This is an optimization exercise on Yosys and OpenROAD, whose aim is small area and a short achievable clock period, not a production implementation.
Not every run is shown, and edits may drop behaviour that the tests do not exercise.
Function was not checked in any run shown here: the RTL went through the layout flow alone.
Power is estimated from default activity; no workload was simulated.

Figure 1. Power grid (run 1).
Pins as bars on the die edge. Tap cells in gray.
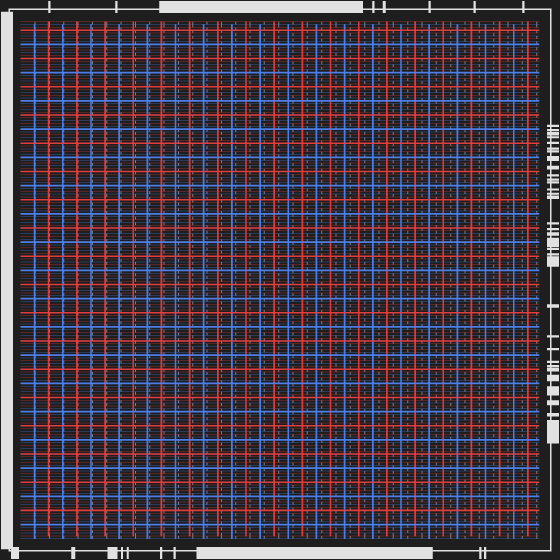
Figure 2. Placement by cell class (run 1).
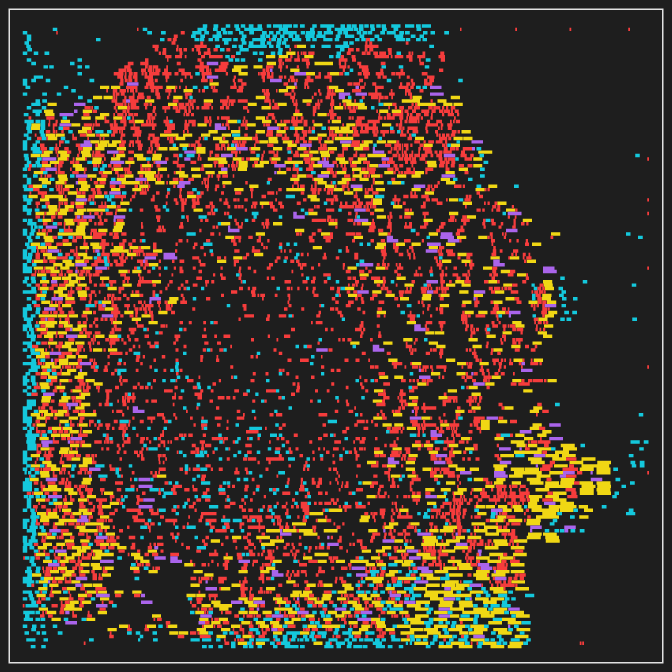
Figure 3. Clock wires, drivers and flops (run 1).
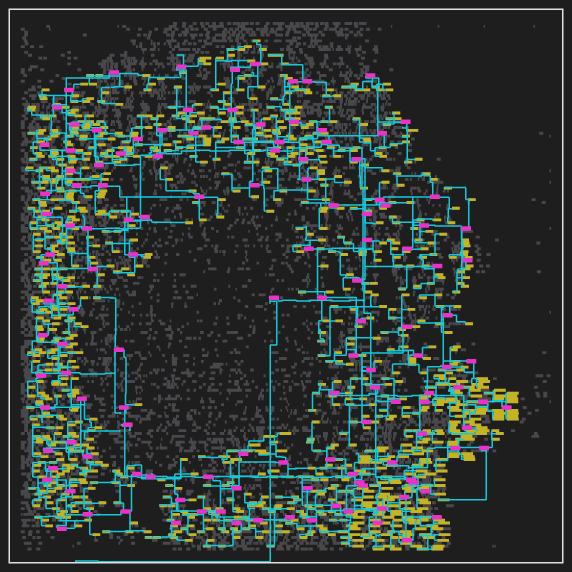
Figure 4. Routed metal, one color a layer (run 1).
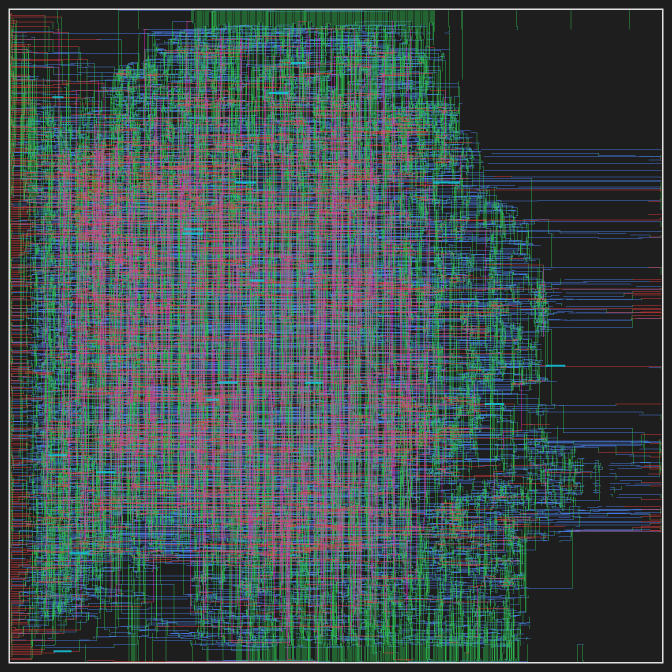
**flow/design.v**
```verilog
module fifo_ptr_logic #(parameter AWIDTH=8) (
    input wire      clk,
    input wire      resn,
    input   wire    shift_in,
    input   wire    shift_out,
    output  reg     full,
    output  reg     almost_full,
    output  reg     empty,
    output  reg     almost_empty,
    output reg [AWIDTH-1:0] write_pointer,
    output reg [AWIDTH-1:0] read_pointer,
    output wire     reading,
    output wire     writing
);
    wire [AWIDTH-1:0] read_pointer_plus_one = (read_pointer + 1'd1);
    wire [AWIDTH-1:0] read_pointer_plus_two = (read_pointer + 2'd2);
    wire [AWIDTH-1:0] write_pointer_plus_one = (write_pointer + 1'd1);
    wire [AWIDTH-1:0] write_pointer_plus_two = (write_pointer + 2'd2);
    assign reading = shift_out && !empty;
	assign writing = shift_in && !full;
    always @(posedge clk) begin
        if (!resn) begin
			full <= 0;
			almost_full <= 0;
			empty <= 1;
			almost_empty <= 1;
			write_pointer <= {AWIDTH{1'b0}};
			read_pointer <= {AWIDTH{1'b0}}; 
        end
        else begin
            if (reading) begin
				read_pointer <= read_pointer + 1'b1;
			end
			if (writing) begin
				write_pointer <= write_pointer+ 1'b1;
			end
			if (writing && !reading &&    write_pointer_plus_one == read_pointer) begin
				full <= 1'b1;
			end
			else if (reading && full) begin 
				full <= 1'b0;
			end 
			if (writing && !reading &&  write_pointer_plus_two == read_pointer) begin
				almost_full <= 1'b1;
			end
			else if (reading && !writing && !full) begin 
				almost_full <= 1'b0;
			end 
			if (reading && !writing && read_pointer_plus_one ==write_pointer) begin 
				empty <= 1'b1;
			end
			else if (writing && empty) begin 
				empty <= 1'b0;
			end
			if (reading && !writing &&  read_pointer_plus_two == write_pointer) begin
				almost_empty <= 1'b1;
			end
			else if (writing && !reading && !empty) begin 
				almost_empty <= 1'b0;
			end 
        end
    end
endmodule
module mini_fwft_fifo #(parameter AWIDTH = 2,parameter DWIDTH=8) (
    input wire clk, 
    input wire resn,
    output reg full, 
    output reg almost_full,
    output reg empty, 
    output reg almost_empty,
    input wire write,
    input wire read,
    input  wire [DWIDTH-1:0] data_in,
    output reg [DWIDTH-1:0] data_out,
    output reg [AWIDTH:0] rd_data_count
);
    wire reading,writing;
    wire [AWIDTH-1:0] write_pointer, read_pointer;
    fifo_ptr_logic # (
        .AWIDTH(AWIDTH)
    )
    fifo_ptr_logic_inst (
        .clk(clk),
        .resn(resn),
        .shift_in(write),
        .shift_out(read),
        .full(full),
        .almost_full(almost_full),
        .empty(empty),
        .almost_empty(almost_empty),
        .reading(reading),
        .writing(writing),
        .write_pointer(write_pointer),
        .read_pointer(read_pointer)
    );
    reg [DWIDTH-1:0] mem [2**AWIDTH];
    wire write_in_to_out = (writing && empty) || (writing && reading && almost_empty);
    always @(posedge clk) begin
        if (!resn) begin
            rd_data_count <= 'b0;
        end else begin
            if (writing && !write_in_to_out) begin
                mem[write_pointer - 1'b1] <= data_in;
            end
            if (write_in_to_out) begin
                data_out            <= data_in;
            end
            else if (reading && !write_in_to_out) begin
                data_out <= mem[read_pointer];
            end
            if (writing && !reading) begin
                rd_data_count <= rd_data_count + 1;
            end
            else if (!writing && reading) begin
                rd_data_count <= rd_data_count - 1;
            end
        end
    end
endmodule
module rfg_axis_protocol  #(
    parameter DATA_WIDTH = 8,
    parameter ID_DEST_WIDTH = 8,
    parameter AXIS_MASTER_DEST = 0) (
    input wire                      aclk,
    input wire                      aresetn,
    output wire [DATA_WIDTH-1:0]    m_axis_tdata,
    output wire                     m_axis_tvalid,
    input  wire                     m_axis_tready,
    output wire                     m_axis_tlast,
    output reg  [ID_DEST_WIDTH-1:0] m_axis_tid,  
    output reg  [ID_DEST_WIDTH-1:0] m_axis_tdest,  
    input  wire [DATA_WIDTH-1:0]    s_axis_tdata,
    input  wire                     s_axis_tvalid,
    output reg                      s_axis_tready,
    input  wire [ID_DEST_WIDTH-1:0] s_axis_tid,  
    output reg [15:0]               rfg_address,
    output reg [7:0]                rfg_write_value,
    output reg                      rfg_write,
    output reg                      rfg_write_last,
    output wire                     rfg_read,
    input  wire                     rfg_read_valid,
    input  wire [7:0]               rfg_read_value,
    output reg                      debug_got_byte,
    output reg [3:0]                debug_state  
);
        reg [DATA_WIDTH-1:0]    switch_m_axis_tdata;
        reg                     switch_m_axis_tvalid;
        reg                     switch_m_axis_tlast;
        assign m_axis_tdata             = switch_m_axis_tdata;
        assign m_axis_tvalid            = switch_m_axis_tvalid;
        assign m_axis_tlast             = switch_m_axis_tlast;
        wire m_axis_write_valid         = switch_m_axis_tvalid && m_axis_tready;
        wire m_axis_write_stall         = switch_m_axis_tvalid && !m_axis_tready;
        wire m_axis_write_invalid       = !switch_m_axis_tvalid;
        wire m_axis_write_available     = m_axis_tready;
        wire axis_sink_byte_valid       = s_axis_tready && s_axis_tvalid;
        typedef struct packed {
            bit [7:4] vchannel;
            bit extended_address;
            bit address_increment;
            bit read;
            bit write;
        } header_t;
        header_t rfg_header;
        reg [15:0] rfg_length;
        reg [15:0] rfg_current_length;
        reg [15:0] rfg_master_length;
        wire rfg_header_write        = rfg_header[0];
        wire rfg_header_incr_address = rfg_header[1];
        reg read_buffer_write;
        reg read_buffer_read;
        wire read_buffer_full;
        wire read_buffer_almost_full;
        wire read_buffer_empty;
        wire read_buffer_almost_empty;
        reg [7:0] read_buffer_data_in;
        wire [7:0] read_buffer_data_out;
        mini_fwft_fifo # (
            .AWIDTH(2),
            .DWIDTH(8)
        )
        mini_fwft_fifo_inst (
            .clk(aclk),
            .resn(aresetn),
            .full(read_buffer_full),
            .almost_full(read_buffer_almost_full),
            .empty(read_buffer_empty),
            .almost_empty(read_buffer_almost_empty),
            .write(read_buffer_write),
            .read(!m_axis_write_stall),
            .data_in(read_buffer_data_in),
            .data_out(read_buffer_data_out),
            .rd_data_count()
        );
        typedef enum logic [3:0] {
            RFP_HEADER,
            RFP_ADDRESS,
            RFP_ADDRESSB,
            RFP_LENGTHA,
            RFP_LENGTHB,
            RFP_WRITE_VALUE,
            RFP_READ_VALUE,
            RFP_READ,
            RFP_FORWARD,
            RFP_READ_FINISH
        }   rf_protocol_states;
        rf_protocol_states rfp_state;
        assign rfg_read = !read_buffer_almost_full && rfp_state == RFP_READ;
        always @(posedge aclk) begin 
            if (aresetn==0) begin 
                rfp_state       <= RFP_HEADER;
                rfg_write       <= 1'b0;
                rfg_write_last  <= 1'b0;
                s_axis_tready <= 1'b0;
                switch_m_axis_tvalid <= 1'b0;
                switch_m_axis_tlast  <= 1'b0;
                read_buffer_write <= 1'b0;
                read_buffer_read  <= 1'b0;
                debug_got_byte <= 1'b0;
            end
            else begin 
                debug_state <= rfp_state;
                case (rfp_state)
                    RFP_READ,RFP_READ_FINISH: begin 
                        if (read_buffer_empty && m_axis_write_valid && rfp_state == RFP_READ_FINISH) begin 
                            begin switch_m_axis_tvalid <= 1'b0; switch_m_axis_tlast <= 1'b0; end
                        end
                        else if ((!read_buffer_empty && read_buffer_read && !m_axis_tvalid) || (!read_buffer_empty && m_axis_write_valid)) begin 
                            switch_m_axis_tvalid <= 1'b1;
                            switch_m_axis_tdata  <= read_buffer_data_out;
                            if (rfg_master_length==1) begin 
                                switch_m_axis_tlast <= 1'b1;
                            end
                        end
                        read_buffer_read <= m_axis_tready;
                        if (!m_axis_write_stall && !read_buffer_empty) begin 
                            rfg_master_length <= rfg_master_length -1'd1;
                        end
                    end
                    default: begin 
                        read_buffer_read <= 1'b1;
                    end
                endcase
                if (axis_sink_byte_valid) begin
                    debug_got_byte <= 1'b1;
                end
                case (rfp_state)
                    RFP_HEADER: begin 
                        s_axis_tready   <= 1'b1;
                        rfg_write       <= 1'b0;
                        rfg_write_last  <= 1'b0;
                        begin switch_m_axis_tvalid <= 1'b0; switch_m_axis_tlast <= 1'b0; end
                        if (axis_sink_byte_valid && (s_axis_tdata[0] || s_axis_tdata[1])) begin 
                            rfp_state     <= RFP_ADDRESS;
                            rfg_header    <= s_axis_tdata;
                            m_axis_tdest <= s_axis_tid;
                        end
                    end
                    RFP_ADDRESS: begin 
                        if (axis_sink_byte_valid && rfg_header.extended_address) begin 
                            rfp_state     <= RFP_ADDRESSB;
                            rfg_address[7:0]   <= s_axis_tdata;
                        end
                        else if (axis_sink_byte_valid) begin
                            rfp_state     <= RFP_LENGTHA;
                            rfg_address   <= {8'h00,s_axis_tdata};
                        end
                    end
                    RFP_ADDRESSB: begin
                        if (axis_sink_byte_valid) begin
                            rfg_address[15:8]   <= s_axis_tdata;
                            rfp_state           <= RFP_LENGTHA;
                        end
                    end
                    RFP_LENGTHA: begin 
                        if (axis_sink_byte_valid) begin 
                            rfp_state       <= RFP_LENGTHB;
                            rfg_length[7:0] <= s_axis_tdata;
                        end
                    end
                    RFP_LENGTHB: begin 
                        if (axis_sink_byte_valid) begin 
                            rfg_length[15:8]    <= s_axis_tdata;
                            rfg_current_length  <= {s_axis_tdata,rfg_length[7:0]};
                            rfg_master_length   <= {s_axis_tdata,rfg_length[7:0]};
                            m_axis_tid <= {4'h00,rfg_header.vchannel};
                            if (rfg_header.write) begin 
                                rfp_state   <= RFP_WRITE_VALUE;
                            end
                            else if (rfg_header.read) begin 
                                rfp_state   <= RFP_READ;
                            end
                            else begin 
                                rfp_state   <= RFP_HEADER;
                            end
                        end
                    end
                    RFP_READ_FINISH: begin 
                        if (rfg_read_valid) begin 
                            read_buffer_write       <= 1'b1;
                            read_buffer_data_in    <= rfg_read_value;
                        end else if (read_buffer_write && !read_buffer_full) begin
                            read_buffer_write       <= 1'b0;
                        end
                        if (read_buffer_empty && m_axis_write_valid) begin 
                            rfp_state               <= RFP_HEADER;
                        end
                    end
                    RFP_READ: begin 
                        if (rfg_current_length==1 && rfg_read  ) begin 
                            rfp_state               <= RFP_READ_FINISH;
                        end
                        if (rfg_read_valid) begin 
                            read_buffer_write       <= 1'b1;
                            read_buffer_data_in    <= rfg_read_value;
                        end
                        else if (!(read_buffer_write && read_buffer_full)) begin 
                            read_buffer_write       <= 1'b0;
                        end
                        if (  rfg_read) begin 
                            rfg_current_length  <= rfg_current_length - 1'd1; 
                        end
                        if (rfg_read && rfg_header.address_increment) begin
                            rfg_address <= rfg_address + 1'd1;
                        end
                    end
                    RFP_WRITE_VALUE: begin 
                        if (axis_sink_byte_valid) begin 
                            rfg_write       <= 1'b1;
                            rfg_write_value <= s_axis_tdata;
                            rfg_write_last  <= rfg_current_length == 1'b1;
                            if (rfg_current_length == 1 ) begin 
                                rfp_state           <= RFP_HEADER;
                            end
                            else begin
                                rfg_current_length  <= rfg_current_length - 1'd1; 
                            end
                        end
                        else begin
                            rfg_write       <= 1'b0; 
                            rfg_write_last  <= 1'b0;
                        end
                        if (rfg_write && rfg_header.address_increment) begin
                            rfg_address <= rfg_address + 1'd1;
                        end
                    end
                endcase
            end
        end
endmodule
module main_rfg(
    input  wire                clk,
    input  wire                resn,
    input  wire  [7:0]         rfg_address,
    input  wire  [7:0]         rfg_write_value,
    input  wire                rfg_write,
    input  wire                rfg_write_last,
    input  wire                rfg_read,
    output reg                 rfg_read_valid,
    output reg  [7:0]          rfg_read_value,
    input  wire [15:0]            hk_xadc_temperature,
    input  wire                  hk_xadc_temperature_write,
    input  wire [15:0]            hk_xadc_vccint,
    input  wire                  hk_xadc_vccint_write,
    output wire [31:0]            hk_conversion_trigger,
    output  reg                  hk_conversion_trigger_interrupt,
    input   wire                  hk_stat_conversions_counter_enable,
    output wire [7:0]            hk_ctrl,
    output wire [2:0]            hk_ctrl_select_adc,
    output reg [7:0]             hk_adcdac_mosi_fifo_m_axis_tdata,
    output reg                   hk_adcdac_mosi_fifo_m_axis_tvalid,
    input  wire                  hk_adcdac_mosi_fifo_m_axis_tready,
    output reg            hk_adcdac_mosi_fifo_m_axis_tlast,
    input  wire [7:0]            hk_adc_miso_fifo_s_axis_tdata,
    input  wire                  hk_adc_miso_fifo_s_axis_tvalid,
    output wire                  hk_adc_miso_fifo_s_axis_tready,
    input  wire [31:0]            hk_adc_miso_fifo_read_size,
    input  wire                  hk_adc_miso_fifo_read_size_write,
    output wire [7:0]            layer_0_cfg_ctrl,
    output wire                  layer_0_cfg_ctrl_hold,
    output wire                  layer_0_cfg_ctrl_reset,
    output wire                  layer_0_cfg_ctrl_disable_autoread,
    output wire                  layer_0_cfg_ctrl_cs,
    output wire                  layer_0_cfg_ctrl_disable_miso,
    output wire                  layer_0_cfg_ctrl_loopback,
    output wire [7:0]            layer_1_cfg_ctrl,
    output wire                  layer_1_cfg_ctrl_hold,
    output wire                  layer_1_cfg_ctrl_reset,
    output wire                  layer_1_cfg_ctrl_disable_autoread,
    output wire                  layer_1_cfg_ctrl_cs,
    output wire                  layer_1_cfg_ctrl_disable_miso,
    output wire                  layer_1_cfg_ctrl_loopback,
    output wire [7:0]            layer_2_cfg_ctrl,
    output wire                  layer_2_cfg_ctrl_hold,
    output wire                  layer_2_cfg_ctrl_reset,
    output wire                  layer_2_cfg_ctrl_disable_autoread,
    output wire                  layer_2_cfg_ctrl_cs,
    output wire                  layer_2_cfg_ctrl_disable_miso,
    output wire                  layer_2_cfg_ctrl_loopback,
    output wire [7:0]            layer_0_status,
    input  wire                  layer_0_status_interruptn,
    input  wire                  layer_0_status_frame_decoding,
    output wire [7:0]            layer_1_status,
    input  wire                  layer_1_status_interruptn,
    input  wire                  layer_1_status_frame_decoding,
    output wire [7:0]            layer_2_status,
    input  wire                  layer_2_status_interruptn,
    input  wire                  layer_2_status_frame_decoding,
    input   wire                  layer_0_stat_frame_counter_enable,
    input   wire                  layer_1_stat_frame_counter_enable,
    input   wire                  layer_2_stat_frame_counter_enable,
    input   wire                  layer_0_stat_idle_counter_enable,
    input   wire                  layer_1_stat_idle_counter_enable,
    input   wire                  layer_2_stat_idle_counter_enable,
    output reg [7:0]             layer_0_mosi_m_axis_tdata,
    output reg                   layer_0_mosi_m_axis_tvalid,
    input  wire                  layer_0_mosi_m_axis_tready,
    output reg            layer_0_mosi_m_axis_tlast,
    input  wire [31:0]            layer_0_mosi_write_size,
    input  wire                  layer_0_mosi_write_size_write,
    output reg [7:0]             layer_1_mosi_m_axis_tdata,
    output reg                   layer_1_mosi_m_axis_tvalid,
    input  wire                  layer_1_mosi_m_axis_tready,
    output reg            layer_1_mosi_m_axis_tlast,
    input  wire [31:0]            layer_1_mosi_write_size,
    input  wire                  layer_1_mosi_write_size_write,
    output reg [7:0]             layer_2_mosi_m_axis_tdata,
    output reg                   layer_2_mosi_m_axis_tvalid,
    input  wire                  layer_2_mosi_m_axis_tready,
    output reg            layer_2_mosi_m_axis_tlast,
    input  wire [31:0]            layer_2_mosi_write_size,
    input  wire                  layer_2_mosi_write_size_write,
    output reg [7:0]             layer_0_loopback_miso_m_axis_tdata,
    output reg                   layer_0_loopback_miso_m_axis_tvalid,
    input  wire                  layer_0_loopback_miso_m_axis_tready,
    input  wire [31:0]            layer_0_loopback_miso_write_size,
    input  wire                  layer_0_loopback_miso_write_size_write,
    output reg [7:0]             layer_1_loopback_miso_m_axis_tdata,
    output reg                   layer_1_loopback_miso_m_axis_tvalid,
    input  wire                  layer_1_loopback_miso_m_axis_tready,
    input  wire [31:0]            layer_1_loopback_miso_write_size,
    input  wire                  layer_1_loopback_miso_write_size_write,
    output reg [7:0]             layer_2_loopback_miso_m_axis_tdata,
    output reg                   layer_2_loopback_miso_m_axis_tvalid,
    input  wire                  layer_2_loopback_miso_m_axis_tready,
    input  wire [31:0]            layer_2_loopback_miso_write_size,
    input  wire                  layer_2_loopback_miso_write_size_write,
    input  wire [7:0]            layer_0_loopback_mosi_s_axis_tdata,
    input  wire                  layer_0_loopback_mosi_s_axis_tvalid,
    output wire                  layer_0_loopback_mosi_s_axis_tready,
    input  wire [31:0]            layer_0_loopback_mosi_read_size,
    input  wire                  layer_0_loopback_mosi_read_size_write,
    input  wire [7:0]            layer_1_loopback_mosi_s_axis_tdata,
    input  wire                  layer_1_loopback_mosi_s_axis_tvalid,
    output wire                  layer_1_loopback_mosi_s_axis_tready,
    input  wire [31:0]            layer_1_loopback_mosi_read_size,
    input  wire                  layer_1_loopback_mosi_read_size_write,
    input  wire [7:0]            layer_2_loopback_mosi_s_axis_tdata,
    input  wire                  layer_2_loopback_mosi_s_axis_tvalid,
    output wire                  layer_2_loopback_mosi_s_axis_tready,
    input  wire [31:0]            layer_2_loopback_mosi_read_size,
    input  wire                  layer_2_loopback_mosi_read_size_write,
    output wire [7:0]            layers_cfg_frame_tag_counter_ctrl,
    output wire                  layers_cfg_frame_tag_counter_ctrl_enable,
    output wire                  layers_cfg_frame_tag_counter_ctrl_force_count,
    output wire [31:0]            layers_cfg_frame_tag_counter_trigger,
    output  reg                  layers_cfg_frame_tag_counter_trigger_interrupt,
    input   wire                  layers_cfg_frame_tag_counter_trigger_enable,
    output wire [31:0]            layers_cfg_frame_tag_counter,
    input   wire                  layers_cfg_frame_tag_counter_enable,
    output wire [7:0]            layers_cfg_nodata_continue,
    output wire [7:0]            layers_sr_out,
    output wire                  layers_sr_out_ck1,
    output wire                  layers_sr_out_ck2,
    output wire                  layers_sr_out_sin,
    output wire                  layers_sr_out_ld0,
    output wire                  layers_sr_out_ld1,
    output wire                  layers_sr_out_ld2,
    output wire [7:0]            layers_sr_in,
    output wire                  layers_sr_in_rb,
    input  wire                  layers_sr_in_sout0,
    input  wire                  layers_sr_in_sout1,
    input  wire                  layers_sr_in_sout2,
    output wire [7:0]            layers_inj_ctrl,
    output wire                  layers_inj_ctrl_reset,
    output wire                  layers_inj_ctrl_suspend,
    output wire                  layers_inj_ctrl_synced,
    output wire                  layers_inj_ctrl_trigger,
    output wire                  layers_inj_ctrl_write,
    input  wire                  layers_inj_ctrl_done,
    input  wire                  layers_inj_ctrl_running,
    output wire [3:0]            layers_inj_waddr,
    output wire [7:0]            layers_inj_wdata,
    input  wire [7:0]            layers_readout_s_axis_tdata,
    input  wire                  layers_readout_s_axis_tvalid,
    output wire                  layers_readout_s_axis_tready,
    input  wire [31:0]            layers_readout_read_size,
    input  wire                  layers_readout_read_size_write,
    output wire [7:0]            io_ctrl,
    output wire                  io_ctrl_sample_clock_enable,
    output wire                  io_ctrl_timestamp_clock_enable,
    output wire                  io_ctrl_gecco_sample_clock_se,
    output wire                  io_ctrl_gecco_inj_enable,
    output wire [7:0]            io_led,
    output wire [7:0]            gecco_sr_ctrl,
    output wire                  gecco_sr_ctrl_ck,
    output wire                  gecco_sr_ctrl_sin,
    output wire                  gecco_sr_ctrl_ld,
    output wire [31:0]            hk_conversion_trigger_match,
    output wire [31:0]            layers_cfg_frame_tag_counter_trigger_match,
    output wire [7:0]             spi_layers_ckdivider_value,
    output wire [7:0]             spi_hk_ckdivider_value
    );
    reg [15:0] hk_xadc_temperature_reg;
    reg [15:0] hk_xadc_vccint_reg;
    reg hk_conversion_trigger_up;
    reg [31:0] hk_adc_miso_fifo_read_size_reg;
    reg [7:0] spi_layers_ckdivider_reg;
    reg [7:0] spi_hk_ckdivider_reg;
    assign spi_layers_ckdivider_value = spi_layers_ckdivider_reg;
    assign spi_hk_ckdivider_value = spi_hk_ckdivider_reg;
    reg [31:0] layer_0_mosi_write_size_reg;
    reg [31:0] layer_1_mosi_write_size_reg;
    reg [31:0] layer_2_mosi_write_size_reg;
    reg [31:0] layer_0_loopback_miso_write_size_reg;
    reg [31:0] layer_1_loopback_miso_write_size_reg;
    reg [31:0] layer_2_loopback_miso_write_size_reg;
    reg [31:0] layer_0_loopback_mosi_read_size_reg;
    reg [31:0] layer_1_loopback_mosi_read_size_reg;
    reg [31:0] layer_2_loopback_mosi_read_size_reg;
    reg layers_cfg_frame_tag_counter_trigger_up;
    reg [31:0] layers_readout_read_size_reg;
    reg [31:0] hk_firmware_id_reg;
    reg [31:0] hk_firmware_version_reg;
    reg [31:0] hk_conversion_trigger_reg;
    assign hk_conversion_trigger = hk_conversion_trigger_reg;
    reg [31:0] hk_stat_conversions_counter_reg;
    reg [7:0] hk_ctrl_reg;
    assign hk_ctrl = hk_ctrl_reg;
    reg [7:0] layer_0_cfg_ctrl_reg;
    assign layer_0_cfg_ctrl = layer_0_cfg_ctrl_reg;
    reg [7:0] layer_1_cfg_ctrl_reg;
    assign layer_1_cfg_ctrl = layer_1_cfg_ctrl_reg;
    reg [7:0] layer_2_cfg_ctrl_reg;
    assign layer_2_cfg_ctrl = layer_2_cfg_ctrl_reg;
    reg [7:0] layer_0_status_reg;
    assign layer_0_status = layer_0_status_reg;
    reg [7:0] layer_1_status_reg;
    assign layer_1_status = layer_1_status_reg;
    reg [7:0] layer_2_status_reg;
    assign layer_2_status = layer_2_status_reg;
    reg [31:0] layer_0_stat_frame_counter_reg;
    reg [31:0] layer_1_stat_frame_counter_reg;
    reg [31:0] layer_2_stat_frame_counter_reg;
    reg [31:0] layer_0_stat_idle_counter_reg;
    reg [31:0] layer_1_stat_idle_counter_reg;
    reg [31:0] layer_2_stat_idle_counter_reg;
    reg [7:0] layers_cfg_frame_tag_counter_ctrl_reg;
    assign layers_cfg_frame_tag_counter_ctrl = layers_cfg_frame_tag_counter_ctrl_reg;
    reg [31:0] layers_cfg_frame_tag_counter_trigger_reg;
    assign layers_cfg_frame_tag_counter_trigger = layers_cfg_frame_tag_counter_trigger_reg;
    reg [31:0] layers_cfg_frame_tag_counter_reg;
    assign layers_cfg_frame_tag_counter = layers_cfg_frame_tag_counter_reg;
    reg [7:0] layers_cfg_nodata_continue_reg;
    assign layers_cfg_nodata_continue = layers_cfg_nodata_continue_reg;
    reg [7:0] layers_sr_out_reg;
    assign layers_sr_out = layers_sr_out_reg;
    reg [7:0] layers_sr_in_reg;
    assign layers_sr_in = layers_sr_in_reg;
    reg [7:0] layers_inj_ctrl_reg;
    assign layers_inj_ctrl = layers_inj_ctrl_reg;
    reg [3:0] layers_inj_waddr_reg;
    assign layers_inj_waddr = layers_inj_waddr_reg;
    reg [7:0] layers_inj_wdata_reg;
    assign layers_inj_wdata = layers_inj_wdata_reg;
    reg [7:0] io_ctrl_reg;
    assign io_ctrl = io_ctrl_reg;
    reg [7:0] io_led_reg;
    assign io_led = io_led_reg;
    reg [7:0] gecco_sr_ctrl_reg;
    assign gecco_sr_ctrl = gecco_sr_ctrl_reg;
    reg [31:0] hk_conversion_trigger_match_reg;
    assign hk_conversion_trigger_match = hk_conversion_trigger_match_reg;
    reg [31:0] layers_cfg_frame_tag_counter_trigger_match_reg;
    assign layers_cfg_frame_tag_counter_trigger_match = layers_cfg_frame_tag_counter_trigger_match_reg;
    assign hk_ctrl_select_adc = hk_ctrl_reg[2:0];
    assign layer_0_cfg_ctrl_hold = layer_0_cfg_ctrl_reg[0];
    assign layer_0_cfg_ctrl_reset = layer_0_cfg_ctrl_reg[1];
    assign layer_0_cfg_ctrl_disable_autoread = layer_0_cfg_ctrl_reg[2];
    assign layer_0_cfg_ctrl_cs = layer_0_cfg_ctrl_reg[3];
    assign layer_0_cfg_ctrl_disable_miso = layer_0_cfg_ctrl_reg[4];
    assign layer_0_cfg_ctrl_loopback = layer_0_cfg_ctrl_reg[5];
    assign layer_1_cfg_ctrl_hold = layer_1_cfg_ctrl_reg[0];
    assign layer_1_cfg_ctrl_reset = layer_1_cfg_ctrl_reg[1];
    assign layer_1_cfg_ctrl_disable_autoread = layer_1_cfg_ctrl_reg[2];
    assign layer_1_cfg_ctrl_cs = layer_1_cfg_ctrl_reg[3];
    assign layer_1_cfg_ctrl_disable_miso = layer_1_cfg_ctrl_reg[4];
    assign layer_1_cfg_ctrl_loopback = layer_1_cfg_ctrl_reg[5];
    assign layer_2_cfg_ctrl_hold = layer_2_cfg_ctrl_reg[0];
    assign layer_2_cfg_ctrl_reset = layer_2_cfg_ctrl_reg[1];
    assign layer_2_cfg_ctrl_disable_autoread = layer_2_cfg_ctrl_reg[2];
    assign layer_2_cfg_ctrl_cs = layer_2_cfg_ctrl_reg[3];
    assign layer_2_cfg_ctrl_disable_miso = layer_2_cfg_ctrl_reg[4];
    assign layer_2_cfg_ctrl_loopback = layer_2_cfg_ctrl_reg[5];
    assign layers_cfg_frame_tag_counter_ctrl_enable = layers_cfg_frame_tag_counter_ctrl_reg[0];
    assign layers_cfg_frame_tag_counter_ctrl_force_count = layers_cfg_frame_tag_counter_ctrl_reg[1];
    assign layers_sr_out_ck1 = layers_sr_out_reg[0];
    assign layers_sr_out_ck2 = layers_sr_out_reg[1];
    assign layers_sr_out_sin = layers_sr_out_reg[2];
    assign layers_sr_out_ld0 = layers_sr_out_reg[3];
    assign layers_sr_out_ld1 = layers_sr_out_reg[4];
    assign layers_sr_out_ld2 = layers_sr_out_reg[5];
    assign layers_sr_in_rb = layers_sr_in_reg[0];
    assign layers_inj_ctrl_reset = layers_inj_ctrl_reg[0];
    assign layers_inj_ctrl_suspend = layers_inj_ctrl_reg[1];
    assign layers_inj_ctrl_synced = layers_inj_ctrl_reg[2];
    assign layers_inj_ctrl_trigger = layers_inj_ctrl_reg[3];
    assign layers_inj_ctrl_write = layers_inj_ctrl_reg[4];
    assign io_ctrl_sample_clock_enable = io_ctrl_reg[0];
    assign io_ctrl_timestamp_clock_enable = io_ctrl_reg[1];
    assign io_ctrl_gecco_sample_clock_se = io_ctrl_reg[2];
    assign io_ctrl_gecco_inj_enable = io_ctrl_reg[3];
    assign gecco_sr_ctrl_ck = gecco_sr_ctrl_reg[0];
    assign gecco_sr_ctrl_sin = gecco_sr_ctrl_reg[1];
    assign gecco_sr_ctrl_ld = gecco_sr_ctrl_reg[2];
    always@(posedge clk) begin
        if (!resn) begin
            hk_firmware_id_reg <= 32'h0000ff00;
            hk_firmware_version_reg <= 32'd2024112001;
            hk_xadc_temperature_reg <= 0;
            hk_xadc_vccint_reg <= 0;
            hk_conversion_trigger_reg <= 0;
            hk_conversion_trigger_up <= 1'b1;
            hk_stat_conversions_counter_reg <= 0;
            hk_ctrl_reg <= 0;
            hk_adcdac_mosi_fifo_m_axis_tvalid <= 1'b0;
            hk_adcdac_mosi_fifo_m_axis_tlast  <= 1'b0;
            hk_adc_miso_fifo_read_size_reg <= 0;
            spi_layers_ckdivider_reg <= 8'h4;
            spi_hk_ckdivider_reg <= 8'h4;
            layer_0_cfg_ctrl_reg <= 8'b00000111;
            layer_1_cfg_ctrl_reg <= 8'b00000111;
            layer_2_cfg_ctrl_reg <= 8'b00000111;
            layer_0_status_reg <= 0;
            layer_1_status_reg <= 0;
            layer_2_status_reg <= 0;
            layer_0_stat_frame_counter_reg <= 0;
            layer_1_stat_frame_counter_reg <= 0;
            layer_2_stat_frame_counter_reg <= 0;
            layer_0_stat_idle_counter_reg <= 0;
            layer_1_stat_idle_counter_reg <= 0;
            layer_2_stat_idle_counter_reg <= 0;
            layer_0_mosi_m_axis_tvalid <= 1'b0;
            layer_0_mosi_m_axis_tlast  <= 1'b0;
            layer_0_mosi_write_size_reg <= 0;
            layer_1_mosi_m_axis_tvalid <= 1'b0;
            layer_1_mosi_m_axis_tlast  <= 1'b0;
            layer_1_mosi_write_size_reg <= 0;
            layer_2_mosi_m_axis_tvalid <= 1'b0;
            layer_2_mosi_m_axis_tlast  <= 1'b0;
            layer_2_mosi_write_size_reg <= 0;
            layer_0_loopback_miso_m_axis_tvalid <= 1'b0;
            layer_0_loopback_miso_write_size_reg <= 0;
            layer_1_loopback_miso_m_axis_tvalid <= 1'b0;
            layer_1_loopback_miso_write_size_reg <= 0;
            layer_2_loopback_miso_m_axis_tvalid <= 1'b0;
            layer_2_loopback_miso_write_size_reg <= 0;
            layer_0_loopback_mosi_read_size_reg <= 0;
            layer_1_loopback_mosi_read_size_reg <= 0;
            layer_2_loopback_mosi_read_size_reg <= 0;
            layers_cfg_frame_tag_counter_ctrl_reg <= 8'h1;
            layers_cfg_frame_tag_counter_trigger_reg <= 0;
            layers_cfg_frame_tag_counter_trigger_up <= 1'b1;
            layers_cfg_frame_tag_counter_reg <= 0;
            layers_cfg_nodata_continue_reg <= 8'd5;
            layers_sr_out_reg <= 0;
            layers_sr_in_reg <= 0;
            layers_inj_ctrl_reg <= 8'b00000110;
            layers_inj_waddr_reg <= 0;
            layers_inj_wdata_reg <= 0;
            layers_readout_read_size_reg <= 0;
            io_ctrl_reg <= 8'b00001000;
            io_led_reg <= 0;
            gecco_sr_ctrl_reg <= 0;
            hk_conversion_trigger_match_reg <= 32'd10;
            layers_cfg_frame_tag_counter_trigger_match_reg <= 32'd4;
        end else begin
            layer_0_status_reg[0] <= layer_0_status_interruptn;
            layer_0_status_reg[1] <= layer_0_status_frame_decoding;
            layer_1_status_reg[0] <= layer_1_status_interruptn;
            layer_1_status_reg[1] <= layer_1_status_frame_decoding;
            layer_2_status_reg[0] <= layer_2_status_interruptn;
            layer_2_status_reg[1] <= layer_2_status_frame_decoding;
            layers_sr_in_reg[1] <= layers_sr_in_sout0;
            layers_sr_in_reg[2] <= layers_sr_in_sout1;
            layers_sr_in_reg[3] <= layers_sr_in_sout2;
            layers_inj_ctrl_reg[5] <= layers_inj_ctrl_done;
            layers_inj_ctrl_reg[6] <= layers_inj_ctrl_running;
            case({rfg_write,rfg_address})
                {1'b1,8'hc}: begin
                    hk_conversion_trigger_reg[7:0] <= rfg_write_value;
                end
                {1'b1,8'hd}: begin
                    hk_conversion_trigger_reg[15:8] <= rfg_write_value;
                end
                {1'b1,8'he}: begin
                    hk_conversion_trigger_reg[23:16] <= rfg_write_value;
                end
                {1'b1,8'hf}: begin
                    hk_conversion_trigger_reg[31:24] <= rfg_write_value;
                end
                {1'b1,8'h14}: begin
                    hk_ctrl_reg[7:0] <= rfg_write_value;
                end
                {1'b1,8'h1b}: begin
                    spi_layers_ckdivider_reg <= rfg_write_value;
                end
                {1'b1,8'h1c}: begin
                    spi_hk_ckdivider_reg <= rfg_write_value;
                end
                {1'b1,8'h1d}: begin
                    layer_0_cfg_ctrl_reg[7:0] <= rfg_write_value;
                end
                {1'b1,8'h1e}: begin
                    layer_1_cfg_ctrl_reg[7:0] <= rfg_write_value;
                end
                {1'b1,8'h1f}: begin
                    layer_2_cfg_ctrl_reg[7:0] <= rfg_write_value;
                end
                {1'b1,8'h23}: begin
                    layer_0_stat_frame_counter_reg[7:0] <= rfg_write_value;
                end
                {1'b1,8'h24}: begin
                    layer_0_stat_frame_counter_reg[15:8] <= rfg_write_value;
                end
                {1'b1,8'h25}: begin
                    layer_0_stat_frame_counter_reg[23:16] <= rfg_write_value;
                end
                {1'b1,8'h26}: begin
                    layer_0_stat_frame_counter_reg[31:24] <= rfg_write_value;
                end
                {1'b1,8'h27}: begin
                    layer_1_stat_frame_counter_reg[7:0] <= rfg_write_value;
                end
                {1'b1,8'h28}: begin
                    layer_1_stat_frame_counter_reg[15:8] <= rfg_write_value;
                end
                {1'b1,8'h29}: begin
                    layer_1_stat_frame_counter_reg[23:16] <= rfg_write_value;
                end
                {1'b1,8'h2a}: begin
                    layer_1_stat_frame_counter_reg[31:24] <= rfg_write_value;
                end
                {1'b1,8'h2b}: begin
                    layer_2_stat_frame_counter_reg[7:0] <= rfg_write_value;
                end
                {1'b1,8'h2c}: begin
                    layer_2_stat_frame_counter_reg[15:8] <= rfg_write_value;
                end
                {1'b1,8'h2d}: begin
                    layer_2_stat_frame_counter_reg[23:16] <= rfg_write_value;
                end
                {1'b1,8'h2e}: begin
                    layer_2_stat_frame_counter_reg[31:24] <= rfg_write_value;
                end
                {1'b1,8'h2f}: begin
                    layer_0_stat_idle_counter_reg[7:0] <= rfg_write_value;
                end
                {1'b1,8'h30}: begin
                    layer_0_stat_idle_counter_reg[15:8] <= rfg_write_value;
                end
                {1'b1,8'h31}: begin
                    layer_0_stat_idle_counter_reg[23:16] <= rfg_write_value;
                end
                {1'b1,8'h32}: begin
                    layer_0_stat_idle_counter_reg[31:24] <= rfg_write_value;
                end
                {1'b1,8'h33}: begin
                    layer_1_stat_idle_counter_reg[7:0] <= rfg_write_value;
                end
                {1'b1,8'h34}: begin
                    layer_1_stat_idle_counter_reg[15:8] <= rfg_write_value;
                end
                {1'b1,8'h35}: begin
                    layer_1_stat_idle_counter_reg[23:16] <= rfg_write_value;
                end
                {1'b1,8'h36}: begin
                    layer_1_stat_idle_counter_reg[31:24] <= rfg_write_value;
                end
                {1'b1,8'h37}: begin
                    layer_2_stat_idle_counter_reg[7:0] <= rfg_write_value;
                end
                {1'b1,8'h38}: begin
                    layer_2_stat_idle_counter_reg[15:8] <= rfg_write_value;
                end
                {1'b1,8'h39}: begin
                    layer_2_stat_idle_counter_reg[23:16] <= rfg_write_value;
                end
                {1'b1,8'h3a}: begin
                    layer_2_stat_idle_counter_reg[31:24] <= rfg_write_value;
                end
                {1'b1,8'h68}: begin
                    layers_cfg_frame_tag_counter_ctrl_reg[7:0] <= rfg_write_value;
                end
                {1'b1,8'h69}: begin
                    layers_cfg_frame_tag_counter_trigger_reg[7:0] <= rfg_write_value;
                end
                {1'b1,8'h6a}: begin
                    layers_cfg_frame_tag_counter_trigger_reg[15:8] <= rfg_write_value;
                end
                {1'b1,8'h6b}: begin
                    layers_cfg_frame_tag_counter_trigger_reg[23:16] <= rfg_write_value;
                end
                {1'b1,8'h6c}: begin
                    layers_cfg_frame_tag_counter_trigger_reg[31:24] <= rfg_write_value;
                end
                {1'b1,8'h6d}: begin
                    layers_cfg_frame_tag_counter_reg[7:0] <= rfg_write_value;
                end
                {1'b1,8'h6e}: begin
                    layers_cfg_frame_tag_counter_reg[15:8] <= rfg_write_value;
                end
                {1'b1,8'h6f}: begin
                    layers_cfg_frame_tag_counter_reg[23:16] <= rfg_write_value;
                end
                {1'b1,8'h70}: begin
                    layers_cfg_frame_tag_counter_reg[31:24] <= rfg_write_value;
                end
                {1'b1,8'h71}: begin
                    layers_cfg_nodata_continue_reg[7:0] <= rfg_write_value;
                end
                {1'b1,8'h72}: begin
                    layers_sr_out_reg[7:0] <= rfg_write_value;
                end
                {1'b1,8'h73}: begin
                    layers_sr_in_reg[7:0] <= rfg_write_value;
                end
                {1'b1,8'h74}: begin
                    layers_inj_ctrl_reg[7:0] <= rfg_write_value;
                end
                {1'b1,8'h75}: begin
                    layers_inj_waddr_reg[3:0] <= rfg_write_value[3:0];
                end
                {1'b1,8'h76}: begin
                    layers_inj_wdata_reg[7:0] <= rfg_write_value;
                end
                {1'b1,8'h7c}: begin
                    io_ctrl_reg[7:0] <= rfg_write_value;
                end
                {1'b1,8'h7d}: begin
                    io_led_reg[7:0] <= rfg_write_value;
                end
                {1'b1,8'h7e}: begin
                    gecco_sr_ctrl_reg[7:0] <= rfg_write_value;
                end
                {1'b1,8'h7f}: begin
                    hk_conversion_trigger_match_reg[7:0] <= rfg_write_value;
                end
                {1'b1,8'h80}: begin
                    hk_conversion_trigger_match_reg[15:8] <= rfg_write_value;
                end
                {1'b1,8'h81}: begin
                    hk_conversion_trigger_match_reg[23:16] <= rfg_write_value;
                end
                {1'b1,8'h82}: begin
                    hk_conversion_trigger_match_reg[31:24] <= rfg_write_value;
                end
                {1'b1,8'h83}: begin
                    layers_cfg_frame_tag_counter_trigger_match_reg[7:0] <= rfg_write_value;
                end
                {1'b1,8'h84}: begin
                    layers_cfg_frame_tag_counter_trigger_match_reg[15:8] <= rfg_write_value;
                end
                {1'b1,8'h85}: begin
                    layers_cfg_frame_tag_counter_trigger_match_reg[23:16] <= rfg_write_value;
                end
                {1'b1,8'h86}: begin
                    layers_cfg_frame_tag_counter_trigger_match_reg[31:24] <= rfg_write_value;
                end
                default: begin
                end
            endcase
            if(rfg_write && rfg_address==8'h15) begin
                hk_adcdac_mosi_fifo_m_axis_tvalid <= 1'b1;
                hk_adcdac_mosi_fifo_m_axis_tdata  <= rfg_write_value;
                hk_adcdac_mosi_fifo_m_axis_tlast  <= rfg_write_last;
            end else begin
                hk_adcdac_mosi_fifo_m_axis_tvalid <= 1'b0;
                hk_adcdac_mosi_fifo_m_axis_tlast  <= 1'b0;
            end
            if(rfg_write && rfg_address==8'h3b) begin
                layer_0_mosi_m_axis_tvalid <= 1'b1;
                layer_0_mosi_m_axis_tdata  <= rfg_write_value;
                layer_0_mosi_m_axis_tlast  <= rfg_write_last;
            end else begin
                layer_0_mosi_m_axis_tvalid <= 1'b0;
                layer_0_mosi_m_axis_tlast  <= 1'b0;
            end
            if(rfg_write && rfg_address==8'h40) begin
                layer_1_mosi_m_axis_tvalid <= 1'b1;
                layer_1_mosi_m_axis_tdata  <= rfg_write_value;
                layer_1_mosi_m_axis_tlast  <= rfg_write_last;
            end else begin
                layer_1_mosi_m_axis_tvalid <= 1'b0;
                layer_1_mosi_m_axis_tlast  <= 1'b0;
            end
            if(rfg_write && rfg_address==8'h45) begin
                layer_2_mosi_m_axis_tvalid <= 1'b1;
                layer_2_mosi_m_axis_tdata  <= rfg_write_value;
                layer_2_mosi_m_axis_tlast  <= rfg_write_last;
            end else begin
                layer_2_mosi_m_axis_tvalid <= 1'b0;
                layer_2_mosi_m_axis_tlast  <= 1'b0;
            end
            if(rfg_write && rfg_address==8'h4a) begin
                layer_0_loopback_miso_m_axis_tvalid <= 1'b1;
                layer_0_loopback_miso_m_axis_tdata  <= rfg_write_value;
            end else begin
                layer_0_loopback_miso_m_axis_tvalid <= 1'b0;
            end
            if(rfg_write && rfg_address==8'h4f) begin
                layer_1_loopback_miso_m_axis_tvalid <= 1'b1;
                layer_1_loopback_miso_m_axis_tdata  <= rfg_write_value;
            end else begin
                layer_1_loopback_miso_m_axis_tvalid <= 1'b0;
            end
            if(rfg_write && rfg_address==8'h54) begin
                layer_2_loopback_miso_m_axis_tvalid <= 1'b1;
                layer_2_loopback_miso_m_axis_tdata  <= rfg_write_value;
            end else begin
                layer_2_loopback_miso_m_axis_tvalid <= 1'b0;
            end
            if(hk_xadc_temperature_write) begin
                hk_xadc_temperature_reg <= hk_xadc_temperature ;
            end
            if(hk_xadc_vccint_write) begin
                hk_xadc_vccint_reg <= hk_xadc_vccint ;
            end
            if(hk_adc_miso_fifo_read_size_write) begin
                hk_adc_miso_fifo_read_size_reg <= hk_adc_miso_fifo_read_size ;
            end
            if(layer_0_mosi_write_size_write) begin
                layer_0_mosi_write_size_reg <= layer_0_mosi_write_size ;
            end
            if(layer_1_mosi_write_size_write) begin
                layer_1_mosi_write_size_reg <= layer_1_mosi_write_size ;
            end
            if(layer_2_mosi_write_size_write) begin
                layer_2_mosi_write_size_reg <= layer_2_mosi_write_size ;
            end
            if(layer_0_loopback_miso_write_size_write) begin
                layer_0_loopback_miso_write_size_reg <= layer_0_loopback_miso_write_size ;
            end
            if(layer_1_loopback_miso_write_size_write) begin
                layer_1_loopback_miso_write_size_reg <= layer_1_loopback_miso_write_size ;
            end
            if(layer_2_loopback_miso_write_size_write) begin
                layer_2_loopback_miso_write_size_reg <= layer_2_loopback_miso_write_size ;
            end
            if(layer_0_loopback_mosi_read_size_write) begin
                layer_0_loopback_mosi_read_size_reg <= layer_0_loopback_mosi_read_size ;
            end
            if(layer_1_loopback_mosi_read_size_write) begin
                layer_1_loopback_mosi_read_size_reg <= layer_1_loopback_mosi_read_size ;
            end
            if(layer_2_loopback_mosi_read_size_write) begin
                layer_2_loopback_mosi_read_size_reg <= layer_2_loopback_mosi_read_size ;
            end
            if(layers_readout_read_size_write) begin
                layers_readout_read_size_reg <= layers_readout_read_size ;
            end
            if(!(rfg_write && rfg_address==8'hc)) begin
                hk_conversion_trigger_reg <= hk_conversion_trigger_up ? hk_conversion_trigger_reg + 1 : hk_conversion_trigger_reg -1 ;
            end
            if(( (hk_conversion_trigger_up && hk_conversion_trigger_reg == (hk_conversion_trigger_match_reg - 1)) || (!hk_conversion_trigger_up && hk_conversion_trigger_reg==1 )) ) begin
                hk_conversion_trigger_interrupt <= 1'b1;
                hk_conversion_trigger_up <= !hk_conversion_trigger_up;
            end else begin
                hk_conversion_trigger_interrupt <= 1'b0;
            end
            if(hk_stat_conversions_counter_enable) begin
                hk_stat_conversions_counter_reg <= hk_stat_conversions_counter_reg + 1 ;
            end
            if(!(rfg_write && rfg_address==8'h23) && layer_0_stat_frame_counter_enable) begin
                layer_0_stat_frame_counter_reg <= layer_0_stat_frame_counter_reg + 1 ;
            end
            if(!(rfg_write && rfg_address==8'h27) && layer_1_stat_frame_counter_enable) begin
                layer_1_stat_frame_counter_reg <= layer_1_stat_frame_counter_reg + 1 ;
            end
            if(!(rfg_write && rfg_address==8'h2b) && layer_2_stat_frame_counter_enable) begin
                layer_2_stat_frame_counter_reg <= layer_2_stat_frame_counter_reg + 1 ;
            end
            if(!(rfg_write && rfg_address==8'h2f) && layer_0_stat_idle_counter_enable) begin
                layer_0_stat_idle_counter_reg <= layer_0_stat_idle_counter_reg + 1 ;
            end
            if(!(rfg_write && rfg_address==8'h33) && layer_1_stat_idle_counter_enable) begin
                layer_1_stat_idle_counter_reg <= layer_1_stat_idle_counter_reg + 1 ;
            end
            if(!(rfg_write && rfg_address==8'h37) && layer_2_stat_idle_counter_enable) begin
                layer_2_stat_idle_counter_reg <= layer_2_stat_idle_counter_reg + 1 ;
            end
            if(!(rfg_write && rfg_address==8'h69) && layers_cfg_frame_tag_counter_trigger_enable) begin
                layers_cfg_frame_tag_counter_trigger_reg <= layers_cfg_frame_tag_counter_trigger_up ? layers_cfg_frame_tag_counter_trigger_reg + 1 : layers_cfg_frame_tag_counter_trigger_reg -1 ;
            end
            if(( (layers_cfg_frame_tag_counter_trigger_up && layers_cfg_frame_tag_counter_trigger_reg == (layers_cfg_frame_tag_counter_trigger_match_reg - 1)) || (!layers_cfg_frame_tag_counter_trigger_up && layers_cfg_frame_tag_counter_trigger_reg==1 )) && layers_cfg_frame_tag_counter_trigger_enable) begin
                layers_cfg_frame_tag_counter_trigger_interrupt <= 1'b1;
                layers_cfg_frame_tag_counter_trigger_up <= !layers_cfg_frame_tag_counter_trigger_up;
            end else begin
                layers_cfg_frame_tag_counter_trigger_interrupt <= 1'b0;
            end
            if(!(rfg_write && rfg_address==8'h6d) && layers_cfg_frame_tag_counter_enable) begin
                layers_cfg_frame_tag_counter_reg <= layers_cfg_frame_tag_counter_reg + 1 ;
            end
        end
    end
    assign hk_adc_miso_fifo_s_axis_tready = rfg_read && rfg_address==8'h16;
    assign layer_0_loopback_mosi_s_axis_tready = rfg_read && rfg_address==8'h59;
    assign layer_1_loopback_mosi_s_axis_tready = rfg_read && rfg_address==8'h5e;
    assign layer_2_loopback_mosi_s_axis_tready = rfg_read && rfg_address==8'h63;
    assign layers_readout_s_axis_tready = rfg_read && rfg_address==8'h77;
    always@(posedge clk) begin
        if (!resn) begin
            rfg_read_valid <= 0;
            rfg_read_value <= 0;
        end else begin
            case({rfg_read,rfg_address})
                {1'b1,8'h0}: begin
                    rfg_read_value <= hk_firmware_id_reg[7:0];
                    rfg_read_valid <= 1 ;
                end
                {1'b1,8'h1}: begin
                    rfg_read_value <= hk_firmware_id_reg[15:8];
                    rfg_read_valid <= 1 ;
                end
                {1'b1,8'h2}: begin
                    rfg_read_value <= hk_firmware_id_reg[23:16];
                    rfg_read_valid <= 1 ;
                end
                {1'b1,8'h3}: begin
                    rfg_read_value <= hk_firmware_id_reg[31:24];
                    rfg_read_valid <= 1 ;
                end
                {1'b1,8'h4}: begin
                    rfg_read_value <= hk_firmware_version_reg[7:0];
                    rfg_read_valid <= 1 ;
                end
                {1'b1,8'h5}: begin
                    rfg_read_value <= hk_firmware_version_reg[15:8];
                    rfg_read_valid <= 1 ;
                end
                {1'b1,8'h6}: begin
                    rfg_read_value <= hk_firmware_version_reg[23:16];
                    rfg_read_valid <= 1 ;
                end
                {1'b1,8'h7}: begin
                    rfg_read_value <= hk_firmware_version_reg[31:24];
                    rfg_read_valid <= 1 ;
                end
                {1'b1,8'h8}: begin
                    rfg_read_value <= hk_xadc_temperature_reg[7:0];
                    rfg_read_valid <= 1 ;
                end
                {1'b1,8'h9}: begin
                    rfg_read_value <= hk_xadc_temperature_reg[15:8];
                    rfg_read_valid <= 1 ;
                end
                {1'b1,8'ha}: begin
                    rfg_read_value <= hk_xadc_vccint_reg[7:0];
                    rfg_read_valid <= 1 ;
                end
                {1'b1,8'hb}: begin
                    rfg_read_value <= hk_xadc_vccint_reg[15:8];
                    rfg_read_valid <= 1 ;
                end
                {1'b1,8'hc}: begin
                    rfg_read_value <= hk_conversion_trigger_reg[7:0];
                    rfg_read_valid <= 1 ;
                end
                {1'b1,8'hd}: begin
                    rfg_read_value <= hk_conversion_trigger_reg[15:8];
                    rfg_read_valid <= 1 ;
                end
                {1'b1,8'he}: begin
                    rfg_read_value <= hk_conversion_trigger_reg[23:16];
                    rfg_read_valid <= 1 ;
                end
                {1'b1,8'hf}: begin
                    rfg_read_value <= hk_conversion_trigger_reg[31:24];
                    rfg_read_valid <= 1 ;
                end
                {1'b1,8'h10}: begin
                    rfg_read_value <= hk_stat_conversions_counter_reg[7:0];
                    rfg_read_valid <= 1 ;
                end
                {1'b1,8'h11}: begin
                    rfg_read_value <= hk_stat_conversions_counter_reg[15:8];
                    rfg_read_valid <= 1 ;
                end
                {1'b1,8'h12}: begin
                    rfg_read_value <= hk_stat_conversions_counter_reg[23:16];
                    rfg_read_valid <= 1 ;
                end
                {1'b1,8'h13}: begin
                    rfg_read_value <= hk_stat_conversions_counter_reg[31:24];
                    rfg_read_valid <= 1 ;
                end
                {1'b1,8'h14}: begin
                    rfg_read_value <= hk_ctrl_reg[7:0];
                    rfg_read_valid <= 1 ;
                end
                {1'b1,8'h16}: begin
                    rfg_read_value <= hk_adc_miso_fifo_s_axis_tvalid ? hk_adc_miso_fifo_s_axis_tdata : 8'hff;
                    rfg_read_valid <= 1 ;
                end
                {1'b1,8'h17}: begin
                    rfg_read_value <= hk_adc_miso_fifo_read_size_reg[7:0];
                    rfg_read_valid <= 1 ;
                end
                {1'b1,8'h18}: begin
                    rfg_read_value <= hk_adc_miso_fifo_read_size_reg[15:8];
                    rfg_read_valid <= 1 ;
                end
                {1'b1,8'h19}: begin
                    rfg_read_value <= hk_adc_miso_fifo_read_size_reg[23:16];
                    rfg_read_valid <= 1 ;
                end
                {1'b1,8'h1a}: begin
                    rfg_read_value <= hk_adc_miso_fifo_read_size_reg[31:24];
                    rfg_read_valid <= 1 ;
                end
                {1'b1,8'h1b}: begin
                    rfg_read_value <= spi_layers_ckdivider_reg[7:0];
                    rfg_read_valid <= 1 ;
                end
                {1'b1,8'h1c}: begin
                    rfg_read_value <= spi_hk_ckdivider_reg[7:0];
                    rfg_read_valid <= 1 ;
                end
                {1'b1,8'h1d}: begin
                    rfg_read_value <= layer_0_cfg_ctrl_reg[7:0];
                    rfg_read_valid <= 1 ;
                end
                {1'b1,8'h1e}: begin
                    rfg_read_value <= layer_1_cfg_ctrl_reg[7:0];
                    rfg_read_valid <= 1 ;
                end
                {1'b1,8'h1f}: begin
                    rfg_read_value <= layer_2_cfg_ctrl_reg[7:0];
                    rfg_read_valid <= 1 ;
                end
                {1'b1,8'h20}: begin
                    rfg_read_value <= layer_0_status_reg[7:0];
                    rfg_read_valid <= 1 ;
                end
                {1'b1,8'h21}: begin
                    rfg_read_value <= layer_1_status_reg[7:0];
                    rfg_read_valid <= 1 ;
                end
                {1'b1,8'h22}: begin
                    rfg_read_value <= layer_2_status_reg[7:0];
                    rfg_read_valid <= 1 ;
                end
                {1'b1,8'h23}: begin
                    rfg_read_value <= layer_0_stat_frame_counter_reg[7:0];
                    rfg_read_valid <= 1 ;
                end
                {1'b1,8'h24}: begin
                    rfg_read_value <= layer_0_stat_frame_counter_reg[15:8];
                    rfg_read_valid <= 1 ;
                end
                {1'b1,8'h25}: begin
                    rfg_read_value <= layer_0_stat_frame_counter_reg[23:16];
                    rfg_read_valid <= 1 ;
                end
                {1'b1,8'h26}: begin
                    rfg_read_value <= layer_0_stat_frame_counter_reg[31:24];
                    rfg_read_valid <= 1 ;
                end
                {1'b1,8'h27}: begin
                    rfg_read_value <= layer_1_stat_frame_counter_reg[7:0];
                    rfg_read_valid <= 1 ;
                end
                {1'b1,8'h28}: begin
                    rfg_read_value <= layer_1_stat_frame_counter_reg[15:8];
                    rfg_read_valid <= 1 ;
                end
                {1'b1,8'h29}: begin
                    rfg_read_value <= layer_1_stat_frame_counter_reg[23:16];
                    rfg_read_valid <= 1 ;
                end
                {1'b1,8'h2a}: begin
                    rfg_read_value <= layer_1_stat_frame_counter_reg[31:24];
                    rfg_read_valid <= 1 ;
                end
                {1'b1,8'h2b}: begin
                    rfg_read_value <= layer_2_stat_frame_counter_reg[7:0];
                    rfg_read_valid <= 1 ;
                end
                {1'b1,8'h2c}: begin
                    rfg_read_value <= layer_2_stat_frame_counter_reg[15:8];
                    rfg_read_valid <= 1 ;
                end
                {1'b1,8'h2d}: begin
                    rfg_read_value <= layer_2_stat_frame_counter_reg[23:16];
                    rfg_read_valid <= 1 ;
                end
                {1'b1,8'h2e}: begin
                    rfg_read_value <= layer_2_stat_frame_counter_reg[31:24];
                    rfg_read_valid <= 1 ;
                end
                {1'b1,8'h2f}: begin
                    rfg_read_value <= layer_0_stat_idle_counter_reg[7:0];
                    rfg_read_valid <= 1 ;
                end
                {1'b1,8'h30}: begin
                    rfg_read_value <= layer_0_stat_idle_counter_reg[15:8];
                    rfg_read_valid <= 1 ;
                end
                {1'b1,8'h31}: begin
                    rfg_read_value <= layer_0_stat_idle_counter_reg[23:16];
                    rfg_read_valid <= 1 ;
                end
                {1'b1,8'h32}: begin
                    rfg_read_value <= layer_0_stat_idle_counter_reg[31:24];
                    rfg_read_valid <= 1 ;
                end
                {1'b1,8'h33}: begin
                    rfg_read_value <= layer_1_stat_idle_counter_reg[7:0];
                    rfg_read_valid <= 1 ;
                end
                {1'b1,8'h34}: begin
                    rfg_read_value <= layer_1_stat_idle_counter_reg[15:8];
                    rfg_read_valid <= 1 ;
                end
                {1'b1,8'h35}: begin
                    rfg_read_value <= layer_1_stat_idle_counter_reg[23:16];
                    rfg_read_valid <= 1 ;
                end
                {1'b1,8'h36}: begin
                    rfg_read_value <= layer_1_stat_idle_counter_reg[31:24];
                    rfg_read_valid <= 1 ;
                end
                {1'b1,8'h37}: begin
                    rfg_read_value <= layer_2_stat_idle_counter_reg[7:0];
                    rfg_read_valid <= 1 ;
                end
                {1'b1,8'h38}: begin
                    rfg_read_value <= layer_2_stat_idle_counter_reg[15:8];
                    rfg_read_valid <= 1 ;
                end
                {1'b1,8'h39}: begin
                    rfg_read_value <= layer_2_stat_idle_counter_reg[23:16];
                    rfg_read_valid <= 1 ;
                end
                {1'b1,8'h3a}: begin
                    rfg_read_value <= layer_2_stat_idle_counter_reg[31:24];
                    rfg_read_valid <= 1 ;
                end
                {1'b1,8'h3c}: begin
                    rfg_read_value <= layer_0_mosi_write_size_reg[7:0];
                    rfg_read_valid <= 1 ;
                end
                {1'b1,8'h3d}: begin
                    rfg_read_value <= layer_0_mosi_write_size_reg[15:8];
                    rfg_read_valid <= 1 ;
                end
                {1'b1,8'h3e}: begin
                    rfg_read_value <= layer_0_mosi_write_size_reg[23:16];
                    rfg_read_valid <= 1 ;
                end
                {1'b1,8'h3f}: begin
                    rfg_read_value <= layer_0_mosi_write_size_reg[31:24];
                    rfg_read_valid <= 1 ;
                end
                {1'b1,8'h41}: begin
                    rfg_read_value <= layer_1_mosi_write_size_reg[7:0];
                    rfg_read_valid <= 1 ;
                end
                {1'b1,8'h42}: begin
                    rfg_read_value <= layer_1_mosi_write_size_reg[15:8];
                    rfg_read_valid <= 1 ;
                end
                {1'b1,8'h43}: begin
                    rfg_read_value <= layer_1_mosi_write_size_reg[23:16];
                    rfg_read_valid <= 1 ;
                end
                {1'b1,8'h44}: begin
                    rfg_read_value <= layer_1_mosi_write_size_reg[31:24];
                    rfg_read_valid <= 1 ;
                end
                {1'b1,8'h46}: begin
                    rfg_read_value <= layer_2_mosi_write_size_reg[7:0];
                    rfg_read_valid <= 1 ;
                end
                {1'b1,8'h47}: begin
                    rfg_read_value <= layer_2_mosi_write_size_reg[15:8];
                    rfg_read_valid <= 1 ;
                end
                {1'b1,8'h48}: begin
                    rfg_read_value <= layer_2_mosi_write_size_reg[23:16];
                    rfg_read_valid <= 1 ;
                end
                {1'b1,8'h49}: begin
                    rfg_read_value <= layer_2_mosi_write_size_reg[31:24];
                    rfg_read_valid <= 1 ;
                end
                {1'b1,8'h4b}: begin
                    rfg_read_value <= layer_0_loopback_miso_write_size_reg[7:0];
                    rfg_read_valid <= 1 ;
                end
                {1'b1,8'h4c}: begin
                    rfg_read_value <= layer_0_loopback_miso_write_size_reg[15:8];
                    rfg_read_valid <= 1 ;
                end
                {1'b1,8'h4d}: begin
                    rfg_read_value <= layer_0_loopback_miso_write_size_reg[23:16];
                    rfg_read_valid <= 1 ;
                end
                {1'b1,8'h4e}: begin
                    rfg_read_value <= layer_0_loopback_miso_write_size_reg[31:24];
                    rfg_read_valid <= 1 ;
                end
                {1'b1,8'h50}: begin
                    rfg_read_value <= layer_1_loopback_miso_write_size_reg[7:0];
                    rfg_read_valid <= 1 ;
                end
                {1'b1,8'h51}: begin
                    rfg_read_value <= layer_1_loopback_miso_write_size_reg[15:8];
                    rfg_read_valid <= 1 ;
                end
                {1'b1,8'h52}: begin
                    rfg_read_value <= layer_1_loopback_miso_write_size_reg[23:16];
                    rfg_read_valid <= 1 ;
                end
                {1'b1,8'h53}: begin
                    rfg_read_value <= layer_1_loopback_miso_write_size_reg[31:24];
                    rfg_read_valid <= 1 ;
                end
                {1'b1,8'h55}: begin
                    rfg_read_value <= layer_2_loopback_miso_write_size_reg[7:0];
                    rfg_read_valid <= 1 ;
                end
                {1'b1,8'h56}: begin
                    rfg_read_value <= layer_2_loopback_miso_write_size_reg[15:8];
                    rfg_read_valid <= 1 ;
                end
                {1'b1,8'h57}: begin
                    rfg_read_value <= layer_2_loopback_miso_write_size_reg[23:16];
                    rfg_read_valid <= 1 ;
                end
                {1'b1,8'h58}: begin
                    rfg_read_value <= layer_2_loopback_miso_write_size_reg[31:24];
                    rfg_read_valid <= 1 ;
                end
                {1'b1,8'h59}: begin
                    rfg_read_value <= layer_0_loopback_mosi_s_axis_tvalid ? layer_0_loopback_mosi_s_axis_tdata : 8'hff;
                    rfg_read_valid <= 1 ;
                end
                {1'b1,8'h5a}: begin
                    rfg_read_value <= layer_0_loopback_mosi_read_size_reg[7:0];
                    rfg_read_valid <= 1 ;
                end
                {1'b1,8'h5b}: begin
                    rfg_read_value <= layer_0_loopback_mosi_read_size_reg[15:8];
                    rfg_read_valid <= 1 ;
                end
                {1'b1,8'h5c}: begin
                    rfg_read_value <= layer_0_loopback_mosi_read_size_reg[23:16];
                    rfg_read_valid <= 1 ;
                end
                {1'b1,8'h5d}: begin
                    rfg_read_value <= layer_0_loopback_mosi_read_size_reg[31:24];
                    rfg_read_valid <= 1 ;
                end
                {1'b1,8'h5e}: begin
                    rfg_read_value <= layer_1_loopback_mosi_s_axis_tvalid ? layer_1_loopback_mosi_s_axis_tdata : 8'hff;
                    rfg_read_valid <= 1 ;
                end
                {1'b1,8'h5f}: begin
                    rfg_read_value <= layer_1_loopback_mosi_read_size_reg[7:0];
                    rfg_read_valid <= 1 ;
                end
                {1'b1,8'h60}: begin
                    rfg_read_value <= layer_1_loopback_mosi_read_size_reg[15:8];
                    rfg_read_valid <= 1 ;
                end
                {1'b1,8'h61}: begin
                    rfg_read_value <= layer_1_loopback_mosi_read_size_reg[23:16];
                    rfg_read_valid <= 1 ;
                end
                {1'b1,8'h62}: begin
                    rfg_read_value <= layer_1_loopback_mosi_read_size_reg[31:24];
                    rfg_read_valid <= 1 ;
                end
                {1'b1,8'h63}: begin
                    rfg_read_value <= layer_2_loopback_mosi_s_axis_tvalid ? layer_2_loopback_mosi_s_axis_tdata : 8'hff;
                    rfg_read_valid <= 1 ;
                end
                {1'b1,8'h64}: begin
                    rfg_read_value <= layer_2_loopback_mosi_read_size_reg[7:0];
                    rfg_read_valid <= 1 ;
                end
                {1'b1,8'h65}: begin
                    rfg_read_value <= layer_2_loopback_mosi_read_size_reg[15:8];
                    rfg_read_valid <= 1 ;
                end
                {1'b1,8'h66}: begin
                    rfg_read_value <= layer_2_loopback_mosi_read_size_reg[23:16];
                    rfg_read_valid <= 1 ;
                end
                {1'b1,8'h67}: begin
                    rfg_read_value <= layer_2_loopback_mosi_read_size_reg[31:24];
                    rfg_read_valid <= 1 ;
                end
                {1'b1,8'h68}: begin
                    rfg_read_value <= layers_cfg_frame_tag_counter_ctrl_reg[7:0];
                    rfg_read_valid <= 1 ;
                end
                {1'b1,8'h69}: begin
                    rfg_read_value <= layers_cfg_frame_tag_counter_trigger_reg[7:0];
                    rfg_read_valid <= 1 ;
                end
                {1'b1,8'h6a}: begin
                    rfg_read_value <= layers_cfg_frame_tag_counter_trigger_reg[15:8];
                    rfg_read_valid <= 1 ;
                end
                {1'b1,8'h6b}: begin
                    rfg_read_value <= layers_cfg_frame_tag_counter_trigger_reg[23:16];
                    rfg_read_valid <= 1 ;
                end
                {1'b1,8'h6c}: begin
                    rfg_read_value <= layers_cfg_frame_tag_counter_trigger_reg[31:24];
                    rfg_read_valid <= 1 ;
                end
                {1'b1,8'h6d}: begin
                    rfg_read_value <= layers_cfg_frame_tag_counter_reg[7:0];
                    rfg_read_valid <= 1 ;
                end
                {1'b1,8'h6e}: begin
                    rfg_read_value <= layers_cfg_frame_tag_counter_reg[15:8];
                    rfg_read_valid <= 1 ;
                end
                {1'b1,8'h6f}: begin
                    rfg_read_value <= layers_cfg_frame_tag_counter_reg[23:16];
                    rfg_read_valid <= 1 ;
                end
                {1'b1,8'h70}: begin
                    rfg_read_value <= layers_cfg_frame_tag_counter_reg[31:24];
                    rfg_read_valid <= 1 ;
                end
                {1'b1,8'h71}: begin
                    rfg_read_value <= layers_cfg_nodata_continue_reg[7:0];
                    rfg_read_valid <= 1 ;
                end
                {1'b1,8'h72}: begin
                    rfg_read_value <= layers_sr_out_reg[7:0];
                    rfg_read_valid <= 1 ;
                end
                {1'b1,8'h73}: begin
                    rfg_read_value <= layers_sr_in_reg[7:0];
                    rfg_read_valid <= 1 ;
                end
                {1'b1,8'h74}: begin
                    rfg_read_value <= layers_inj_ctrl_reg[7:0];
                    rfg_read_valid <= 1 ;
                end
                {1'b1,8'h76}: begin
                    rfg_read_value <= layers_inj_wdata_reg[7:0];
                    rfg_read_valid <= 1 ;
                end
                {1'b1,8'h77}: begin
                    rfg_read_value <= layers_readout_s_axis_tvalid ? layers_readout_s_axis_tdata : 8'hff;
                    rfg_read_valid <= 1 ;
                end
                {1'b1,8'h78}: begin
                    rfg_read_value <= layers_readout_read_size_reg[7:0];
                    rfg_read_valid <= 1 ;
                end
                {1'b1,8'h79}: begin
                    rfg_read_value <= layers_readout_read_size_reg[15:8];
                    rfg_read_valid <= 1 ;
                end
                {1'b1,8'h7a}: begin
                    rfg_read_value <= layers_readout_read_size_reg[23:16];
                    rfg_read_valid <= 1 ;
                end
                {1'b1,8'h7b}: begin
                    rfg_read_value <= layers_readout_read_size_reg[31:24];
                    rfg_read_valid <= 1 ;
                end
                {1'b1,8'h7c}: begin
                    rfg_read_value <= io_ctrl_reg[7:0];
                    rfg_read_valid <= 1 ;
                end
                {1'b1,8'h7d}: begin
                    rfg_read_value <= io_led_reg[7:0];
                    rfg_read_valid <= 1 ;
                end
                {1'b1,8'h7e}: begin
                    rfg_read_value <= gecco_sr_ctrl_reg[7:0];
                    rfg_read_valid <= 1 ;
                end
                {1'b1,8'h7f}: begin
                    rfg_read_value <= hk_conversion_trigger_match_reg[7:0];
                    rfg_read_valid <= 1 ;
                end
                {1'b1,8'h80}: begin
                    rfg_read_value <= hk_conversion_trigger_match_reg[15:8];
                    rfg_read_valid <= 1 ;
                end
                {1'b1,8'h81}: begin
                    rfg_read_value <= hk_conversion_trigger_match_reg[23:16];
                    rfg_read_valid <= 1 ;
                end
                {1'b1,8'h82}: begin
                    rfg_read_value <= hk_conversion_trigger_match_reg[31:24];
                    rfg_read_valid <= 1 ;
                end
                {1'b1,8'h83}: begin
                    rfg_read_value <= layers_cfg_frame_tag_counter_trigger_match_reg[7:0];
                    rfg_read_valid <= 1 ;
                end
                {1'b1,8'h84}: begin
                    rfg_read_value <= layers_cfg_frame_tag_counter_trigger_match_reg[15:8];
                    rfg_read_valid <= 1 ;
                end
                {1'b1,8'h85}: begin
                    rfg_read_value <= layers_cfg_frame_tag_counter_trigger_match_reg[23:16];
                    rfg_read_valid <= 1 ;
                end
                {1'b1,8'h86}: begin
                    rfg_read_value <= layers_cfg_frame_tag_counter_trigger_match_reg[31:24];
                    rfg_read_valid <= 1 ;
                end
                default: begin
                rfg_read_valid <= 0 ;
                end
            endcase
        end
    end
endmodule
module rfg_host (
    input  wire        clk,
    input  wire        resn,
    input  wire [7:0]  s_axis_tdata,
    input  wire        s_axis_tvalid,
    output wire        s_axis_tready,
    input  wire [7:0]  s_axis_tid,
    output wire [7:0]  m_axis_tdata,
    output wire        m_axis_tvalid,
    input  wire        m_axis_tready,
    output wire        m_axis_tlast,
    output wire [7:0]  m_axis_tid,
    output wire [7:0]  m_axis_tdest,
    output wire        debug_got_byte,
    output wire [3:0]  debug_state,
    input  wire [15:0]   hk_xadc_temperature,
    input  wire          hk_xadc_temperature_write,
    input  wire [15:0]   hk_xadc_vccint,
    input  wire          hk_xadc_vccint_write,
    output wire [31:0]   hk_conversion_trigger,
    output wire          hk_conversion_trigger_interrupt,
    input  wire          hk_stat_conversions_counter_enable,
    output wire [7:0]    hk_ctrl,
    output wire [2:0]    hk_ctrl_select_adc,
    output wire [7:0]    hk_adcdac_mosi_fifo_m_axis_tdata,
    output wire          hk_adcdac_mosi_fifo_m_axis_tvalid,
    input  wire          hk_adcdac_mosi_fifo_m_axis_tready,
    output wire          hk_adcdac_mosi_fifo_m_axis_tlast,
    input  wire [7:0]    hk_adc_miso_fifo_s_axis_tdata,
    input  wire          hk_adc_miso_fifo_s_axis_tvalid,
    output wire          hk_adc_miso_fifo_s_axis_tready,
    input  wire [31:0]   hk_adc_miso_fifo_read_size,
    input  wire          hk_adc_miso_fifo_read_size_write,
    output wire [7:0]    layer_0_cfg_ctrl,
    output wire          layer_0_cfg_ctrl_hold,
    output wire          layer_0_cfg_ctrl_reset,
    output wire          layer_0_cfg_ctrl_disable_autoread,
    output wire          layer_0_cfg_ctrl_cs,
    output wire          layer_0_cfg_ctrl_disable_miso,
    output wire          layer_0_cfg_ctrl_loopback,
    output wire [7:0]    layer_1_cfg_ctrl,
    output wire          layer_1_cfg_ctrl_hold,
    output wire          layer_1_cfg_ctrl_reset,
    output wire          layer_1_cfg_ctrl_disable_autoread,
    output wire          layer_1_cfg_ctrl_cs,
    output wire          layer_1_cfg_ctrl_disable_miso,
    output wire          layer_1_cfg_ctrl_loopback,
    output wire [7:0]    layer_2_cfg_ctrl,
    output wire          layer_2_cfg_ctrl_hold,
    output wire          layer_2_cfg_ctrl_reset,
    output wire          layer_2_cfg_ctrl_disable_autoread,
    output wire          layer_2_cfg_ctrl_cs,
    output wire          layer_2_cfg_ctrl_disable_miso,
    output wire          layer_2_cfg_ctrl_loopback,
    output wire [7:0]    layer_0_status,
    input  wire          layer_0_status_interruptn,
    input  wire          layer_0_status_frame_decoding,
    output wire [7:0]    layer_1_status,
    input  wire          layer_1_status_interruptn,
    input  wire          layer_1_status_frame_decoding,
    output wire [7:0]    layer_2_status,
    input  wire          layer_2_status_interruptn,
    input  wire          layer_2_status_frame_decoding,
    input  wire          layer_0_stat_frame_counter_enable,
    input  wire          layer_1_stat_frame_counter_enable,
    input  wire          layer_2_stat_frame_counter_enable,
    input  wire          layer_0_stat_idle_counter_enable,
    input  wire          layer_1_stat_idle_counter_enable,
    input  wire          layer_2_stat_idle_counter_enable,
    output wire [7:0]    layer_0_mosi_m_axis_tdata,
    output wire          layer_0_mosi_m_axis_tvalid,
    input  wire          layer_0_mosi_m_axis_tready,
    output wire          layer_0_mosi_m_axis_tlast,
    input  wire [31:0]   layer_0_mosi_write_size,
    input  wire          layer_0_mosi_write_size_write,
    output wire [7:0]    layer_1_mosi_m_axis_tdata,
    output wire          layer_1_mosi_m_axis_tvalid,
    input  wire          layer_1_mosi_m_axis_tready,
    output wire          layer_1_mosi_m_axis_tlast,
    input  wire [31:0]   layer_1_mosi_write_size,
    input  wire          layer_1_mosi_write_size_write,
    output wire [7:0]    layer_2_mosi_m_axis_tdata,
    output wire          layer_2_mosi_m_axis_tvalid,
    input  wire          layer_2_mosi_m_axis_tready,
    output wire          layer_2_mosi_m_axis_tlast,
    input  wire [31:0]   layer_2_mosi_write_size,
    input  wire          layer_2_mosi_write_size_write,
    output wire [7:0]    layer_0_loopback_miso_m_axis_tdata,
    output wire          layer_0_loopback_miso_m_axis_tvalid,
    input  wire          layer_0_loopback_miso_m_axis_tready,
    input  wire [31:0]   layer_0_loopback_miso_write_size,
    input  wire          layer_0_loopback_miso_write_size_write,
    output wire [7:0]    layer_1_loopback_miso_m_axis_tdata,
    output wire          layer_1_loopback_miso_m_axis_tvalid,
    input  wire          layer_1_loopback_miso_m_axis_tready,
    input  wire [31:0]   layer_1_loopback_miso_write_size,
    input  wire          layer_1_loopback_miso_write_size_write,
    output wire [7:0]    layer_2_loopback_miso_m_axis_tdata,
    output wire          layer_2_loopback_miso_m_axis_tvalid,
    input  wire          layer_2_loopback_miso_m_axis_tready,
    input  wire [31:0]   layer_2_loopback_miso_write_size,
    input  wire          layer_2_loopback_miso_write_size_write,
    input  wire [7:0]    layer_0_loopback_mosi_s_axis_tdata,
    input  wire          layer_0_loopback_mosi_s_axis_tvalid,
    output wire          layer_0_loopback_mosi_s_axis_tready,
    input  wire [31:0]   layer_0_loopback_mosi_read_size,
    input  wire          layer_0_loopback_mosi_read_size_write,
    input  wire [7:0]    layer_1_loopback_mosi_s_axis_tdata,
    input  wire          layer_1_loopback_mosi_s_axis_tvalid,
    output wire          layer_1_loopback_mosi_s_axis_tready,
    input  wire [31:0]   layer_1_loopback_mosi_read_size,
    input  wire          layer_1_loopback_mosi_read_size_write,
    input  wire [7:0]    layer_2_loopback_mosi_s_axis_tdata,
    input  wire          layer_2_loopback_mosi_s_axis_tvalid,
    output wire          layer_2_loopback_mosi_s_axis_tready,
    input  wire [31:0]   layer_2_loopback_mosi_read_size,
    input  wire          layer_2_loopback_mosi_read_size_write,
    output wire [7:0]    layers_cfg_frame_tag_counter_ctrl,
    output wire          layers_cfg_frame_tag_counter_ctrl_enable,
    output wire          layers_cfg_frame_tag_counter_ctrl_force_count,
    output wire [31:0]   layers_cfg_frame_tag_counter_trigger,
    output wire          layers_cfg_frame_tag_counter_trigger_interrupt,
    input  wire          layers_cfg_frame_tag_counter_trigger_enable,
    output wire [31:0]   layers_cfg_frame_tag_counter,
    input  wire          layers_cfg_frame_tag_counter_enable,
    output wire [7:0]    layers_cfg_nodata_continue,
    output wire [7:0]    layers_sr_out,
    output wire          layers_sr_out_ck1,
    output wire          layers_sr_out_ck2,
    output wire          layers_sr_out_sin,
    output wire          layers_sr_out_ld0,
    output wire          layers_sr_out_ld1,
    output wire          layers_sr_out_ld2,
    output wire [7:0]    layers_sr_in,
    output wire          layers_sr_in_rb,
    input  wire          layers_sr_in_sout0,
    input  wire          layers_sr_in_sout1,
    input  wire          layers_sr_in_sout2,
    output wire [7:0]    layers_inj_ctrl,
    output wire          layers_inj_ctrl_reset,
    output wire          layers_inj_ctrl_suspend,
    output wire          layers_inj_ctrl_synced,
    output wire          layers_inj_ctrl_trigger,
    output wire          layers_inj_ctrl_write,
    input  wire          layers_inj_ctrl_done,
    input  wire          layers_inj_ctrl_running,
    output wire [3:0]    layers_inj_waddr,
    output wire [7:0]    layers_inj_wdata,
    input  wire [7:0]    layers_readout_s_axis_tdata,
    input  wire          layers_readout_s_axis_tvalid,
    output wire          layers_readout_s_axis_tready,
    input  wire [31:0]   layers_readout_read_size,
    input  wire          layers_readout_read_size_write,
    output wire [7:0]    io_ctrl,
    output wire          io_ctrl_sample_clock_enable,
    output wire          io_ctrl_timestamp_clock_enable,
    output wire          io_ctrl_gecco_sample_clock_se,
    output wire          io_ctrl_gecco_inj_enable,
    output wire [7:0]    io_led,
    output wire [7:0]    gecco_sr_ctrl,
    output wire          gecco_sr_ctrl_ck,
    output wire          gecco_sr_ctrl_sin,
    output wire          gecco_sr_ctrl_ld,
    output wire [31:0]   hk_conversion_trigger_match,
    output wire [31:0]   layers_cfg_frame_tag_counter_trigger_match,
    output wire [7:0]    spi_layers_ckdivider_value,
    output wire [7:0]    spi_hk_ckdivider_value
);
    wire [15:0] rfg_address;
    wire [7:0]  rfg_write_value;
    wire        rfg_write;
    wire        rfg_write_last;
    wire        rfg_read;
    wire        rfg_read_valid;
    wire [7:0]  rfg_read_value;
    rfg_axis_protocol rfg_protocol (
        .aclk(clk),
        .aresetn(resn),
        .m_axis_tdata(m_axis_tdata),
        .m_axis_tvalid(m_axis_tvalid),
        .m_axis_tready(m_axis_tready),
        .m_axis_tlast(m_axis_tlast),
        .m_axis_tid(m_axis_tid),
        .m_axis_tdest(m_axis_tdest),
        .s_axis_tdata(s_axis_tdata),
        .s_axis_tvalid(s_axis_tvalid),
        .s_axis_tready(s_axis_tready),
        .s_axis_tid(s_axis_tid),
        .rfg_address(rfg_address),
        .rfg_write_value(rfg_write_value),
        .rfg_write(rfg_write),
        .rfg_write_last(rfg_write_last),
        .rfg_read(rfg_read),
        .rfg_read_valid(rfg_read_valid),
        .rfg_read_value(rfg_read_value),
        .debug_got_byte(debug_got_byte),
        .debug_state(debug_state)
    );
    main_rfg main_rfg_I (
        .clk(clk),
        .resn(resn),
        .rfg_address(rfg_address[7:0]),
        .rfg_write_value(rfg_write_value),
        .rfg_write(rfg_write),
        .rfg_write_last(rfg_write_last),
        .rfg_read(rfg_read),
        .rfg_read_valid(rfg_read_valid),
        .rfg_read_value(rfg_read_value),
        .hk_xadc_temperature(hk_xadc_temperature),
        .hk_xadc_temperature_write(hk_xadc_temperature_write),
        .hk_xadc_vccint(hk_xadc_vccint),
        .hk_xadc_vccint_write(hk_xadc_vccint_write),
        .hk_conversion_trigger(hk_conversion_trigger),
        .hk_conversion_trigger_interrupt(hk_conversion_trigger_interrupt),
        .hk_stat_conversions_counter_enable(hk_stat_conversions_counter_enable),
        .hk_ctrl(hk_ctrl),
        .hk_ctrl_select_adc(hk_ctrl_select_adc),
        .hk_adcdac_mosi_fifo_m_axis_tdata(hk_adcdac_mosi_fifo_m_axis_tdata),
        .hk_adcdac_mosi_fifo_m_axis_tvalid(hk_adcdac_mosi_fifo_m_axis_tvalid),
        .hk_adcdac_mosi_fifo_m_axis_tready(hk_adcdac_mosi_fifo_m_axis_tready),
        .hk_adcdac_mosi_fifo_m_axis_tlast(hk_adcdac_mosi_fifo_m_axis_tlast),
        .hk_adc_miso_fifo_s_axis_tdata(hk_adc_miso_fifo_s_axis_tdata),
        .hk_adc_miso_fifo_s_axis_tvalid(hk_adc_miso_fifo_s_axis_tvalid),
        .hk_adc_miso_fifo_s_axis_tready(hk_adc_miso_fifo_s_axis_tready),
        .hk_adc_miso_fifo_read_size(hk_adc_miso_fifo_read_size),
        .hk_adc_miso_fifo_read_size_write(hk_adc_miso_fifo_read_size_write),
        .layer_0_cfg_ctrl(layer_0_cfg_ctrl),
        .layer_0_cfg_ctrl_hold(layer_0_cfg_ctrl_hold),
        .layer_0_cfg_ctrl_reset(layer_0_cfg_ctrl_reset),
        .layer_0_cfg_ctrl_disable_autoread(layer_0_cfg_ctrl_disable_autoread),
        .layer_0_cfg_ctrl_cs(layer_0_cfg_ctrl_cs),
        .layer_0_cfg_ctrl_disable_miso(layer_0_cfg_ctrl_disable_miso),
        .layer_0_cfg_ctrl_loopback(layer_0_cfg_ctrl_loopback),
        .layer_1_cfg_ctrl(layer_1_cfg_ctrl),
        .layer_1_cfg_ctrl_hold(layer_1_cfg_ctrl_hold),
        .layer_1_cfg_ctrl_reset(layer_1_cfg_ctrl_reset),
        .layer_1_cfg_ctrl_disable_autoread(layer_1_cfg_ctrl_disable_autoread),
        .layer_1_cfg_ctrl_cs(layer_1_cfg_ctrl_cs),
        .layer_1_cfg_ctrl_disable_miso(layer_1_cfg_ctrl_disable_miso),
        .layer_1_cfg_ctrl_loopback(layer_1_cfg_ctrl_loopback),
        .layer_2_cfg_ctrl(layer_2_cfg_ctrl),
        .layer_2_cfg_ctrl_hold(layer_2_cfg_ctrl_hold),
        .layer_2_cfg_ctrl_reset(layer_2_cfg_ctrl_reset),
        .layer_2_cfg_ctrl_disable_autoread(layer_2_cfg_ctrl_disable_autoread),
        .layer_2_cfg_ctrl_cs(layer_2_cfg_ctrl_cs),
        .layer_2_cfg_ctrl_disable_miso(layer_2_cfg_ctrl_disable_miso),
        .layer_2_cfg_ctrl_loopback(layer_2_cfg_ctrl_loopback),
        .layer_0_status(layer_0_status),
        .layer_0_status_interruptn(layer_0_status_interruptn),
        .layer_0_status_frame_decoding(layer_0_status_frame_decoding),
        .layer_1_status(layer_1_status),
        .layer_1_status_interruptn(layer_1_status_interruptn),
        .layer_1_status_frame_decoding(layer_1_status_frame_decoding),
        .layer_2_status(layer_2_status),
        .layer_2_status_interruptn(layer_2_status_interruptn),
        .layer_2_status_frame_decoding(layer_2_status_frame_decoding),
        .layer_0_stat_frame_counter_enable(layer_0_stat_frame_counter_enable),
        .layer_1_stat_frame_counter_enable(layer_1_stat_frame_counter_enable),
        .layer_2_stat_frame_counter_enable(layer_2_stat_frame_counter_enable),
        .layer_0_stat_idle_counter_enable(layer_0_stat_idle_counter_enable),
        .layer_1_stat_idle_counter_enable(layer_1_stat_idle_counter_enable),
        .layer_2_stat_idle_counter_enable(layer_2_stat_idle_counter_enable),
        .layer_0_mosi_m_axis_tdata(layer_0_mosi_m_axis_tdata),
        .layer_0_mosi_m_axis_tvalid(layer_0_mosi_m_axis_tvalid),
        .layer_0_mosi_m_axis_tready(layer_0_mosi_m_axis_tready),
        .layer_0_mosi_m_axis_tlast(layer_0_mosi_m_axis_tlast),
        .layer_0_mosi_write_size(layer_0_mosi_write_size),
        .layer_0_mosi_write_size_write(layer_0_mosi_write_size_write),
        .layer_1_mosi_m_axis_tdata(layer_1_mosi_m_axis_tdata),
        .layer_1_mosi_m_axis_tvalid(layer_1_mosi_m_axis_tvalid),
        .layer_1_mosi_m_axis_tready(layer_1_mosi_m_axis_tready),
        .layer_1_mosi_m_axis_tlast(layer_1_mosi_m_axis_tlast),
        .layer_1_mosi_write_size(layer_1_mosi_write_size),
        .layer_1_mosi_write_size_write(layer_1_mosi_write_size_write),
        .layer_2_mosi_m_axis_tdata(layer_2_mosi_m_axis_tdata),
        .layer_2_mosi_m_axis_tvalid(layer_2_mosi_m_axis_tvalid),
        .layer_2_mosi_m_axis_tready(layer_2_mosi_m_axis_tready),
        .layer_2_mosi_m_axis_tlast(layer_2_mosi_m_axis_tlast),
        .layer_2_mosi_write_size(layer_2_mosi_write_size),
        .layer_2_mosi_write_size_write(layer_2_mosi_write_size_write),
        .layer_0_loopback_miso_m_axis_tdata(layer_0_loopback_miso_m_axis_tdata),
        .layer_0_loopback_miso_m_axis_tvalid(layer_0_loopback_miso_m_axis_tvalid),
        .layer_0_loopback_miso_m_axis_tready(layer_0_loopback_miso_m_axis_tready),
        .layer_0_loopback_miso_write_size(layer_0_loopback_miso_write_size),
        .layer_0_loopback_miso_write_size_write(layer_0_loopback_miso_write_size_write),
        .layer_1_loopback_miso_m_axis_tdata(layer_1_loopback_miso_m_axis_tdata),
        .layer_1_loopback_miso_m_axis_tvalid(layer_1_loopback_miso_m_axis_tvalid),
        .layer_1_loopback_miso_m_axis_tready(layer_1_loopback_miso_m_axis_tready),
        .layer_1_loopback_miso_write_size(layer_1_loopback_miso_write_size),
        .layer_1_loopback_miso_write_size_write(layer_1_loopback_miso_write_size_write),
        .layer_2_loopback_miso_m_axis_tdata(layer_2_loopback_miso_m_axis_tdata),
        .layer_2_loopback_miso_m_axis_tvalid(layer_2_loopback_miso_m_axis_tvalid),
        .layer_2_loopback_miso_m_axis_tready(layer_2_loopback_miso_m_axis_tready),
        .layer_2_loopback_miso_write_size(layer_2_loopback_miso_write_size),
        .layer_2_loopback_miso_write_size_write(layer_2_loopback_miso_write_size_write),
        .layer_0_loopback_mosi_s_axis_tdata(layer_0_loopback_mosi_s_axis_tdata),
        .layer_0_loopback_mosi_s_axis_tvalid(layer_0_loopback_mosi_s_axis_tvalid),
        .layer_0_loopback_mosi_s_axis_tready(layer_0_loopback_mosi_s_axis_tready),
        .layer_0_loopback_mosi_read_size(layer_0_loopback_mosi_read_size),
        .layer_0_loopback_mosi_read_size_write(layer_0_loopback_mosi_read_size_write),
        .layer_1_loopback_mosi_s_axis_tdata(layer_1_loopback_mosi_s_axis_tdata),
        .layer_1_loopback_mosi_s_axis_tvalid(layer_1_loopback_mosi_s_axis_tvalid),
        .layer_1_loopback_mosi_s_axis_tready(layer_1_loopback_mosi_s_axis_tready),
        .layer_1_loopback_mosi_read_size(layer_1_loopback_mosi_read_size),
        .layer_1_loopback_mosi_read_size_write(layer_1_loopback_mosi_read_size_write),
        .layer_2_loopback_mosi_s_axis_tdata(layer_2_loopback_mosi_s_axis_tdata),
        .layer_2_loopback_mosi_s_axis_tvalid(layer_2_loopback_mosi_s_axis_tvalid),
        .layer_2_loopback_mosi_s_axis_tready(layer_2_loopback_mosi_s_axis_tready),
        .layer_2_loopback_mosi_read_size(layer_2_loopback_mosi_read_size),
        .layer_2_loopback_mosi_read_size_write(layer_2_loopback_mosi_read_size_write),
        .layers_cfg_frame_tag_counter_ctrl(layers_cfg_frame_tag_counter_ctrl),
        .layers_cfg_frame_tag_counter_ctrl_enable(layers_cfg_frame_tag_counter_ctrl_enable),
        .layers_cfg_frame_tag_counter_ctrl_force_count(layers_cfg_frame_tag_counter_ctrl_force_count),
        .layers_cfg_frame_tag_counter_trigger(layers_cfg_frame_tag_counter_trigger),
        .layers_cfg_frame_tag_counter_trigger_interrupt(layers_cfg_frame_tag_counter_trigger_interrupt),
        .layers_cfg_frame_tag_counter_trigger_enable(layers_cfg_frame_tag_counter_trigger_enable),
        .layers_cfg_frame_tag_counter(layers_cfg_frame_tag_counter),
        .layers_cfg_frame_tag_counter_enable(layers_cfg_frame_tag_counter_enable),
        .layers_cfg_nodata_continue(layers_cfg_nodata_continue),
        .layers_sr_out(layers_sr_out),
        .layers_sr_out_ck1(layers_sr_out_ck1),
        .layers_sr_out_ck2(layers_sr_out_ck2),
        .layers_sr_out_sin(layers_sr_out_sin),
        .layers_sr_out_ld0(layers_sr_out_ld0),
        .layers_sr_out_ld1(layers_sr_out_ld1),
        .layers_sr_out_ld2(layers_sr_out_ld2),
        .layers_sr_in(layers_sr_in),
        .layers_sr_in_rb(layers_sr_in_rb),
        .layers_sr_in_sout0(layers_sr_in_sout0),
        .layers_sr_in_sout1(layers_sr_in_sout1),
        .layers_sr_in_sout2(layers_sr_in_sout2),
        .layers_inj_ctrl(layers_inj_ctrl),
        .layers_inj_ctrl_reset(layers_inj_ctrl_reset),
        .layers_inj_ctrl_suspend(layers_inj_ctrl_suspend),
        .layers_inj_ctrl_synced(layers_inj_ctrl_synced),
        .layers_inj_ctrl_trigger(layers_inj_ctrl_trigger),
        .layers_inj_ctrl_write(layers_inj_ctrl_write),
        .layers_inj_ctrl_done(layers_inj_ctrl_done),
        .layers_inj_ctrl_running(layers_inj_ctrl_running),
        .layers_inj_waddr(layers_inj_waddr),
        .layers_inj_wdata(layers_inj_wdata),
        .layers_readout_s_axis_tdata(layers_readout_s_axis_tdata),
        .layers_readout_s_axis_tvalid(layers_readout_s_axis_tvalid),
        .layers_readout_s_axis_tready(layers_readout_s_axis_tready),
        .layers_readout_read_size(layers_readout_read_size),
        .layers_readout_read_size_write(layers_readout_read_size_write),
        .io_ctrl(io_ctrl),
        .io_ctrl_sample_clock_enable(io_ctrl_sample_clock_enable),
        .io_ctrl_timestamp_clock_enable(io_ctrl_timestamp_clock_enable),
        .io_ctrl_gecco_sample_clock_se(io_ctrl_gecco_sample_clock_se),
        .io_ctrl_gecco_inj_enable(io_ctrl_gecco_inj_enable),
        .io_led(io_led),
        .gecco_sr_ctrl(gecco_sr_ctrl),
        .gecco_sr_ctrl_ck(gecco_sr_ctrl_ck),
        .gecco_sr_ctrl_sin(gecco_sr_ctrl_sin),
        .gecco_sr_ctrl_ld(gecco_sr_ctrl_ld),
        .hk_conversion_trigger_match(hk_conversion_trigger_match),
        .layers_cfg_frame_tag_counter_trigger_match(layers_cfg_frame_tag_counter_trigger_match),
        .spi_layers_ckdivider_value(spi_layers_ckdivider_value),
        .spi_hk_ckdivider_value(spi_hk_ckdivider_value)
    );
endmodule
```
**flow/run.sh**
```bash
#!/bin/bash
# synth_recipe.tcl (not shown) runs the flow's synth.tcl, then flattens the netlist and writes it again
# the make line also repeats each setting of config.mk as NAME=value (left out here)
make -C /OpenROAD-flow-scripts/flow DESIGN_CONFIG=/design/flow/config.mk WORK_HOME=/design/flow/orfs CLKGATE_MAP_FILE= SYNTH_SCRIPT=/design/flow/synth_recipe.tcl finish
```
**flow/config.mk**
```make
export PLATFORM = sky130hd
export DESIGN_NAME = rfg_host
export DESIGN_NICKNAME = rfg_host
export VERILOG_FILES = /design/flow/design.v
export SDC_FILE = /design/flow/constraint.sdc
export NUM_CORES = 4
export LEC_CHECK = 0
export CAP_MARGIN = 20
export CORE_AREA = 10 10 510 510
export DIE_AREA = 0 0 520 520
export SLEW_MARGIN = 20
```
**flow/constraint.sdc**
```tcl
create_clock -name core_clock -period 6.0 [get_ports {clk}]
set_input_delay 1.2000 -clock core_clock [delete_from_list [all_inputs] [get_ports {clk}]]
set_output_delay 1.2000 -clock core_clock [all_outputs]
set_load 0.01 [all_outputs]
```
==> results.txt, run 1 <==
DRT Pass-1 Iters=8; worst path arrival time=about 4400 ps; synth top area cells=dfxtp_1, edfxtp_1, mux2i_1, nor2_1, a21oi_1; Max Clock Freq=180 MHz; I/O pin count=between 900 and 1,000; crit path capture type=primary output; most frequent cell after synthesis=dfxtp_1; vias=67,600; final setup skew=around 37 ps; first-iteration detailed-routing DRC count=between 10,000 and 15,000; postcts setup bufs=0; Slew @ Worst Pin=around 1300 ps; synth cell count leaders=dfxtp_1, nor2_1, nand2_1; DR WL/cell=about 44 um; busiest grt layer=met2; Final HPWL DP=between 300,000 and 400,000 um; Worst Hold Class=reg2reg; Cell variety after synth=98; met3 Track Usage GR=0.105; largest class=multi-input gates; critical path's largest stage delay=about 1100 ps; post-synthesis sequential area ratio=0.418; Worst-path clk slew=approximately 60 ps; non-clk buf share=0.157; Synth Warn #=4; register area=24,700 sq um; Leak Pwr=roughly 28 nW; clock buffer count=184; Fillers=between 20,000 and 30,000; maximum vdd drop=~0.25 mV; crit path buf inv count=2; crit path time final=5570 ps; Worst R2R Start=rfg_protocol.rfp_state[0]; Hold Path Cell Cnt=0; end of the worst hold path=rfg_protocol.switch_m_axis_tdata[4]; PD cells=around 260 nW/um^2; antenna violations before repair=between 80 and 90; maxcap violations=0; Die ar.=between 200,000 and 300,000 sq um; Horiz. Die Dim=520 um; Diodes inserted=64; R2R Path End=main_rfg_I.rfg_read_value[2]; worst r2r path cells=9; crit start category=flop; Num CTS Buffers=between 100 and 150; Critical Path Fanout Max=21; DR WL met3=53,100 um; status=finished clean; Async S/R FF share, synth=0; CTS root buf=clkbuf_16; reg2reg setup slack=just under 500 ps; Slew HR=0.143; final count of hold timing violations=0; CP top delay family=simple AND/OR/NAND/NOR gates; Hold Buf Count CTS=0; Max Used Layer=met5; worst setup path class=reg2out; Yosys reg bits=around 1,100; EDFF count, synth=194; CTS H-tree depth=4; Cells after Synth=6,920; routed wire length=489,000 um; GRT Resource Usage Total=0.342; CTS resizes=0; antenna viol nets, final=0; tap cell count=3,330; vias in the first global route=~62,000; global-route wire length before repair=626,000 um; crit share post-route=0.928; unrepaired setup endpoints after global routing=false; M1 GR Usage=0.421; main flop type after synthesis=dfxtp_1; CTS Sinks=between 1,000 and 1,500; DR vias/cell=6.01; clk latency of the worst-skew pair=approximately 840 ps; post-synthesis area per instance=between 8 and 9 sq um; PortBufs=between 900 and 1,000; sequential cells=around 1,100
## Picture notes: Figure 1
| color | net |
|---|---|
| blue | VSS |
| red | VDD |
tap cells: 3,330
met5 straps: 36

## Picture notes: Figure 2
| color | class | cells | share of their area |
|---|---|---|---|
| yellow | flip-flops | 1,136 | 33% |
| purple | clock drivers and dummy loads | 248 | 6.6% |
| cyan | other buffers and delay cells | 1,283 | 17% |
| red | all other logic | 5,177 | 43% |
Seq/total area: 0.315
design area: 78,300 sq um
post-layout util: 0.315
CORE AREA: 249,000 sq um
Rows: 183

## Picture notes: Figure 3
[yellow] flip-flops | count: 1,136
[cyan] clock wires | length: 17,600 um
[magenta] cells driving clock nets | count: 136
routed clock nets: 137

## Picture notes: Figure 4
| color | layer | wire length |
|---|---|---|
| red | met3 | 53.1 mm |
| cyan | met5 | 223 um |
| magenta | met4 | 48.4 mm |
| green | met2 | 200 mm |
| blue | met1 | 188 mm |

## run 1: layout by cell type, fill, tap and decap left out, types with 64 or more instances in the layout
cell type,synthesis,layout
mux2i_1,465,465
xor2_1,104,104
nor4_1,87,84
o21ai_0,333,332
a311oi_1,64,64
nand3_1,329,329
nand4_1,117,117
edfxtp_1,194,194
o22ai_1,74,74
inv_1,71,69
a22oi_1,210,210
and3_1,105,105
a211oi_1,145,144
dfxtp_1,942,941
diode_2,0,64
nor2_1,922,914
clkdlybuf4s50_1,0,902
nand2_1,549,547
nor3_1,163,152
buf_4,72,332
xnor2_1,122,122
a21oi_1,457,456
clkbuf_16,0,143
## run 1: report_power, final
part / switching [mW] / leakage [nW] / internal (mW)
Combinational: 1.37 / 15.9 / 0.848
Sequential: 0.544 / 9.46 / 8.01
Clock: 3.77 / 2.40 / 5.45
Total: 5.69 / 27.8 / 14.3
## run 1: stage by stage
stage	utilization	std cells	area, sq um	worst slack, ps	total power [mW]
finish	0.315	11200	78300	433	20.0
floorplan	-	6941	59200	2560	9.35
detailed placement	0.294	10900	73200	1120	10.8
global placement	0.294	10900	73200	1160	10.8
CTS	0.314	11200	78100	645	19.9
global route	0.314	11200	78200	622	20.4
## run 1: worst max-delay path by stage
stage | endpoint | slack [ps] | depth (start not counted) | from
6_report | hk_adc_miso_fifo_s_axis_tready | 430 | 4 | rfg_protocol.rfp_state[0]
5_1_grt | layer_1_loopback_mosi_s_axis_tready | 620 | 4 | rfg_protocol.rfp_state[0]
4_1_cts | hk_adc_miso_fifo_s_axis_tready | 650 | 4 | rfg_protocol.rfp_state[0]
3_5_place_dp | main_rfg_I.rfg_read_value[2] | 1120 | 9 | rfg_protocol.rfp_state[0]
3_3_place_gp | main_rfg_I.rfg_read_value[2] | 1160 | 9 | rfg_protocol.rfp_state[0]
2_1_floorplan | rfg_protocol.m_axis_tdest[0] | 2560 | 4 | resn
## run 1: cells by family (layout without fill, tap and decap cells)
| family | count (synthesis) | in the layout | synth area share |
|---|---|---|---|
| AND/OR/NAND/NOR | 2625 | 2625 | 0.214 |
| AO/OA/AOI/OAI | 1707 | 1707 | 0.190 |
| flip-flops | 1136 | 1136 | 0.418 |
| buffers and inverters | 700 | 1603 | 0.0516 |
| multiplexers | 497 | 497 | 0.0864 |
| XOR/XNOR | 226 | 226 | 0.0335 |
| adder cells (fa/ha/maj) | 28 | 28 | 0.00593 |
| other | 1 | 86 | 0.0000635 |
==> inputs of run 2 (changes only) <==
--- a/flow/config.mk
+++ b/flow/config.mk
@@ -8,4 +8,5 @@
 export CAP_MARGIN = 20
-export CORE_AREA = 10 10 510 510
-export DIE_AREA = 0 0 520 520
+export CORE_AREA = 10 10 330 330
+export DIE_AREA = 0 0 340 340
+export SETUP_SLACK_MARGIN = 3.0
 export SLEW_MARGIN = 20
==> run 2 against run 1 <==
  * The flow now stops in global routing (5_1_grt)
  * Synthesized area stayed put
  * Synthesized cell count stayed put
==> results.txt, run 2 <==
Post-Synth XOR/XNOR Area=0.0335 (unchanged); Cell Area, Synth=between 50,000 and 60,000 sq um; Cell variety after synth=98 (unchanged); most frequent cell after synthesis=dfxtp_1; Hold Buf Count CTS=0 (unchanged); initial core utilization=0.581; cell taking the most area after synthesis=dfxtp_1; Num CTS Buffers=112 (-18%); Final HPWL DP=284,000 um (-26%); post-synthesis area per instance=8.54 sq um (unchanged); total gr overflow=6; PortBufs=915 (unchanged); EDFF count, synth=194 (unchanged); post-synthesis sequential area ratio=0.418 (unchanged); adder-cell area share of the yosys netlist=0.00593 (unchanged); I/O pin count=945 (unchanged); post-synth top area share=0.319; Synth Warn #=4 (unchanged); Horiz. Die Dim=340 um (-35%); synth top area cells=dfxtp_1, edfxtp_1, mux2i_1, nor2_1, a21oi_1; dpl cells=8,808 (-19%); Async S/R FF share, synth=0 (unchanged); placed cell area=69,200 sq um (-5.5%); halt point of the flow=global routing (5_1_grt); CTS H-tree depth=3 (-1); Post-Synth Simple-Gate Area=0.214 (unchanged); post-synthesis mux area share=0.0864 (unchanged); status=did not finish; GRT Resource Usage Total=0.727; largest net degree at the start of global routing=around 200; synth cell count leaders=dfxtp_1, nor2_1, nand2_1; Tool Error=[ERROR GRT-0232] Routing congestion too high. Check the congestion heatmap in the GUI.; Rows=117 (-36%); main flop type after synthesis=dfxtp_1; CTS Sinks=1,136 (unchanged); largest family of logic cells by synthesized area=simple AND/OR/NAND/NOR gates; Placer Congestion=between 1 and 1.5; CTS root buf=clkbuf_16; Cells after Synth=6,920 (unchanged); clock buffer depth=3; Synth Area in Compound Gates=0.190 (unchanged); DIE HEIGHT=~340 um; Yosys reg bits=1,136 (unchanged)
run 2: cell counts after synthesis:
No cell type changed its count.
run 2: cells by family after synthesis:
logic type      Yosys count
other cells               1
buf+inv                 700
compound gates         1707
mux                     497
xor+xnor                226
flops                  1136
simple gates           2625
fa+ha+maj                28
run 2: worst max path at each step:
stage               slack, ps                        start                                   to
floorplan                3020                         resn         rfg_protocol.m_axis_tdest[0]
global placement         1490  rfg_protocol.rfg_address[6]  layer_0_loopback_mosi_s_axis_tready
detailed placement       1410  rfg_protocol.rfg_address[6]  layer_0_loopback_mosi_s_axis_tready
CTS                      2220  rfg_protocol.rfg_address[5]  layer_0_loopback_mosi_s_axis_tready
run 2: per-layer routing:
| metal | track usage | GRT overflow |
|---|---|---|
| met5 | 0.406 | 0 |
| met4 | 0.706 | 2 |
| met3 | 0.613 | 2 |
| met2 | 0.881 | 1 |
| met1 | 0.704 | 1 |
run 2: power groups by stage:
| stage | Combinational, mW | Clock, mW | Sequential (mW) |
|---|---|---|---|
| after CTS | 2.20 | 7.14 | 8.35 |
| after detailed placement | 1.92 | 0 | 8.58 |
| after global placement | 1.85 | 0 | 8.57 |
| after floorplan | 1.02 | 0 | 8.33 |
run 2: repair_timing:
action / in CTS
setup endpoints to repair: 804
buffers inserted: 195
gates cloned: 10
resized for setup: 890
pin swaps: 85
run 2: stage by stage:
stage / util / setup WS (ps) / total power [mW]
2_1_floorplan: - / 3020 / 9.35
3_3_place_gp: 0.680 / 1490 / 10.4
3_5_place_dp: 0.680 / 1410 / 10.5
4_1_cts: 0.757 / 2220 / 17.7

-- what the ideal ports hide --
No port has a modelled driver above. Below, the same layout with a new extraction and two added sets of constraints. Step 1, drivers: a clkbuf_16 drives clk and a buf_2 each remaining input, both assumed. Step 2, shift: input delay + t, output delay - t, t = (earliest + latest rising clock arrival at the registers) / 2. This alone moves slack from input paths to output paths. Slacks: ideal ports / drivers / drivers and shift; pairs: ideal ports / drivers.
run: run 1
shift t [ns]: 0.909
setup WS [ns]: 0.433 / 0.343 / 0.488
worst setup path at the end: register to register
cell pins on the clock port's net: 1
After both steps run 1 still meets setup and hold. The setup slack of run 1 moves by -0.090 ns with the drivers and by +0.055 ns with both steps.
